Background: an optimization exercise with open tools, aiming at small area. Do not read the settings as production practice.
Only simulation tests tie the RTL to the original design; equivalence was not proved.
The series may have gaps, and a smaller design here may also do less where the tests do not look.

run_1/registers.png
Other sequential cells in the stronger grey, the rest of the logic in the fainter grey.
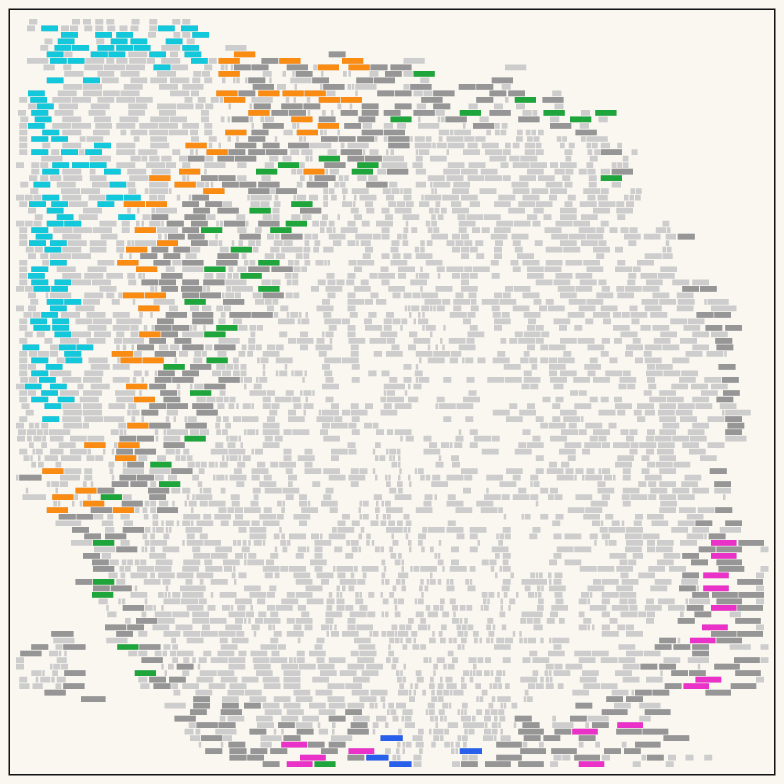
run_1/density.png
The die is cut into 32 by 32 equal tiles; white is low, dark blue is high, 0 to 100% covered.
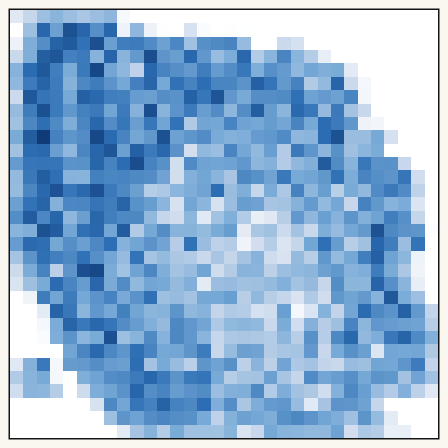
run_1/zoom.png
Bar = 5 um. Region (150, 86) to (170, 106) um. Cells in grey, sequential cells in the stronger grey; small squares are vias.
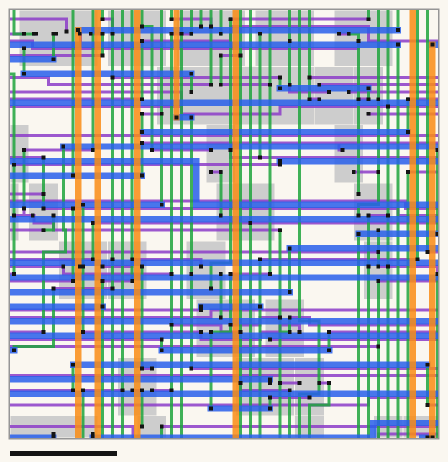
run_1/final_routing.png
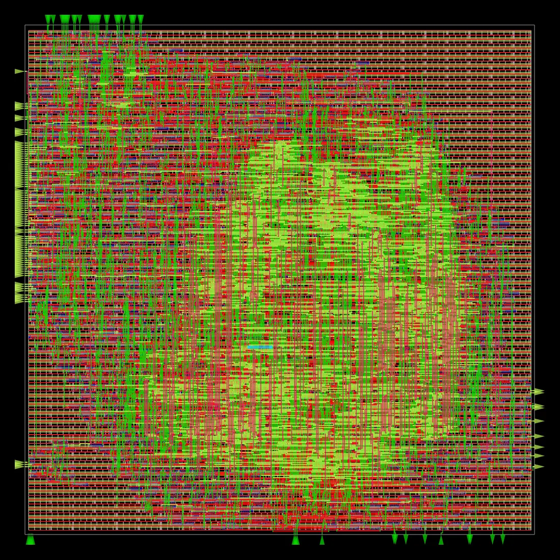
==> flow/design.v, too long to show whole: its modules and the start of the top module <==
// module da_sel_n: 11 lines
// module pair_add: 15 lines
// module fa_cell: 10 lines
// module ha_cell: 9 lines
// module rx_beamformer: 2752 lines
module rx_beamformer (
    input         clk,
    input         rst,
    input         adc_valid,
    input  [11:0] adc_ch1,
    input  [11:0] adc_ch2,
    input  [11:0] adc_ch3,
    input  [11:0] adc_ch4,
    input  [11:0] adc_ch5,
    input  [11:0] adc_ch6,
    input  [11:0] adc_ch7,
    input  [11:0] adc_ch8,
    input  [7:0]  beam_no,
    input  [1:0]  decim_factor,
    input  [7:0]  focal_point,
    output [15:0] bf_data,
    output        bf_valid
);
  // ...
==> flow/run.sh <==
#!/bin/bash
# synth_recipe.tcl (not shown) runs the flow's synth.tcl, then flattens the netlist and writes it again
# the make line also repeats each setting of config.mk as NAME=value (left out here)
make -C /OpenROAD-flow-scripts/flow DESIGN_CONFIG=/design/flow/config.mk WORK_HOME=/design/flow/orfs CLKGATE_MAP_FILE= SYNTH_SCRIPT=/design/flow/synth_recipe.tcl finish
==> flow/config.mk <==
export PLATFORM = sky130hd
export DESIGN_NAME = rx_beamformer
export DESIGN_NICKNAME = rx_beamformer
export VERILOG_FILES = /design/flow/design.v
export SDC_FILE = /design/flow/constraint.sdc
export NUM_CORES = 4
export LEC_CHECK = 0
export CAP_MARGIN = 20
export CORE_MARGIN = 2
export CORE_UTILIZATION = 40
export PLACE_DENSITY = 0.6
export SLEW_MARGIN = 20
export SYNTH_HIERARCHICAL = 1
export SYNTH_MINIMUM_KEEP_SIZE = 0
==> flow/constraint.sdc <==
create_clock -name core_clock -period 10.0 [get_ports {clk}]
set_input_delay 2.0000 -clock core_clock [delete_from_list [all_inputs] [get_ports {clk}]]
set_output_delay 2.0000 -clock core_clock [all_outputs]
set_load 0.01 [all_outputs]
==> results_dict.tcl, run 1 <==
set metrics [dict create \
    status "finished clean" \
    wl_per_cell_um 34.1 \
    path_max_fanout 18 \
    skew_ps 61.7 \
    r2r_slack_ps 1360 \
    synth_xor_area_share_pct 0.372 \
    synthToLayoutAreaGrowth_pct 16.2 \
    slew_violations 0 \
    post_dp_cell_area_um2 44200 \
    synth.area.mux_share_pct 10.6 \
    fin_ws_ps 1070 \
    yosys.area_share.simple_pct 4.84 \
    hold_violations 0 \
    gp_congestion 1.08 \
    ios 134 \
    finalSetupViolCount 0 \
    drt_iter0_markers 7402 \
    timing.setup.tns_ps 0 \
    grt_max_degree 141 \
    cp_slowest_cell "fa_1" \
    max_freq_mhz 112 \
    vias_per_cell 6.96 \
    period_needed_ps 8930 \
    cpLargestDelayFamily "adder cells" \
    cts-resized-gates 0 \
    synth-edff-count 48 \
    synthesis.area_um2 39700 \
    largest_reg_flops 96 \
    ys.flop_type "dfxtp_1" \
    synth_top_area_share_pct 32.3 \
    final_layout_size_suffix_gt1_share_pct 17.3 \
    worstHoldPathCells 0 \
    drcViolationCount 0 \
    port_buffers 129 \
    die_area_um2 102000 \
    cts_buffer_depth 3 \
    ys_top_cells_by_count "fa_1, a222oi_1, dfxtp_1" \
    wl_met3_um 23400 \
    cp_common_cell "fa_1" \
]
Notes on registers.png above:
- in_reg: cyan (flops 96)
- out_pr: orange (flops 52)
- rb: green (flops 39)
- ci: blue (flops 4; where south)
- st1: magenta (flops 16)
post-layout util: 46.9%
Seq area share: 26.4%
Reg area: 12200 um^2

Notes on density.png above:
- mean over tiles: 44%
- nearly empty tiles: 15%
- fullest tile: 95%

Notes on zoom.png above:
- met1: purple
- met3: blue
- met2: green
- met4: orange
- most frequent: buf_4 (5), nand2_1 (3)
- cells with their middle in the window: 22
- sequential cells in the window: 0

Notes on final_routing.png above:
Top Metal Used: met5
Met2 Wirelength: 66100 um

run 1: final cells by class:
class	instances	area [um^2]	area share (%)
antenna	1	2.50	0.00542
timing repair buffer	319	2740	5.94
clock buffer	81	1640	3.55
sequential	534	12200	26.4
clock inverter	25	344	0.746
inverter	103	394	0.854
multi-input combinational	2251	27200	59.0
tap	1287	1610	3.49
run 1: placed cells by master, fill, tap and decap left out, types with 35 or more instances in the layout:
cell type / Yosys / final
fa_1: 640 / 640
a222oi_1: 553 / 553
dfxtp_1: 288 / 288
dfrtp_1: 191 / 190
buf_4: 4 / 187
clkdlybuf4s50_1: 0 / 129
mux2_2: 122 / 122
nand2_1: 101 / 101
inv_1: 101 / 99
mux4_2: 96 / 96
a21oi_1: 103 / 92
nor2_1: 87 / 87
conb_1: 1 / 86
mux2i_1: 68 / 68
o21ai_0: 66 / 62
ha_1: 62 / 62
nor2b_1: 92 / 57
clkbuf_16: 0 / 57
and2_1: 50 / 50
edfxtp_1: 48 / 48
nor2b_2: 0 / 35
--- run 2 (diff from run 1) ---
--- a/flow/design.v
+++ b/flow/design.v
@@ -156,8 +156,6 @@
     always @(posedge clk) deci_pr <= adc_pr;
     reg [51:0] ra, rb, rc;
-    always @(posedge clk or posedge rst) begin
-        if (rst) begin
-            ra <= 52'd0; rb <= 52'd0; rc <= 52'd0;
-        end else if (dp) begin
+    always @(posedge clk) begin
+        if (dp) begin
             ra <= deci_pr; rb <= ra; rc <= rb;
         end
@@ -180,8 +178,11 @@
     end
     wire [3:0] cix = ci;
-    wire [12:0] u1 = ra[ 0 +: 13], w1 = rc[ 0 +: 13];
-    wire [12:0] u2 = ra[13 +: 13], w2 = rc[13 +: 13];
-    wire [12:0] u3 = ra[26 +: 13], w3 = rc[26 +: 13];
-    wire [12:0] u4 = ra[39 +: 13], w4 = rc[39 +: 13];
+    wire       mu = (scnt != 2'b00), mw = (scnt == 2'b11);
+    wire [51:0] rau = ra & {52{mu}};
+    wire [51:0] rcw = rc & {52{mw}};
+    wire [12:0] u1 = rau[ 0 +: 13];
+    wire [12:0] u2 = rau[13 +: 13], w2 = rcw[13 +: 13];
+    wire [12:0] u3 = rau[26 +: 13], w3 = rcw[26 +: 13];
+    wire [12:0] u4 = rau[39 +: 13], w4 = rcw[39 +: 13];
     reg [15:0] c2;
     always @(*) begin
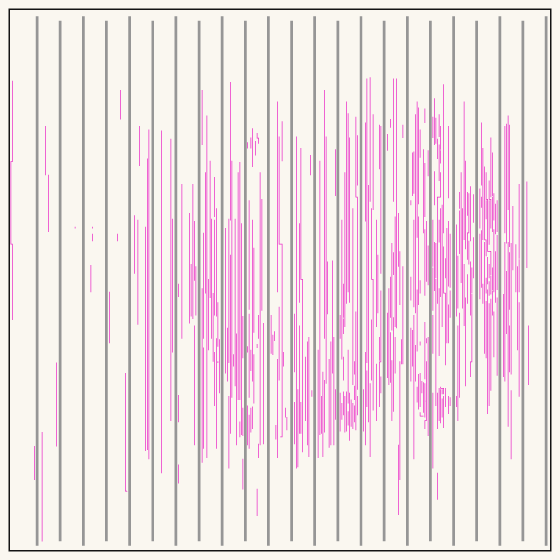
run_2/met4.png
Supply wires on this layer in grey.
- share of all routed wire: 9.6%
- longest straight run: 201 um
- nets with wire on the layer: 278
- main direction: vertical
- wire length on this layer: 15400 um

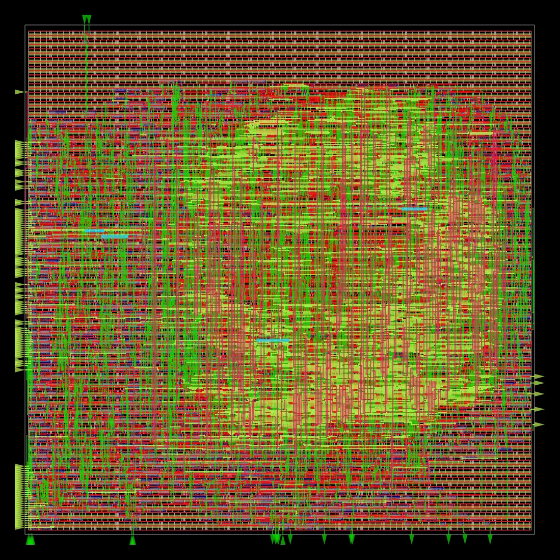
run_2/final_routing.png
drt total wl: 160000 um
WL per Instance: 35.3 um

==> run 2 against run 1 <==
Count of clock-buffer cells in the layout down 6. Global-route usage grew 1.1 points. Critical endpoint unchanged. Final cell count down 1.2%. Largest cell class unchanged. Worst setup slack worse by 190 ps. Still clean on timing, DRC and antenna. Final area shrank 1.3%. Via count decreased by 1.7%.
==> results_dict.tcl, run 2 <==
set metrics [dict create \
    layout_commonest_cell "fa_1" \
    taps 1276 \
    gp_congestion 1.12 \
    ys.flop_type "dfxtp_1" \
    multi_input_area_share_pct 56.9 \
    synth.area.mux_share_pct 8.23 \
    antennaDiodeCount 3 \
    synthToLayoutAreaGrowth_pct 16.5 \
    timing.setup.tns_ps 0 \
    multi_input_area_um2 25900 \
    dominant_cells "multi-input gates" \
    port_buffers 129 \
    status "finished clean" \
    finalSetupViolCount 0 \
    synth-edff-count 178 \
    synth_top_area_share_pct 32.8 \
    seq_area_um2 12800 \
    yosys.area_share.simple_pct 3.95 \
    drcViolationCount 0 \
    cts-resized-gates 0 \
    seq_cell_count 534 \
    layout_common_cells "fa_1, a222oi_1, dfxtp_1" \
    slew_violations 0 \
    ys_top_cells_by_count "fa_1, a222oi_1, dfxtp_1" \
    die_area_um2 100000 \
    worstHoldPathCells 0 \
    max_freq_mhz 110 \
]
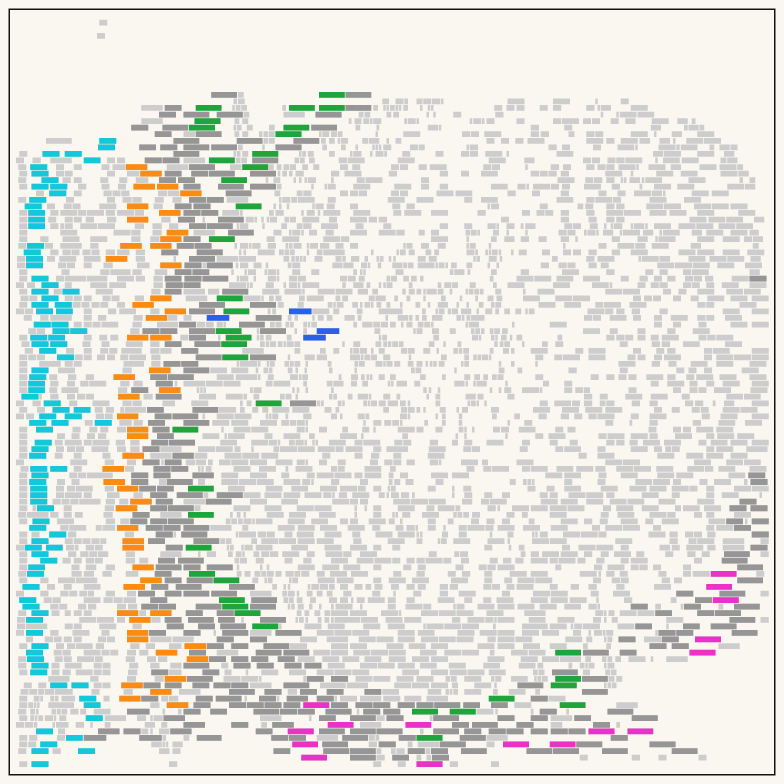
run_2/registers.png
Other sequential cells in the stronger grey, the rest of the logic in the fainter grey.
- ci: blue (flops 4; where centre)
- out_pr: orange (flops 52)
- in_reg: cyan (flops 96; where a column on the left)
- rb: green (flops 39)
- st1: magenta (flops 16)
- not coloured: 327

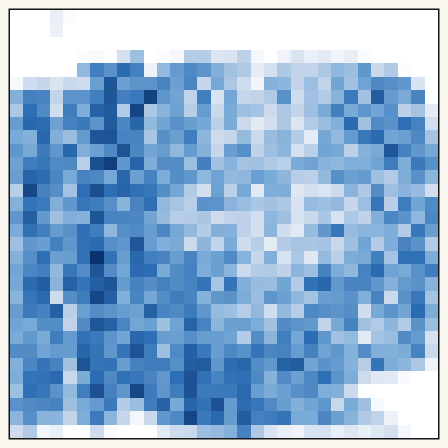
run_2/density.png
The die is cut into 32 by 32 equal tiles; white is low, dark blue is high, 0 to 100% covered.
initial core utilization: 40.4%
core area: 96900 um^2

-- run 2: cell count changes after synthesis, sizes merged, moves of 22 or more --
cell	previous run	this run
mux4	96	0
and3	4	77
nand2	101	123
and2	50	5
nor2	87	61
nor2b	92	18
o21ai	66	37
mux2i	68	195
edfxtp	48	178
dfrtp	191	61
-- run 2: logic make-up after synthesis --
kind of cell	Yosys count
adders and majority gates	712
other	1
DFF	534
buffers and inverters	189
muxes	303
and+or+nand+nor	323
xor gates and xnor gates	12
AOI/OAI and AO/OA	750
-- run 2: per-layer routing --
layer / wire [um] / GRT usage (%)
met2: 66300 / 45.8
met3: 22200 / 11.6
met5: 57 / 0
met1: 56400 / 39.0
met4: 15400 / 23.1
-- run 2: through the flow --
step	setup WS [ps]	util (%)	instances	hold WS (ps)
after detailed placement	187	45.0	4442	312
after global routing	616	47.0	4545	323
after CTS	852	47.0	4544	323
after floorplan	1360	-	2909	310
after global placement	231	45.0	4442	310
final	876	47.1	4548	319
--- run 3 (diff from run 2) ---
--- a/flow/design.v
+++ b/flow/design.v
@@ -10,4 +10,20 @@
     assign o = ~((a & x) | (b & y) | (c & z));
 endmodule
+module mux2i_cell #(
+    parameter W = 1
+) (
+    input          s,
+    input  [W-1:0] a,
+    input  [W-1:0] b,
+    output [W-1:0] y
+);
+    assign y = ~(s ? b : a);
+endmodule
+module inv_cell (
+    input  a,
+    output y
+);
+    assign y = ~a;
+endmodule
 module pair_add (
     input  [11:0] a,
@@ -95,6 +111,17 @@
         end
     end
-    wire [95:0] rt1 = rot[0] ? {in_reg[83:0], in_reg[95:84]} : in_reg;
-    wire [95:0] rt2 = rot[1] ? {rt1[71:0], rt1[95:72]} : rt1;
+    wire [95:0] rt1, rt2;
+    wire [95:0] in_r1 = {in_reg[83:0], in_reg[95:84]};
+    wire [95:0] rt1_r2 = {rt1[71:0], rt1[95:72]};
+    genvar gc;
+    generate
+        for (gc = 0; gc < 8; gc = gc + 1) begin : rsel
+            wire s0n, s1n;
+            inv_cell i0 (.a(rot[0]), .y(s0n));
+            inv_cell i1 (.a(rot[1]), .y(s1n));
+            mux2i_cell #(.W(12)) m1 (.s(s0n), .a(in_r1[gc*12 +: 12]), .b(in_reg[gc*12 +: 12]), .y(rt1[gc*12 +: 12]));
+            mux2i_cell #(.W(12)) m2 (.s(s1n), .a(rt1_r2[gc*12 +: 12]), .b(rt1[gc*12 +: 12]), .y(rt2[gc*12 +: 12]));
+        end
+    endgenerate
     wire [12:0] q0;
     pair_add pa0 (.a(rt2[0*12 +: 12]), .b(rt2[7*12 +: 12]), .s(q0));
@@ -262,8 +289,6 @@
     wire tn2_0_13;
     da_sel_n tn2_0_13_i (.a(ka2_0), .b(kb2_0), .c(kc2_0), .x(c2[13]), .y(s2[13]), .z(cs2[13]), .o(tn2_0_13));
-    wire tn2_0_14;
-    da_sel_n tn2_0_14_i (.a(ka2_0), .b(kb2_0), .c(kc2_0), .x(c2[14]), .y(s2[14]), .z(cs2[14]), .o(tn2_0_14));
-    wire tn2_0_15;
-    da_sel_n tn2_0_15_i (.a(ka2_0), .b(kb2_0), .c(kc2_0), .x(c2[15]), .y(s2[15]), .z(cs2[15]), .o(tn2_0_15));
+    wire tn2_0_14 = ~((ka2_0 & c2[14]));
+    wire tn2_0_15 = ~((kc2_0 & cs2[15]));
     wire ka2_1 = u2[1] & ~w2[1], kb2_1 = ~u2[1] & w2[1], kc2_1 = u2[1] & w2[1];
     wire tn2_1_0;
@@ -295,8 +320,6 @@
     wire tn2_1_13;
     da_sel_n tn2_1_13_i (.a(ka2_1), .b(kb2_1), .c(kc2_1), .x(c2[13]), .y(s2[13]), .z(cs2[13]), .o(tn2_1_13));
-    wire tn2_1_14;
-    da_sel_n tn2_1_14_i (.a(ka2_1), .b(kb2_1), .c(kc2_1), .x(c2[14]), .y(s2[14]), .z(cs2[14]), .o(tn2_1_14));
-    wire tn2_1_15;
-    da_sel_n tn2_1_15_i (.a(ka2_1), .b(kb2_1), .c(kc2_1), .x(c2[15]), .y(s2[15]), .z(cs2[15]), .o(tn2_1_15));
+    wire tn2_1_14 = ~((ka2_1 & c2[14]));
+    wire tn2_1_15 = ~((kc2_1 & cs2[15]));
     wire ka2_2 = u2[2] & ~w2[2], kb2_2 = ~u2[2] & w2[2], kc2_2 = u2[2] & w2[2];
     wire tn2_2_0;
@@ -328,8 +351,6 @@
     wire tn2_2_13;
     da_sel_n tn2_2_13_i (.a(ka2_2), .b(kb2_2), .c(kc2_2), .x(c2[13]), .y(s2[13]), .z(cs2[13]), .o(tn2_2_13));
-    wire tn2_2_14;
-    da_sel_n tn2_2_14_i (.a(ka2_2), .b(kb2_2), .c(kc2_2), .x(c2[14]), .y(s2[14]), .z(cs2[14]), .o(tn2_2_14));
-    wire tn2_2_15;
-    da_sel_n tn2_2_15_i (.a(ka2_2), .b(kb2_2), .c(kc2_2), .x(c2[15]), .y(s2[15]), .z(cs2[15]), .o(tn2_2_15));
+    wire tn2_2_14 = ~((ka2_2 & c2[14]));
+    wire tn2_2_15 = ~((kc2_2 & cs2[15]));
     wire ka2_3 = u2[3] & ~w2[3], kb2_3 = ~u2[3] & w2[3], kc2_3 = u2[3] & w2[3];
     wire tn2_3_0;
@@ -361,8 +382,6 @@
     wire tn2_3_13;
     da_sel_n tn2_3_13_i (.a(ka2_3), .b(kb2_3), .c(kc2_3), .x(c2[13]), .y(s2[13]), .z(cs2[13]), .o(tn2_3_13));
-    wire tn2_3_14;
-    da_sel_n tn2_3_14_i (.a(ka2_3), .b(kb2_3), .c(kc2_3), .x(c2[14]), .y(s2[14]), .z(cs2[14]), .o(tn2_3_14));
-    wire tn2_3_15;
-    da_sel_n tn2_3_15_i (.a(ka2_3), .b(kb2_3), .c(kc2_3), .x(c2[15]), .y(s2[15]), .z(cs2[15]), .o(tn2_3_15));
+    wire tn2_3_14 = ~((ka2_3 & c2[14]));
+    wire tn2_3_15 = ~((kc2_3 & cs2[15]));
     wire ka2_4 = u2[4] & ~w2[4], kb2_4 = ~u2[4] & w2[4], kc2_4 = u2[4] & w2[4];
     wire tn2_4_0;
@@ -394,8 +413,6 @@
     wire tn2_4_13;
     da_sel_n tn2_4_13_i (.a(ka2_4), .b(kb2_4), .c(kc2_4), .x(c2[13]), .y(s2[13]), .z(cs2[13]), .o(tn2_4_13));
-    wire tn2_4_14;
-    da_sel_n tn2_4_14_i (.a(ka2_4), .b(kb2_4), .c(kc2_4), .x(c2[14]), .y(s2[14]), .z(cs2[14]), .o(tn2_4_14));
-    wire tn2_4_15;
-    da_sel_n tn2_4_15_i (.a(ka2_4), .b(kb2_4), .c(kc2_4), .x(c2[15]), .y(s2[15]), .z(cs2[15]), .o(tn2_4_15));
+    wire tn2_4_14 = ~((ka2_4 & c2[14]));
+    wire tn2_4_15 = ~((kc2_4 & cs2[15]));
     wire ka2_5 = u2[5] & ~w2[5], kb2_5 = ~u2[5] & w2[5], kc2_5 = u2[5] & w2[5];
     wire tn2_5_0;
@@ -427,8 +444,6 @@
     wire tn2_5_13;
     da_sel_n tn2_5_13_i (.a(ka2_5), .b(kb2_5), .c(kc2_5), .x(c2[13]), .y(s2[13]), .z(cs2[13]), .o(tn2_5_13));
-    wire tn2_5_14;
-    da_sel_n tn2_5_14_i (.a(ka2_5), .b(kb2_5), .c(kc2_5), .x(c2[14]), .y(s2[14]), .z(cs2[14]), .o(tn2_5_14));
-    wire tn2_5_15;
-    da_sel_n tn2_5_15_i (.a(ka2_5), .b(kb2_5), .c(kc2_5), .x(c2[15]), .y(s2[15]), .z(cs2[15]), .o(tn2_5_15));
+    wire tn2_5_14 = ~((ka2_5 & c2[14]));
+    wire tn2_5_15 = ~((kc2_5 & cs2[15]));
     wire ka2_6 = u2[6] & ~w2[6], kb2_6 = ~u2[6] & w2[6], kc2_6 = u2[6] & w2[6];
     wire tn2_6_0;
@@ -460,8 +475,6 @@
     wire tn2_6_13;
     da_sel_n tn2_6_13_i (.a(ka2_6), .b(kb2_6), .c(kc2_6), .x(c2[13]), .y(s2[13]), .z(cs2[13]), .o(tn2_6_13));
-    wire tn2_6_14;
-    da_sel_n tn2_6_14_i (.a(ka2_6), .b(kb2_6), .c(kc2_6), .x(c2[14]), .y(s2[14]), .z(cs2[14]), .o(tn2_6_14));
-    wire tn2_6_15;
-    da_sel_n tn2_6_15_i (.a(ka2_6), .b(kb2_6), .c(kc2_6), .x(c2[15]), .y(s2[15]), .z(cs2[15]), .o(tn2_6_15));
+    wire tn2_6_14 = ~((ka2_6 & c2[14]));
+    wire tn2_6_15 = ~((kc2_6 & cs2[15]));
     wire ka2_7 = u2[7] & ~w2[7], kb2_7 = ~u2[7] & w2[7], kc2_7 = u2[7] & w2[7];
     wire tn2_7_0;
@@ -493,8 +506,6 @@
     wire tn2_7_13;
     da_sel_n tn2_7_13_i (.a(ka2_7), .b(kb2_7), .c(kc2_7), .x(c2[13]), .y(s2[13]), .z(cs2[13]), .o(tn2_7_13));
-    wire tn2_7_14;
-    da_sel_n tn2_7_14_i (.a(ka2_7), .b(kb2_7), .c(kc2_7), .x(c2[14]), .y(s2[14]), .z(cs2[14]), .o(tn2_7_14));
-    wire tn2_7_15;
-    da_sel_n tn2_7_15_i (.a(ka2_7), .b(kb2_7), .c(kc2_7), .x(c2[15]), .y(s2[15]), .z(cs2[15]), .o(tn2_7_15));
+    wire tn2_7_14 = ~((ka2_7 & c2[14]));
+    wire tn2_7_15 = ~((kc2_7 & cs2[15]));
     wire ka2_8 = u2[8] & ~w2[8], kb2_8 = ~u2[8] & w2[8], kc2_8 = u2[8] & w2[8];
     wire tn2_8_0;
@@ -526,8 +537,6 @@
     wire tn2_8_13;
     da_sel_n tn2_8_13_i (.a(ka2_8), .b(kb2_8), .c(kc2_8), .x(c2[13]), .y(s2[13]), .z(cs2[13]), .o(tn2_8_13));
-    wire tn2_8_14;
-    da_sel_n tn2_8_14_i (.a(ka2_8), .b(kb2_8), .c(kc2_8), .x(c2[14]), .y(s2[14]), .z(cs2[14]), .o(tn2_8_14));
-    wire tn2_8_15;
-    da_sel_n tn2_8_15_i (.a(ka2_8), .b(kb2_8), .c(kc2_8), .x(c2[15]), .y(s2[15]), .z(cs2[15]), .o(tn2_8_15));
+    wire tn2_8_14 = ~((ka2_8 & c2[14]));
+    wire tn2_8_15 = ~((kc2_8 & cs2[15]));
     wire ka2_9 = u2[9] & ~w2[9], kb2_9 = ~u2[9] & w2[9], kc2_9 = u2[9] & w2[9];
     wire tn2_9_0;
@@ -559,8 +568,6 @@
     wire tn2_9_13;
     da_sel_n tn2_9_13_i (.a(ka2_9), .b(kb2_9), .c(kc2_9), .x(c2[13]), .y(s2[13]), .z(cs2[13]), .o(tn2_9_13));
-    wire tn2_9_14;
-    da_sel_n tn2_9_14_i (.a(ka2_9), .b(kb2_9), .c(kc2_9), .x(c2[14]), .y(s2[14]), .z(cs2[14]), .o(tn2_9_14));
-    wire tn2_9_15;
-    da_sel_n tn2_9_15_i (.a(ka2_9), .b(kb2_9), .c(kc2_9), .x(c2[15]), .y(s2[15]), .z(cs2[15]), .o(tn2_9_15));
+    wire tn2_9_14 = ~((ka2_9 & c2[14]));
+    wire tn2_9_15 = ~((kc2_9 & cs2[15]));
     wire ka2_10 = u2[10] & ~w2[10], kb2_10 = ~u2[10] & w2[10], kc2_10 = u2[10] & w2[10];
     wire tn2_10_0;
@@ -592,8 +599,6 @@
     wire tn2_10_13;
     da_sel_n tn2_10_13_i (.a(ka2_10), .b(kb2_10), .c(kc2_10), .x(c2[13]), .y(s2[13]), .z(cs2[13]), .o(tn2_10_13));
-    wire tn2_10_14;
-    da_sel_n tn2_10_14_i (.a(ka2_10), .b(kb2_10), .c(kc2_10), .x(c2[14]), .y(s2[14]), .z(cs2[14]), .o(tn2_10_14));
-    wire tn2_10_15;
-    da_sel_n tn2_10_15_i (.a(ka2_10), .b(kb2_10), .c(kc2_10), .x(c2[15]), .y(s2[15]), .z(cs2[15]), .o(tn2_10_15));
+    wire tn2_10_14 = ~((ka2_10 & c2[14]));
+    wire tn2_10_15 = ~((kc2_10 & cs2[15]));
     wire ka2_11 = u2[11] & ~w2[11], kb2_11 = ~u2[11] & w2[11], kc2_11 = u2[11] & w2[11];
     wire tn2_11_0;
@@ -625,8 +630,6 @@
     wire tn2_11_13;
     da_sel_n tn2_11_13_i (.a(ka2_11), .b(kb2_11), .c(kc2_11), .x(c2[13]), .y(s2[13]), .z(cs2[13]), .o(tn2_11_13));
-    wire tn2_11_14;
-    da_sel_n tn2_11_14_i (.a(ka2_11), .b(kb2_11), .c(kc2_11), .x(c2[14]), .y(s2[14]), .z(cs2[14]), .o(tn2_11_14));
-    wire tn2_11_15;
-    da_sel_n tn2_11_15_i (.a(ka2_11), .b(kb2_11), .c(kc2_11), .x(c2[15]), .y(s2[15]), .z(cs2[15]), .o(tn2_11_15));
+    wire tn2_11_14 = ~((ka2_11 & c2[14]));
+    wire tn2_11_15 = ~((kc2_11 & cs2[15]));
     wire ka2_12 = u2[12] & ~w2[12], kb2_12 = ~u2[12] & w2[12], kc2_12 = u2[12] & w2[12];
     wire tp2_12_0 = (ka2_12 & c2[0]) | (kb2_12 & s2[0]) | (kc2_12 & cs2[0]);
@@ -723,6 +726,5 @@
     wire tn3_0_13;
     da_sel_n tn3_0_13_i (.a(ka3_0), .b(kb3_0), .c(kc3_0), .x(c3[13]), .y(s3[13]), .z(cs3[13]), .o(tn3_0_13));
-    wire tn3_0_14;
-    da_sel_n tn3_0_14_i (.a(ka3_0), .b(kb3_0), .c(kc3_0), .x(c3[14]), .y(s3[14]), .z(cs3[14]), .o(tn3_0_14));
+    wire tn3_0_14 = ~((kb3_0 & s3[14]) | (kc3_0 & cs3[14]));
     wire tp3_0_15 = (ka3_0 & c3[15]) | (kb3_0 & s3[15]) | (kc3_0 & cs3[15]);
     wire ka3_1 = u3[1] & ~w3[1], kb3_1 = ~u3[1] & w3[1], kc3_1 = u3[1] & w3[1];
@@ -755,6 +757,5 @@
     wire tn3_1_13;
     da_sel_n tn3_1_13_i (.a(ka3_1), .b(kb3_1), .c(kc3_1), .x(c3[13]), .y(s3[13]), .z(cs3[13]), .o(tn3_1_13));
-    wire tn3_1_14;
-    da_sel_n tn3_1_14_i (.a(ka3_1), .b(kb3_1), .c(kc3_1), .x(c3[14]), .y(s3[14]), .z(cs3[14]), .o(tn3_1_14));
+    wire tn3_1_14 = ~((kb3_1 & s3[14]) | (kc3_1 & cs3[14]));
     wire tp3_1_15 = (ka3_1 & c3[15]) | (kb3_1 & s3[15]) | (kc3_1 & cs3[15]);
     wire ka3_2 = u3[2] & ~w3[2], kb3_2 = ~u3[2] & w3[2], kc3_2 = u3[2] & w3[2];
@@ -787,6 +788,5 @@
     wire tn3_2_13;
     da_sel_n tn3_2_13_i (.a(ka3_2), .b(kb3_2), .c(kc3_2), .x(c3[13]), .y(s3[13]), .z(cs3[13]), .o(tn3_2_13));
-    wire tn3_2_14;
-    da_sel_n tn3_2_14_i (.a(ka3_2), .b(kb3_2), .c(kc3_2), .x(c3[14]), .y(s3[14]), .z(cs3[14]), .o(tn3_2_14));
+    wire tn3_2_14 = ~((kb3_2 & s3[14]) | (kc3_2 & cs3[14]));
     wire tp3_2_15 = (ka3_2 & c3[15]) | (kb3_2 & s3[15]) | (kc3_2 & cs3[15]);
     wire ka3_3 = u3[3] & ~w3[3], kb3_3 = ~u3[3] & w3[3], kc3_3 = u3[3] & w3[3];
@@ -819,6 +819,5 @@
     wire tn3_3_13;
     da_sel_n tn3_3_13_i (.a(ka3_3), .b(kb3_3), .c(kc3_3), .x(c3[13]), .y(s3[13]), .z(cs3[13]), .o(tn3_3_13));
-    wire tn3_3_14;
-    da_sel_n tn3_3_14_i (.a(ka3_3), .b(kb3_3), .c(kc3_3), .x(c3[14]), .y(s3[14]), .z(cs3[14]), .o(tn3_3_14));
+    wire tn3_3_14 = ~((kb3_3 & s3[14]) | (kc3_3 & cs3[14]));
     wire tp3_3_15 = (ka3_3 & c3[15]) | (kb3_3 & s3[15]) | (kc3_3 & cs3[15]);
     wire ka3_4 = u3[4] & ~w3[4], kb3_4 = ~u3[4] & w3[4], kc3_4 = u3[4] & w3[4];
@@ -851,6 +850,5 @@
     wire tn3_4_13;
     da_sel_n tn3_4_13_i (.a(ka3_4), .b(kb3_4), .c(kc3_4), .x(c3[13]), .y(s3[13]), .z(cs3[13]), .o(tn3_4_13));
-    wire tn3_4_14;
-    da_sel_n tn3_4_14_i (.a(ka3_4), .b(kb3_4), .c(kc3_4), .x(c3[14]), .y(s3[14]), .z(cs3[14]), .o(tn3_4_14));
+    wire tn3_4_14 = ~((kb3_4 & s3[14]) | (kc3_4 & cs3[14]));
     wire tp3_4_15 = (ka3_4 & c3[15]) | (kb3_4 & s3[15]) | (kc3_4 & cs3[15]);
     wire ka3_5 = u3[5] & ~w3[5], kb3_5 = ~u3[5] & w3[5], kc3_5 = u3[5] & w3[5];
@@ -883,6 +881,5 @@
     wire tn3_5_13;
     da_sel_n tn3_5_13_i (.a(ka3_5), .b(kb3_5), .c(kc3_5), .x(c3[13]), .y(s3[13]), .z(cs3[13]), .o(tn3_5_13));
-    wire tn3_5_14;
-    da_sel_n tn3_5_14_i (.a(ka3_5), .b(kb3_5), .c(kc3_5), .x(c3[14]), .y(s3[14]), .z(cs3[14]), .o(tn3_5_14));
+    wire tn3_5_14 = ~((kb3_5 & s3[14]) | (kc3_5 & cs3[14]));
     wire tp3_5_15 = (ka3_5 & c3[15]) | (kb3_5 & s3[15]) | (kc3_5 & cs3[15]);
     wire ka3_6 = u3[6] & ~w3[6], kb3_6 = ~u3[6] & w3[6], kc3_6 = u3[6] & w3[6];
@@ -915,6 +912,5 @@
     wire tn3_6_13;
     da_sel_n tn3_6_13_i (.a(ka3_6), .b(kb3_6), .c(kc3_6), .x(c3[13]), .y(s3[13]), .z(cs3[13]), .o(tn3_6_13));
-    wire tn3_6_14;
-    da_sel_n tn3_6_14_i (.a(ka3_6), .b(kb3_6), .c(kc3_6), .x(c3[14]), .y(s3[14]), .z(cs3[14]), .o(tn3_6_14));
+    wire tn3_6_14 = ~((kb3_6 & s3[14]) | (kc3_6 & cs3[14]));
     wire tp3_6_15 = (ka3_6 & c3[15]) | (kb3_6 & s3[15]) | (kc3_6 & cs3[15]);
     wire ka3_7 = u3[7] & ~w3[7], kb3_7 = ~u3[7] & w3[7], kc3_7 = u3[7] & w3[7];
@@ -947,6 +943,5 @@
     wire tn3_7_13;
     da_sel_n tn3_7_13_i (.a(ka3_7), .b(kb3_7), .c(kc3_7), .x(c3[13]), .y(s3[13]), .z(cs3[13]), .o(tn3_7_13));
-    wire tn3_7_14;
-    da_sel_n tn3_7_14_i (.a(ka3_7), .b(kb3_7), .c(kc3_7), .x(c3[14]), .y(s3[14]), .z(cs3[14]), .o(tn3_7_14));
+    wire tn3_7_14 = ~((kb3_7 & s3[14]) | (kc3_7 & cs3[14]));
     wire tp3_7_15 = (ka3_7 & c3[15]) | (kb3_7 & s3[15]) | (kc3_7 & cs3[15]);
     wire ka3_8 = u3[8] & ~w3[8], kb3_8 = ~u3[8] & w3[8], kc3_8 = u3[8] & w3[8];
@@ -979,6 +974,5 @@
     wire tn3_8_13;
     da_sel_n tn3_8_13_i (.a(ka3_8), .b(kb3_8), .c(kc3_8), .x(c3[13]), .y(s3[13]), .z(cs3[13]), .o(tn3_8_13));
-    wire tn3_8_14;
-    da_sel_n tn3_8_14_i (.a(ka3_8), .b(kb3_8), .c(kc3_8), .x(c3[14]), .y(s3[14]), .z(cs3[14]), .o(tn3_8_14));
+    wire tn3_8_14 = ~((kb3_8 & s3[14]) | (kc3_8 & cs3[14]));
     wire tp3_8_15 = (ka3_8 & c3[15]) | (kb3_8 & s3[15]) | (kc3_8 & cs3[15]);
     wire ka3_9 = u3[9] & ~w3[9], kb3_9 = ~u3[9] & w3[9], kc3_9 = u3[9] & w3[9];
@@ -1011,6 +1005,5 @@
     wire tn3_9_13;
     da_sel_n tn3_9_13_i (.a(ka3_9), .b(kb3_9), .c(kc3_9), .x(c3[13]), .y(s3[13]), .z(cs3[13]), .o(tn3_9_13));
-    wire tn3_9_14;
-    da_sel_n tn3_9_14_i (.a(ka3_9), .b(kb3_9), .c(kc3_9), .x(c3[14]), .y(s3[14]), .z(cs3[14]), .o(tn3_9_14));
+    wire tn3_9_14 = ~((kb3_9 & s3[14]) | (kc3_9 & cs3[14]));
     wire tp3_9_15 = (ka3_9 & c3[15]) | (kb3_9 & s3[15]) | (kc3_9 & cs3[15]);
     wire ka3_10 = u3[10] & ~w3[10], kb3_10 = ~u3[10] & w3[10], kc3_10 = u3[10] & w3[10];
@@ -1043,6 +1036,5 @@
     wire tn3_10_13;
     da_sel_n tn3_10_13_i (.a(ka3_10), .b(kb3_10), .c(kc3_10), .x(c3[13]), .y(s3[13]), .z(cs3[13]), .o(tn3_10_13));
-    wire tn3_10_14;
-    da_sel_n tn3_10_14_i (.a(ka3_10), .b(kb3_10), .c(kc3_10), .x(c3[14]), .y(s3[14]), .z(cs3[14]), .o(tn3_10_14));
+    wire tn3_10_14 = ~((kb3_10 & s3[14]) | (kc3_10 & cs3[14]));
     wire tp3_10_15 = (ka3_10 & c3[15]) | (kb3_10 & s3[15]) | (kc3_10 & cs3[15]);
     wire ka3_11 = u3[11] & ~w3[11], kb3_11 = ~u3[11] & w3[11], kc3_11 = u3[11] & w3[11];
@@ -1075,6 +1067,5 @@
     wire tn3_11_13;
     da_sel_n tn3_11_13_i (.a(ka3_11), .b(kb3_11), .c(kc3_11), .x(c3[13]), .y(s3[13]), .z(cs3[13]), .o(tn3_11_13));
-    wire tn3_11_14;
-    da_sel_n tn3_11_14_i (.a(ka3_11), .b(kb3_11), .c(kc3_11), .x(c3[14]), .y(s3[14]), .z(cs3[14]), .o(tn3_11_14));
+    wire tn3_11_14 = ~((kb3_11 & s3[14]) | (kc3_11 & cs3[14]));
     wire tp3_11_15 = (ka3_11 & c3[15]) | (kb3_11 & s3[15]) | (kc3_11 & cs3[15]);
     wire ka3_12 = u3[12] & ~w3[12], kb3_12 = ~u3[12] & w3[12], kc3_12 = u3[12] & w3[12];
@@ -1094,6 +1085,5 @@
     wire tp3_12_13 = (ka3_12 & c3[13]) | (kb3_12 & s3[13]) | (kc3_12 & cs3[13]);
     wire tp3_12_14 = (ka3_12 & c3[14]) | (kb3_12 & s3[14]) | (kc3_12 & cs3[14]);
-    wire tn3_12_15;
-    da_sel_n tn3_12_15_i (.a(ka3_12), .b(kb3_12), .c(kc3_12), .x(c3[15]), .y(s3[15]), .z(cs3[15]), .o(tn3_12_15));
+    wire tn3_12_15 = ~((kb3_12 & s3[15]) | (kc3_12 & cs3[15]));
     reg [14:0] c4;
     always @(*) begin
@@ -1171,8 +1161,6 @@
     wire tn4_0_12;
     da_sel_n tn4_0_12_i (.a(ka4_0), .b(kb4_0), .c(kc4_0), .x(c4[12]), .y(s4[12]), .z(cs4[12]), .o(tn4_0_12));
-    wire tn4_0_13;
-    da_sel_n tn4_0_13_i (.a(ka4_0), .b(kb4_0), .c(kc4_0), .x(c4[13]), .y(s4[13]), .z(cs4[13]), .o(tn4_0_13));
-    wire tn4_0_14;
-    da_sel_n tn4_0_14_i (.a(ka4_0), .b(kb4_0), .c(kc4_0), .x(c4[14]), .y(s4[14]), .z(cs4[14]), .o(tn4_0_14));
+    wire tn4_0_13 = ~((kb4_0 & s4[13]) | (kc4_0 & cs4[13]));
+    wire tn4_0_14 = ~((kb4_0 & s4[14]) | (kc4_0 & cs4[14]));
     wire ka4_1 = u4[1] & ~w4[1], kb4_1 = ~u4[1] & w4[1], kc4_1 = u4[1] & w4[1];
     wire tn4_1_0;
@@ -1202,8 +1190,6 @@
     wire tn4_1_12;
     da_sel_n tn4_1_12_i (.a(ka4_1), .b(kb4_1), .c(kc4_1), .x(c4[12]), .y(s4[12]), .z(cs4[12]), .o(tn4_1_12));
-    wire tn4_1_13;
-    da_sel_n tn4_1_13_i (.a(ka4_1), .b(kb4_1), .c(kc4_1), .x(c4[13]), .y(s4[13]), .z(cs4[13]), .o(tn4_1_13));
-    wire tn4_1_14;
-    da_sel_n tn4_1_14_i (.a(ka4_1), .b(kb4_1), .c(kc4_1), .x(c4[14]), .y(s4[14]), .z(cs4[14]), .o(tn4_1_14));
+    wire tn4_1_13 = ~((kb4_1 & s4[13]) | (kc4_1 & cs4[13]));
+    wire tn4_1_14 = ~((kb4_1 & s4[14]) | (kc4_1 & cs4[14]));
     wire ka4_2 = u4[2] & ~w4[2], kb4_2 = ~u4[2] & w4[2], kc4_2 = u4[2] & w4[2];
     wire tn4_2_0;
@@ -1233,8 +1219,6 @@
     wire tn4_2_12;
     da_sel_n tn4_2_12_i (.a(ka4_2), .b(kb4_2), .c(kc4_2), .x(c4[12]), .y(s4[12]), .z(cs4[12]), .o(tn4_2_12));
-    wire tn4_2_13;
-    da_sel_n tn4_2_13_i (.a(ka4_2), .b(kb4_2), .c(kc4_2), .x(c4[13]), .y(s4[13]), .z(cs4[13]), .o(tn4_2_13));
-    wire tn4_2_14;
-    da_sel_n tn4_2_14_i (.a(ka4_2), .b(kb4_2), .c(kc4_2), .x(c4[14]), .y(s4[14]), .z(cs4[14]), .o(tn4_2_14));
+    wire tn4_2_13 = ~((kb4_2 & s4[13]) | (kc4_2 & cs4[13]));
+    wire tn4_2_14 = ~((kb4_2 & s4[14]) | (kc4_2 & cs4[14]));
     wire ka4_3 = u4[3] & ~w4[3], kb4_3 = ~u4[3] & w4[3], kc4_3 = u4[3] & w4[3];
     wire tn4_3_0;
@@ -1264,8 +1248,6 @@
     wire tn4_3_12;
     da_sel_n tn4_3_12_i (.a(ka4_3), .b(kb4_3), .c(kc4_3), .x(c4[12]), .y(s4[12]), .z(cs4[12]), .o(tn4_3_12));
-    wire tn4_3_13;
-    da_sel_n tn4_3_13_i (.a(ka4_3), .b(kb4_3), .c(kc4_3), .x(c4[13]), .y(s4[13]), .z(cs4[13]), .o(tn4_3_13));
-    wire tn4_3_14;
-    da_sel_n tn4_3_14_i (.a(ka4_3), .b(kb4_3), .c(kc4_3), .x(c4[14]), .y(s4[14]), .z(cs4[14]), .o(tn4_3_14));
+    wire tn4_3_13 = ~((kb4_3 & s4[13]) | (kc4_3 & cs4[13]));
+    wire tn4_3_14 = ~((kb4_3 & s4[14]) | (kc4_3 & cs4[14]));
     wire ka4_4 = u4[4] & ~w4[4], kb4_4 = ~u4[4] & w4[4], kc4_4 = u4[4] & w4[4];
     wire tn4_4_0;
@@ -1295,8 +1277,6 @@
     wire tn4_4_12;
     da_sel_n tn4_4_12_i (.a(ka4_4), .b(kb4_4), .c(kc4_4), .x(c4[12]), .y(s4[12]), .z(cs4[12]), .o(tn4_4_12));
-    wire tn4_4_13;
-    da_sel_n tn4_4_13_i (.a(ka4_4), .b(kb4_4), .c(kc4_4), .x(c4[13]), .y(s4[13]), .z(cs4[13]), .o(tn4_4_13));
-    wire tn4_4_14;
-    da_sel_n tn4_4_14_i (.a(ka4_4), .b(kb4_4), .c(kc4_4), .x(c4[14]), .y(s4[14]), .z(cs4[14]), .o(tn4_4_14));
+    wire tn4_4_13 = ~((kb4_4 & s4[13]) | (kc4_4 & cs4[13]));
+    wire tn4_4_14 = ~((kb4_4 & s4[14]) | (kc4_4 & cs4[14]));
     wire ka4_5 = u4[5] & ~w4[5], kb4_5 = ~u4[5] & w4[5], kc4_5 = u4[5] & w4[5];
     wire tn4_5_0;
@@ -1326,8 +1306,6 @@
     wire tn4_5_12;
     da_sel_n tn4_5_12_i (.a(ka4_5), .b(kb4_5), .c(kc4_5), .x(c4[12]), .y(s4[12]), .z(cs4[12]), .o(tn4_5_12));
-    wire tn4_5_13;
-    da_sel_n tn4_5_13_i (.a(ka4_5), .b(kb4_5), .c(kc4_5), .x(c4[13]), .y(s4[13]), .z(cs4[13]), .o(tn4_5_13));
-    wire tn4_5_14;
-    da_sel_n tn4_5_14_i (.a(ka4_5), .b(kb4_5), .c(kc4_5), .x(c4[14]), .y(s4[14]), .z(cs4[14]), .o(tn4_5_14));
+    wire tn4_5_13 = ~((kb4_5 & s4[13]) | (kc4_5 & cs4[13]));
+    wire tn4_5_14 = ~((kb4_5 & s4[14]) | (kc4_5 & cs4[14]));
     wire ka4_6 = u4[6] & ~w4[6], kb4_6 = ~u4[6] & w4[6], kc4_6 = u4[6] & w4[6];
     wire tn4_6_0;
@@ -1357,8 +1335,6 @@
     wire tn4_6_12;
     da_sel_n tn4_6_12_i (.a(ka4_6), .b(kb4_6), .c(kc4_6), .x(c4[12]), .y(s4[12]), .z(cs4[12]), .o(tn4_6_12));
-    wire tn4_6_13;
-    da_sel_n tn4_6_13_i (.a(ka4_6), .b(kb4_6), .c(kc4_6), .x(c4[13]), .y(s4[13]), .z(cs4[13]), .o(tn4_6_13));
-    wire tn4_6_14;
-    da_sel_n tn4_6_14_i (.a(ka4_6), .b(kb4_6), .c(kc4_6), .x(c4[14]), .y(s4[14]), .z(cs4[14]), .o(tn4_6_14));
+    wire tn4_6_13 = ~((kb4_6 & s4[13]) | (kc4_6 & cs4[13]));
+    wire tn4_6_14 = ~((kb4_6 & s4[14]) | (kc4_6 & cs4[14]));
     wire ka4_7 = u4[7] & ~w4[7], kb4_7 = ~u4[7] & w4[7], kc4_7 = u4[7] & w4[7];
     wire tn4_7_0;
@@ -1388,8 +1364,6 @@
     wire tn4_7_12;
     da_sel_n tn4_7_12_i (.a(ka4_7), .b(kb4_7), .c(kc4_7), .x(c4[12]), .y(s4[12]), .z(cs4[12]), .o(tn4_7_12));
-    wire tn4_7_13;
-    da_sel_n tn4_7_13_i (.a(ka4_7), .b(kb4_7), .c(kc4_7), .x(c4[13]), .y(s4[13]), .z(cs4[13]), .o(tn4_7_13));
-    wire tn4_7_14;
-    da_sel_n tn4_7_14_i (.a(ka4_7), .b(kb4_7), .c(kc4_7), .x(c4[14]), .y(s4[14]), .z(cs4[14]), .o(tn4_7_14));
+    wire tn4_7_13 = ~((kb4_7 & s4[13]) | (kc4_7 & cs4[13]));
+    wire tn4_7_14 = ~((kb4_7 & s4[14]) | (kc4_7 & cs4[14]));
     wire ka4_8 = u4[8] & ~w4[8], kb4_8 = ~u4[8] & w4[8], kc4_8 = u4[8] & w4[8];
     wire tn4_8_0;
@@ -1419,8 +1393,6 @@
     wire tn4_8_12;
     da_sel_n tn4_8_12_i (.a(ka4_8), .b(kb4_8), .c(kc4_8), .x(c4[12]), .y(s4[12]), .z(cs4[12]), .o(tn4_8_12));
-    wire tn4_8_13;
-    da_sel_n tn4_8_13_i (.a(ka4_8), .b(kb4_8), .c(kc4_8), .x(c4[13]), .y(s4[13]), .z(cs4[13]), .o(tn4_8_13));
-    wire tn4_8_14;
-    da_sel_n tn4_8_14_i (.a(ka4_8), .b(kb4_8), .c(kc4_8), .x(c4[14]), .y(s4[14]), .z(cs4[14]), .o(tn4_8_14));
+    wire tn4_8_13 = ~((kb4_8 & s4[13]) | (kc4_8 & cs4[13]));
+    wire tn4_8_14 = ~((kb4_8 & s4[14]) | (kc4_8 & cs4[14]));
     wire ka4_9 = u4[9] & ~w4[9], kb4_9 = ~u4[9] & w4[9], kc4_9 = u4[9] & w4[9];
     wire tn4_9_0;
@@ -1450,8 +1422,6 @@
     wire tn4_9_12;
     da_sel_n tn4_9_12_i (.a(ka4_9), .b(kb4_9), .c(kc4_9), .x(c4[12]), .y(s4[12]), .z(cs4[12]), .o(tn4_9_12));
-    wire tn4_9_13;
-    da_sel_n tn4_9_13_i (.a(ka4_9), .b(kb4_9), .c(kc4_9), .x(c4[13]), .y(s4[13]), .z(cs4[13]), .o(tn4_9_13));
-    wire tn4_9_14;
-    da_sel_n tn4_9_14_i (.a(ka4_9), .b(kb4_9), .c(kc4_9), .x(c4[14]), .y(s4[14]), .z(cs4[14]), .o(tn4_9_14));
+    wire tn4_9_13 = ~((kb4_9 & s4[13]) | (kc4_9 & cs4[13]));
+    wire tn4_9_14 = ~((kb4_9 & s4[14]) | (kc4_9 & cs4[14]));
     wire ka4_10 = u4[10] & ~w4[10], kb4_10 = ~u4[10] & w4[10], kc4_10 = u4[10] & w4[10];
     wire tn4_10_0;
@@ -1481,8 +1451,6 @@
     wire tn4_10_12;
     da_sel_n tn4_10_12_i (.a(ka4_10), .b(kb4_10), .c(kc4_10), .x(c4[12]), .y(s4[12]), .z(cs4[12]), .o(tn4_10_12));
-    wire tn4_10_13;
-    da_sel_n tn4_10_13_i (.a(ka4_10), .b(kb4_10), .c(kc4_10), .x(c4[13]), .y(s4[13]), .z(cs4[13]), .o(tn4_10_13));
-    wire tn4_10_14;
-    da_sel_n tn4_10_14_i (.a(ka4_10), .b(kb4_10), .c(kc4_10), .x(c4[14]), .y(s4[14]), .z(cs4[14]), .o(tn4_10_14));
+    wire tn4_10_13 = ~((kb4_10 & s4[13]) | (kc4_10 & cs4[13]));
+    wire tn4_10_14 = ~((kb4_10 & s4[14]) | (kc4_10 & cs4[14]));
     wire ka4_11 = u4[11] & ~w4[11], kb4_11 = ~u4[11] & w4[11], kc4_11 = u4[11] & w4[11];
     wire tn4_11_0;
@@ -1512,8 +1480,6 @@
     wire tn4_11_12;
     da_sel_n tn4_11_12_i (.a(ka4_11), .b(kb4_11), .c(kc4_11), .x(c4[12]), .y(s4[12]), .z(cs4[12]), .o(tn4_11_12));
-    wire tn4_11_13;
-    da_sel_n tn4_11_13_i (.a(ka4_11), .b(kb4_11), .c(kc4_11), .x(c4[13]), .y(s4[13]), .z(cs4[13]), .o(tn4_11_13));
-    wire tn4_11_14;
-    da_sel_n tn4_11_14_i (.a(ka4_11), .b(kb4_11), .c(kc4_11), .x(c4[14]), .y(s4[14]), .z(cs4[14]), .o(tn4_11_14));
+    wire tn4_11_13 = ~((kb4_11 & s4[13]) | (kc4_11 & cs4[13]));
+    wire tn4_11_14 = ~((kb4_11 & s4[14]) | (kc4_11 & cs4[14]));
     wire ka4_12 = u4[12] & ~w4[12], kb4_12 = ~u4[12] & w4[12], kc4_12 = u4[12] & w4[12];
     wire tp4_12_0 = (ka4_12 & c4[0]) | (kb4_12 & s4[0]) | (kc4_12 & cs4[0]);
--- a/flow/config.mk
+++ b/flow/config.mk
@@ -9,4 +9,6 @@
 export CORE_MARGIN = 2
 export CORE_UTILIZATION = 40
+export CTS_CLUSTER_DIAMETER = 80
+export CTS_CLUSTER_SIZE = 20
 export PLACE_DENSITY = 0.6
 export SLEW_MARGIN = 20
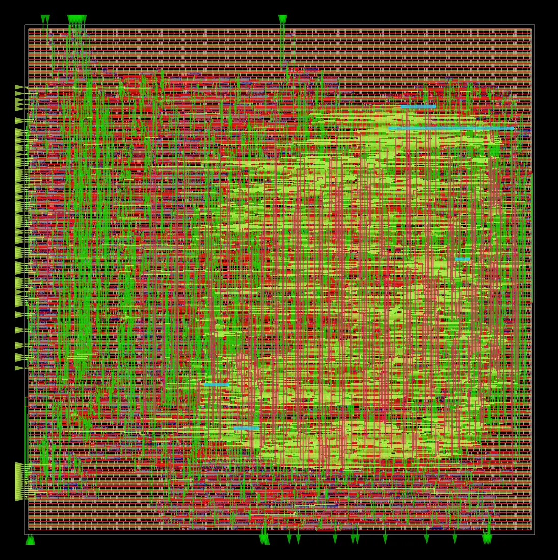
run_3/final_routing.png
routed wl met3: 23700 um
Met2 Wirelength: 73500 um
drt total wl: 174000 um
WL per Instance: 37.8 um
Total GRT Usage: 33.9%

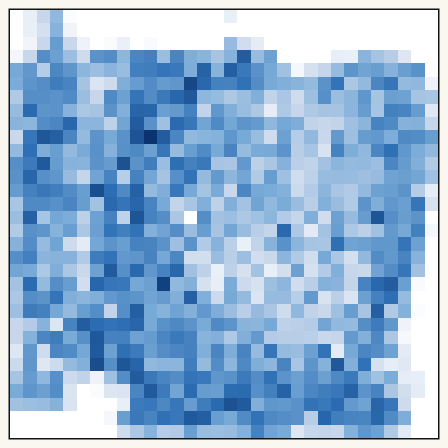
run_3/density.png
The die is cut into 32 by 32 equal tiles; white is low, dark blue is high, 0 to 100% covered.
- nearly empty tiles: 13%
- emptiest ninth of the die: north-east
- fullest tile: 99%
- tiles over 75% full: 6.4%

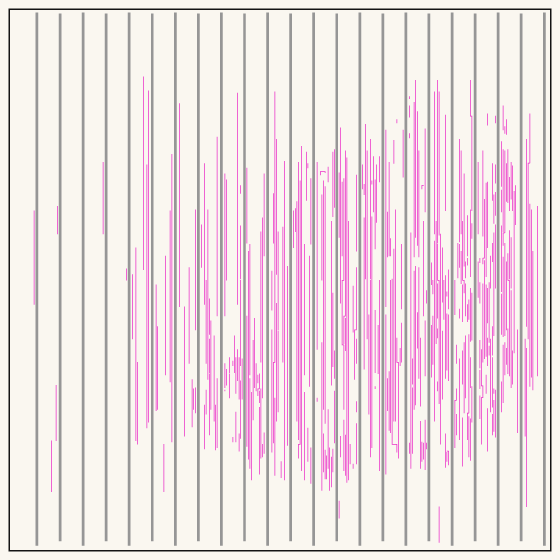
run_3/met4.png
Supply wires on this layer in grey.
- wire length on this layer: 15700 um
- longest straight run: 195 um
- nets with wire on the layer: 280

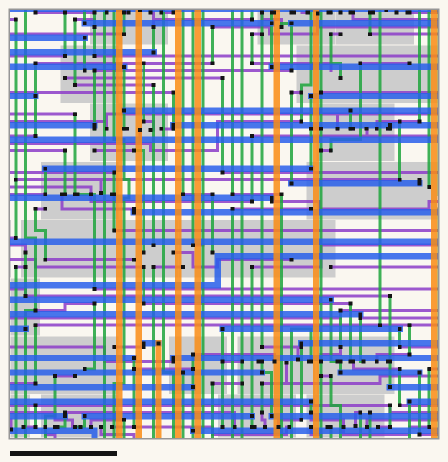
run_3/zoom.png
Bar = 5 um. Region (149, 85) to (169, 105) um. Cells in grey, sequential cells in the stronger grey; small squares are vias.

==> run 3 against run 2 <==
Flip-flop and latch count is the same. Still clean on timing, DRC and antenna. Hold slack better by 0.76 ps. Fmax is 0.32% higher. Area after synthesis up 0.69%.
==> results_dict.tcl, run 3 <==
set metrics [dict create \
    synthToLayoutAreaGrowth_pct 14.1 \
    layout_commonest_cell "fa_1" \
    gp_congestion 1.13 \
    preCtsSetupSlack_ps 207 \
    drt-met1-wl_um 61000 \
    grt_max_degree 99 \
    layout_common_cells "fa_1, a222oi_1, dfxtp_1" \
    skew_ps 50.3 \
    grtUsageMet3_pct 13.5 \
    final_layout_size_suffix_gt1_share_pct 10.8 \
    finalSetupViolCount 0 \
    highest_layer "met5" \
    cpLargestDelayFamily "adder cells" \
    path_max_fanout 8 \
    slew_violations 0 \
    period_needed_ps 9100 \
    synth-edff-count 178 \
    cts-resized-gates 0 \
    hold_ws_ps 319 \
    worstHoldPathCells 0 \
    status "finished clean" \
]
run 3: cell types whose count changed after synthesis, moves of 30 or more:
cell / change
clkbuf_1: +33
o211ai_1: +55
a222oi_1: -63
nand2_1: +30
mux2_2: -89
nand4_1: +53
a2bb2oi_1: +52
run 3: metrics by stage:
stage	area [um^2]	util, %
2_1_floorplan	39400	-
3_3_place_gp	43700	44.6
3_5_place_dp	43700	44.6
4_1_cts	44900	45.8
5_1_grt	44900	45.9
6_report	44900	45.9
run 3: logic make-up (layout without fill, tap and decap cells):
group / Yosys count / count (layout) / share of synthesized area (%)
buf+inv: 241 / 561 / 2.67
mux: 211 / 211 / 5.38
fa+ha+maj: 712 / 712 / 34.8
other cells: 1 / 6 / 0.00952
xor+xnor: 10 / 10 / 0.375
flops: 534 / 534 / 32.6
compound gates: 824 / 824 / 18.4
simple gates: 455 / 455 / 5.83
run 3: area by class of cell:
class,count,share of cell area [%]
Clock inverter,17,0.445
Timing Repair Buffer,369,6.94
Tap cell,1287,3.58
Sequential cell,534,28.5
Inverter,122,1.02
Antenna cell,5,0.0278
Clock buffer,53,2.24
Multi-Input combinational cell,2213,57.2
run_3/registers.png
Other sequential cells in the stronger grey, the rest of the logic in the fainter grey.
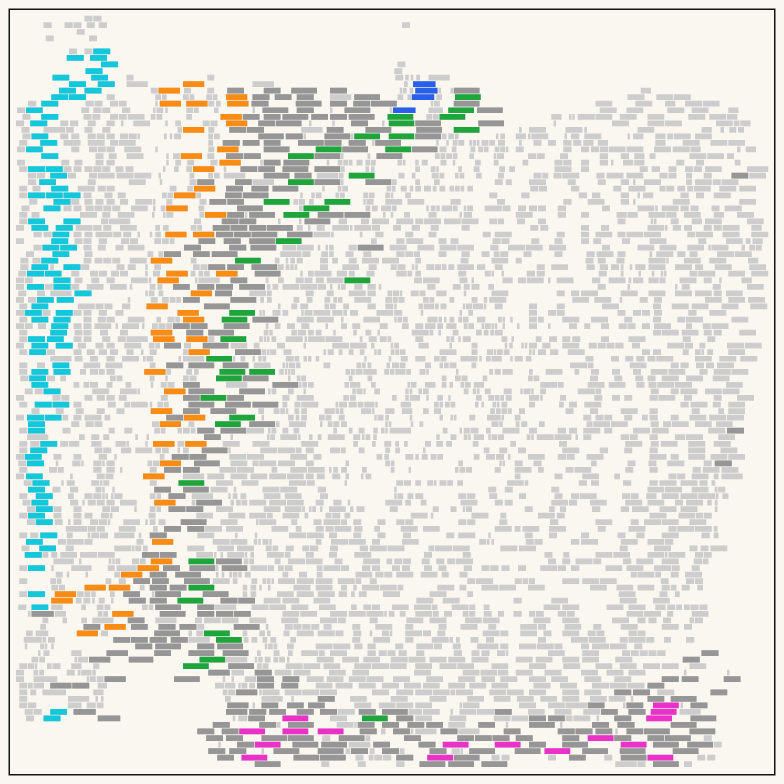

--- run 4 (diff from run 3) ---
--- a/flow/config.mk
+++ b/flow/config.mk
@@ -9,6 +9,6 @@
 export CORE_MARGIN = 2
 export CORE_UTILIZATION = 40
-export CTS_CLUSTER_DIAMETER = 80
-export CTS_CLUSTER_SIZE = 20
+export CTS_CLUSTER_DIAMETER = 120
+export CTS_CLUSTER_SIZE = 30
 export PLACE_DENSITY = 0.6
 export SLEW_MARGIN = 20
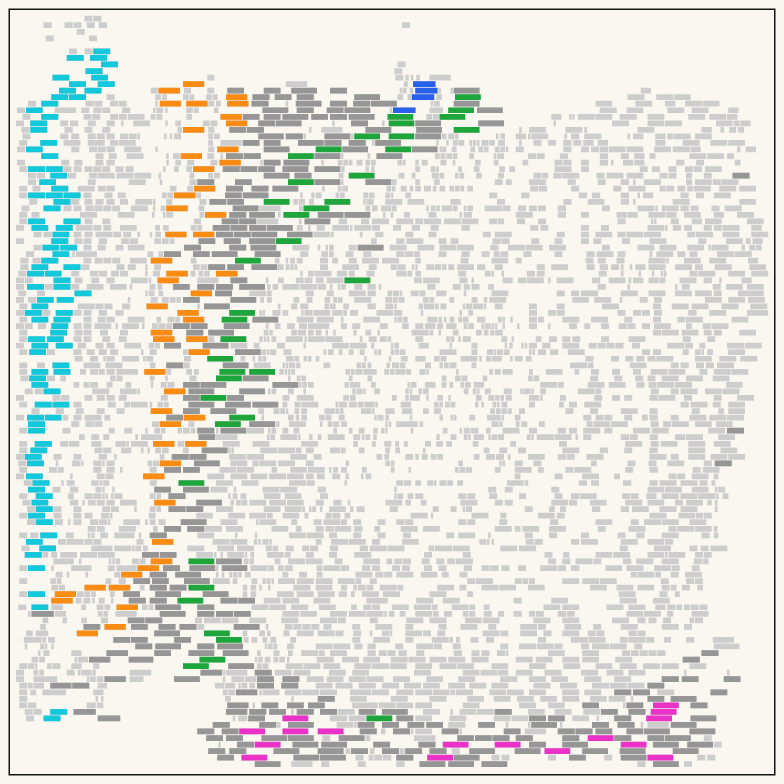
run_4/registers.png
Other sequential cells in the stronger grey, the rest of the logic in the fainter grey.
- rb: green (flops 39)
- st1: magenta (flops 16)
- in_reg: cyan (flops 96)
- out_pr: orange (flops 52; where a column on the left)
- ci: blue (flops 4; where north)

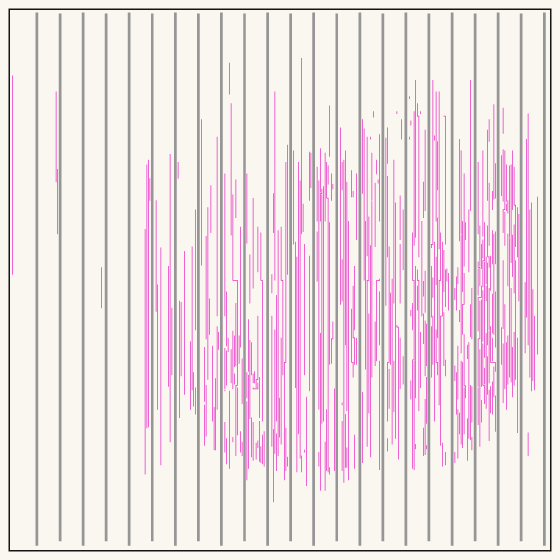
run_4/met4.png
Supply wires on this layer in grey.
- main direction: vertical
- nets with wire on the layer: 277
DR vias: 32600
drt total wl: 173000 um

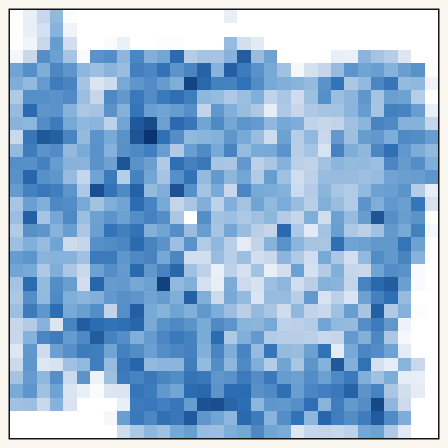
run_4/density.png
The die is cut into 32 by 32 equal tiles; white is low, dark blue is high, 0 to 100% covered.
initial core utilization: 40.2%
post-layout util: 45.5%
core area: 98000 um^2

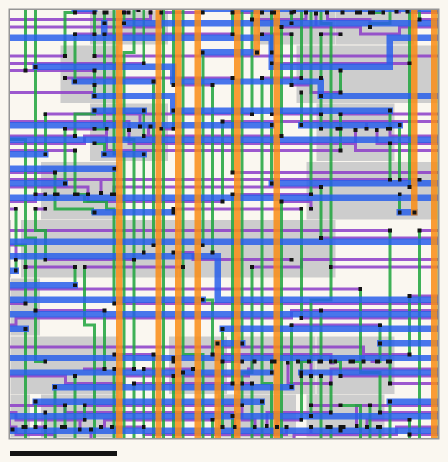
run_4/zoom.png
Bar = 5 um. Region (149, 85) to (169, 105) um. Cells in grey, sequential cells in the stronger grey; small squares are vias.
- met1: purple
- met2: green
- met3: blue
- met4: orange
- most frequent: a222oi_1 (11), fa_1 (5), buf_4 (2)
- sequential cells in the window: 0
- cells with their middle in the window: 18

==> run 4 against run 3 <==
Still clean. Count of clock-buffer cells in the layout down 15. Routed wire length fell by 0.50%. Final cell count shrank 0.52%. Fmax shrank 0.17%. Global-route usage is 0.15 points lower. Via count fell by 0.63%. Hold slack lost 60 ps. Critical path type is now reg -> reg.
==> results_dict.tcl, run 4 <==
set metrics [dict create \
    design_area_um2 44600 \
    yosys.area_share.simple_pct 5.83 \
    fin_ws_ps 889 \
    synth.area.mux_share_pct 5.38 \
    slew_violations 0 \
    placed_cells_incl_taps 4524 \
    fin_cells 4576 \
    status "finished clean" \
    synthToLayoutAreaGrowth_pct 13.2 \
    synth_fa_ha_area_share_pct 34.8 \
    synth_compound_area_share_pct 18.4 \
    vias_per_cell 7.11 \
    largest_reg_flops 96 \
    synth_xor_area_share_pct 0.375 \
    grt_max_degree 99 \
    period_needed_ps 9110 \
    skew_ps 102 \
    final_layout_size_suffix_gt1_share_pct 10.2 \
    path_max_fanout 15 \
    layout_commonest_cell "fa_1" \
    post_dp_cell_area_um2 43700 \
    max_freq_mhz 110 \
    seq_area_um2 12800 \
    ys.flop_type "dfxtp_1" \
    finalSetupViolCount 0 \
    synth.avg_cell_area_um2 13.2 \
    port_buffers 129 \
    synth-edff-count 178 \
    cts_buffer_depth 3 \
    timing.setup.tns_ps 0 \
    ios 134 \
    grt_usage_pct 33.7 \
    synthesis.area_um2 39400 \
    hold_violations 0 \
    hold_ws_ps 259 \
    setup.worst_path.end_class "flop" \
    worstHoldPathCells 0 \
    cts-resized-gates 0 \
    layout_common_cells "fa_1, a222oi_1, dfxtp_1" \
    multi_input_area_um2 25700 \
    synth_top_family_by_area "adder cells" \
    drcViolationCount 0 \
]
## run 4: critical path, stage by stage, from the launching register on
cell and delay [ps]:
dfstp_2 800, inv_1 290, ha_1 430, and3b_1 410
nor2_1 350, inv_1 260, a222oi_1 1090, fa_1 740
fa_1 570, fa_1 610, fa_1 480, fa_1 530
fa_1 540, fa_1 540, fa_1 550, ha_1 330
nand4_1 150, a211o_1 260, o211ai_1 90
## run 4: routing by layer
metal / track usage [%] / vias up / routed length (um)
met5: 0.189 / - / 171
met4: 23.0 / 14 / 16100
met3: 14.2 / 772 / 24000
met2: 49.9 / 2867 / 72700
met1: 40.0 / 16400 / 60300
li1: - / 12600 / -
## run 4: cells by family (layout without fill, tap and decap cells)
kind of cell,after synthesis,in the layout
and+or+nand+nor,455,455
buffers and inverters,241,537
xor gates and xnor gates,10,10
DFF,534,534
adders and majority gates,712,712
other,1,6
muxes,211,211
AOI/OAI and AO/OA,824,824
## run 4: final cells by class
cell class,instances,area share [%]
Clock inverter,8,0.351
Multi-Input combinational cell,2213,57.7
Clock buffer,38,1.56
Sequential cell,534,28.8
Antenna cell,5,0.0281
Timing Repair Buffer,369,6.99
Inverter,122,1.03
Tap cell,1287,3.61
--- run 5 (diff from run 4) ---
==> flow/flow/run.sh (new file) <==
#!/bin/bash
# The standard layout (standard.sh, ORFS from synthesis to the final layout),
# with these changes in how it is made:
#  - the port buffers are the smallest buffer, buf_1;
#  - clock tree synthesis inserts no dummy loads and clusters up to 20
#    flip-flops per leaf buffer;
#  - timing-driven global placement does not keep the buffers of its
#    trial repairs (the later repair steps still fix every violation);
#  - after global routing, gates off the critical paths are downsized
#    (ORFS's RECOVER_POWER step).
# make's full output goes to flow_make.log; ORFS keeps each tool's log under
# orfs/logs/.
set -euo pipefail
bash standard.sh \
  "BUFFER_PORTS_ARGS=-buffer_cell sky130_fd_sc_hd__buf_1" \
  "CTS_ARGS=-sink_clustering_enable -repair_clock_nets -dont_use_dummy_load -sink_clustering_size 20 -sink_clustering_max_diameter 80" \
  "RECOVER_POWER=100" \
  "GPL_KEEP_OVERFLOW=0" \
  finish > flow_make.log 2>&1
==> flow/standard.sh (new file) <==
#!/bin/bash
# synth_recipe.tcl (not shown) runs the flow's synth.tcl, then flattens the netlist and writes it again
# the make line also repeats each setting of config.mk as NAME=value (left out here)
make -C /OpenROAD-flow-scripts/flow DESIGN_CONFIG=/design/flow/config.mk WORK_HOME=/design/flow/orfs CLKGATE_MAP_FILE= SYNTH_SCRIPT=/design/flow/synth_recipe.tcl "${@:-finish}"
--- a/flow/config.mk
+++ b/flow/config.mk
@@ -6,11 +6,10 @@
 export NUM_CORES = 4
 export LEC_CHECK = 0
-export CAP_MARGIN = 20
+export CAP_MARGIN = 0
 export CORE_MARGIN = 2
 export CORE_UTILIZATION = 40
-export CTS_CLUSTER_DIAMETER = 120
-export CTS_CLUSTER_SIZE = 30
 export PLACE_DENSITY = 0.6
-export SLEW_MARGIN = 20
+export SETUP_SLACK_MARGIN = 0.15
+export SLEW_MARGIN = 0
 export SYNTH_HIERARCHICAL = 1
 export SYNTH_MINIMUM_KEEP_SIZE = 0
removed: flow/run.sh
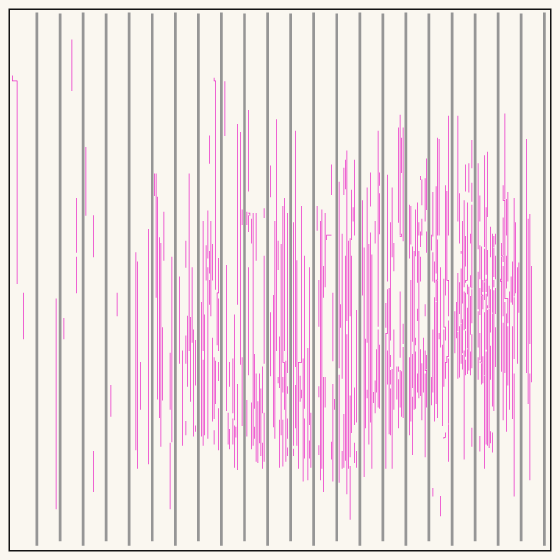
run_5/met4.png
Supply wires on this layer in grey.
drt total wl: 165000 um
DR vias: 32200

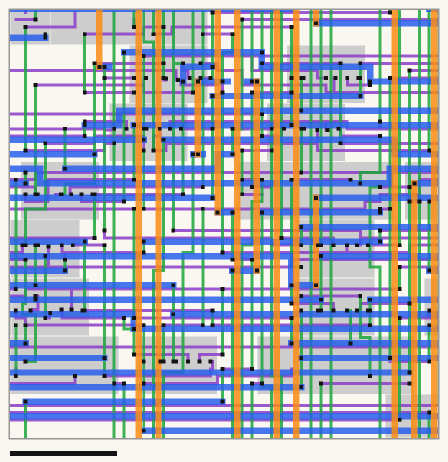
run_5/zoom.png
Bar = 5 um. Region (149, 85) to (169, 105) um. Cells in grey, sequential cells in the stronger grey; small squares are vias.

==> run 5 against run 4 <==
The layout now fails its checks (max-capacitance violations, max-slew violations). Via count shrank 1.1%. Die area is the same. Count of clock-buffer cells in the layout unchanged. Sequential share of layout area rose by 0.91 points. Critical path depth fell by 1. Final area shrank 3.0%. Fmax fell by 6.6%. Routed wire length is 4.6% lower. Critical endpoint unchanged. Largest cell class unchanged. Highest routed layer is now met4.
==> results_dict.tcl, run 5 <==
set metrics [dict create \
    status "complete, but fails checks" \
    failed_checks "max-capacitance violations, max-slew violations" \
    setup.worst_path.end_class "flop" \
    ys_top_cells_by_count "fa_1, a222oi_1, dfxtp_1" \
    cpLargestDelayFamily "adder cells" \
    synth_compound_area_share_pct 18.4 \
    largest_reg_flops 96 \
    path_depth 17 \
    max_freq_mhz 102 \
    synth-edff-count 178 \
    synth_top_family_by_area "adder cells" \
    layout_common_cells "fa_1, a222oi_1, dfxtp_1" \
    grt_usage_pct 32.3 \
    cp_common_cell "fa_1" \
    path_buf_inv 1 \
    layout_commonest_cell "fa_1" \
    yosys.area_share.simple_pct 5.83 \
    synthesis.area_um2 39400 \
    slew_violations 255 \
    skew_ps 111 \
    initial_utilization_pct 40.2 \
    ys.flop_type "dfxtp_1" \
    die_area_um2 101000 \
    port_buffers 129 \
    drcViolationCount 0 \
    synth.avg_cell_area_um2 13.2 \
    vias_per_cell 7.32 \
    placed_cells_incl_taps 4347 \
    hold_violations 0 \
    path_cells "inv_1 -> ha_1 -> nand2_1 -> nand3_1 -> a222oi_1 -> fa_1 -> fa_1 -> fa_1 -> fa_1 -> fa_1 -> fa_1 -> fa_1 -> fa_1 -> ha_1 -> nand4_1 -> a211o_1 -> o211ai_1" \
    timing.setup.tns_ps 0 \
    fin_cells 4400 \
    synth_top_area_share_pct 32.5 \
    period_needed_ps 9760 \
    core-area_um2 98000 \
    maxCapViolations 8 \
    drt_iter0_markers 8161 \
    design_area_um2 43200 \
    path_max_fanout 55 \
    synth.area.mux_share_pct 5.38 \
]
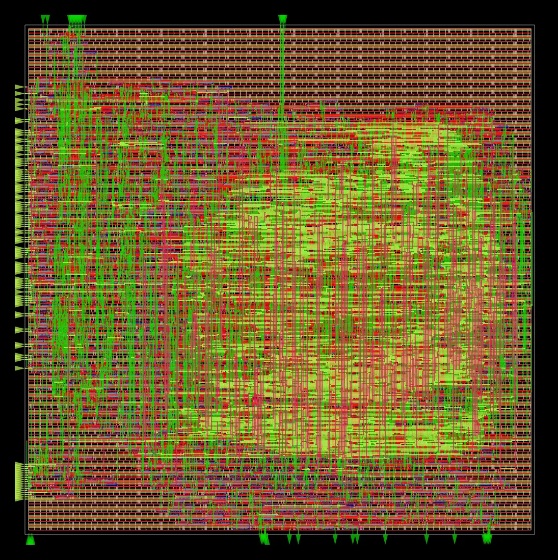
run_5/final_routing.png
Met2 Wirelength: 67500 um
WL per Instance: 37.5 um

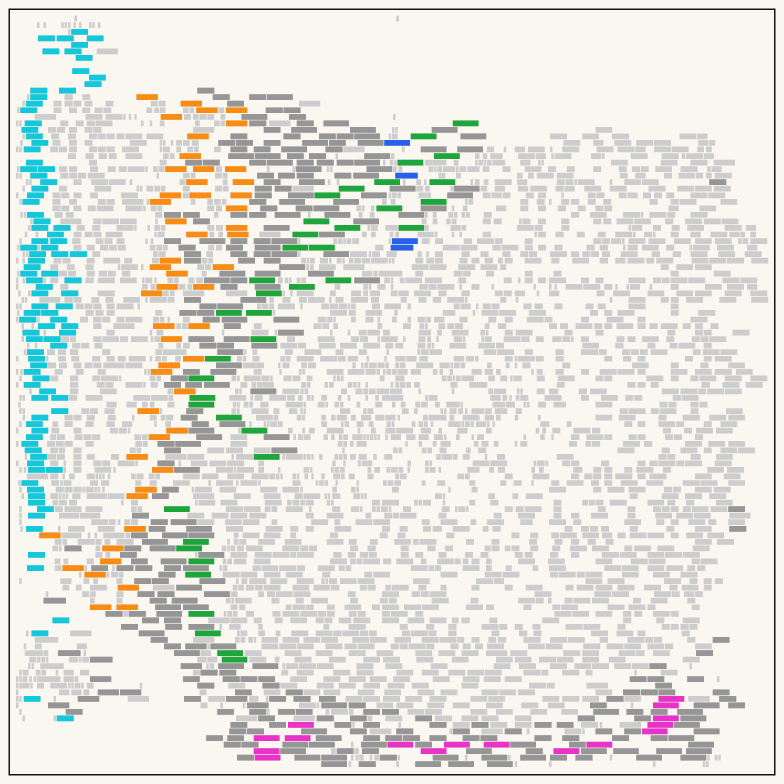
run_5/registers.png
Other sequential cells in the stronger grey, the rest of the logic in the fainter grey.
post-layout util: 44.1%

[run 5: cell counts after synthesis]
Identical to the previous run, type by type.
[run 5: through the flow]
stage          setup WS, ps  hold slack, ps
2_1_floorplan           950             310
3_3_place_gp          -1470             310
3_5_place_dp           -590             312
4_1_cts                 323             309
5_1_grt                 127             316
6_report                242             305
[run 5: area by class of cell]
| cell class | count | area [um^2] | area share, % |
|---|---|---|---|
| inverter | 122 | 474 | 1.10 |
| tap | 1287 | 1610 | 3.72 |
| sequential | 534 | 12800 | 29.7 |
| timing repair inverter | 3 | 15.0 | 0.0347 |
| timing repair buffer | 203 | 1450 | 3.35 |
| multi-input combinational | 2213 | 25900 | 59.9 |
| clock buffer | 38 | 951 | 2.20 |
[run 5: layer usage]
metal	GRT usage (%)	share of wire, %
met1	40.1	35
met2	45.9	41
met3	13.0	14
met4	22.3	9.5
met5	0.331	0

==> afterwards: timing with drivers on the ports <==
Ports are ideal in the flow. The routed layouts listed here were re-timed in OpenROAD.
Step 1 (the two cells are an assumption about what drives the block):
set clk [get_ports {clk}]
set_driving_cell -lib_cell sky130_fd_sc_hd__clkbuf_16 $clk
set_driving_cell -lib_cell sky130_fd_sc_hd__buf_2 [delete_from_list [all_inputs] $clk]
Step 2 times the ports against the registers' clock, not the clock port: input delays grow and output delays shrink by t, the midpoint of the rising clock arrivals with the driver on.
a / b / c = no drivers / after step 1 / after step 2; a / b = the first two.
run	t, ns	setup slack, ns	slew at the worst register clock pin (ns)
run 1	0.728	1.065 / 1.117 / 0.389	0.07 / 0.07
run 2	0.686	0.876 / 0.924 / 0.237	0.07 / 0.07
run 3	0.695	0.905 / 0.942 / 0.266	0.08 / 0.08
run 4	0.687	0.889 / 0.889 / 0.255	0.12 / 0.12
run 5	0.659	0.242 / 0.242 / -0.001	0.08 / 0.08
The setup slack of run 1, which loses most, moves by +0.052 ns with the drivers and by -0.676 ns with both steps.
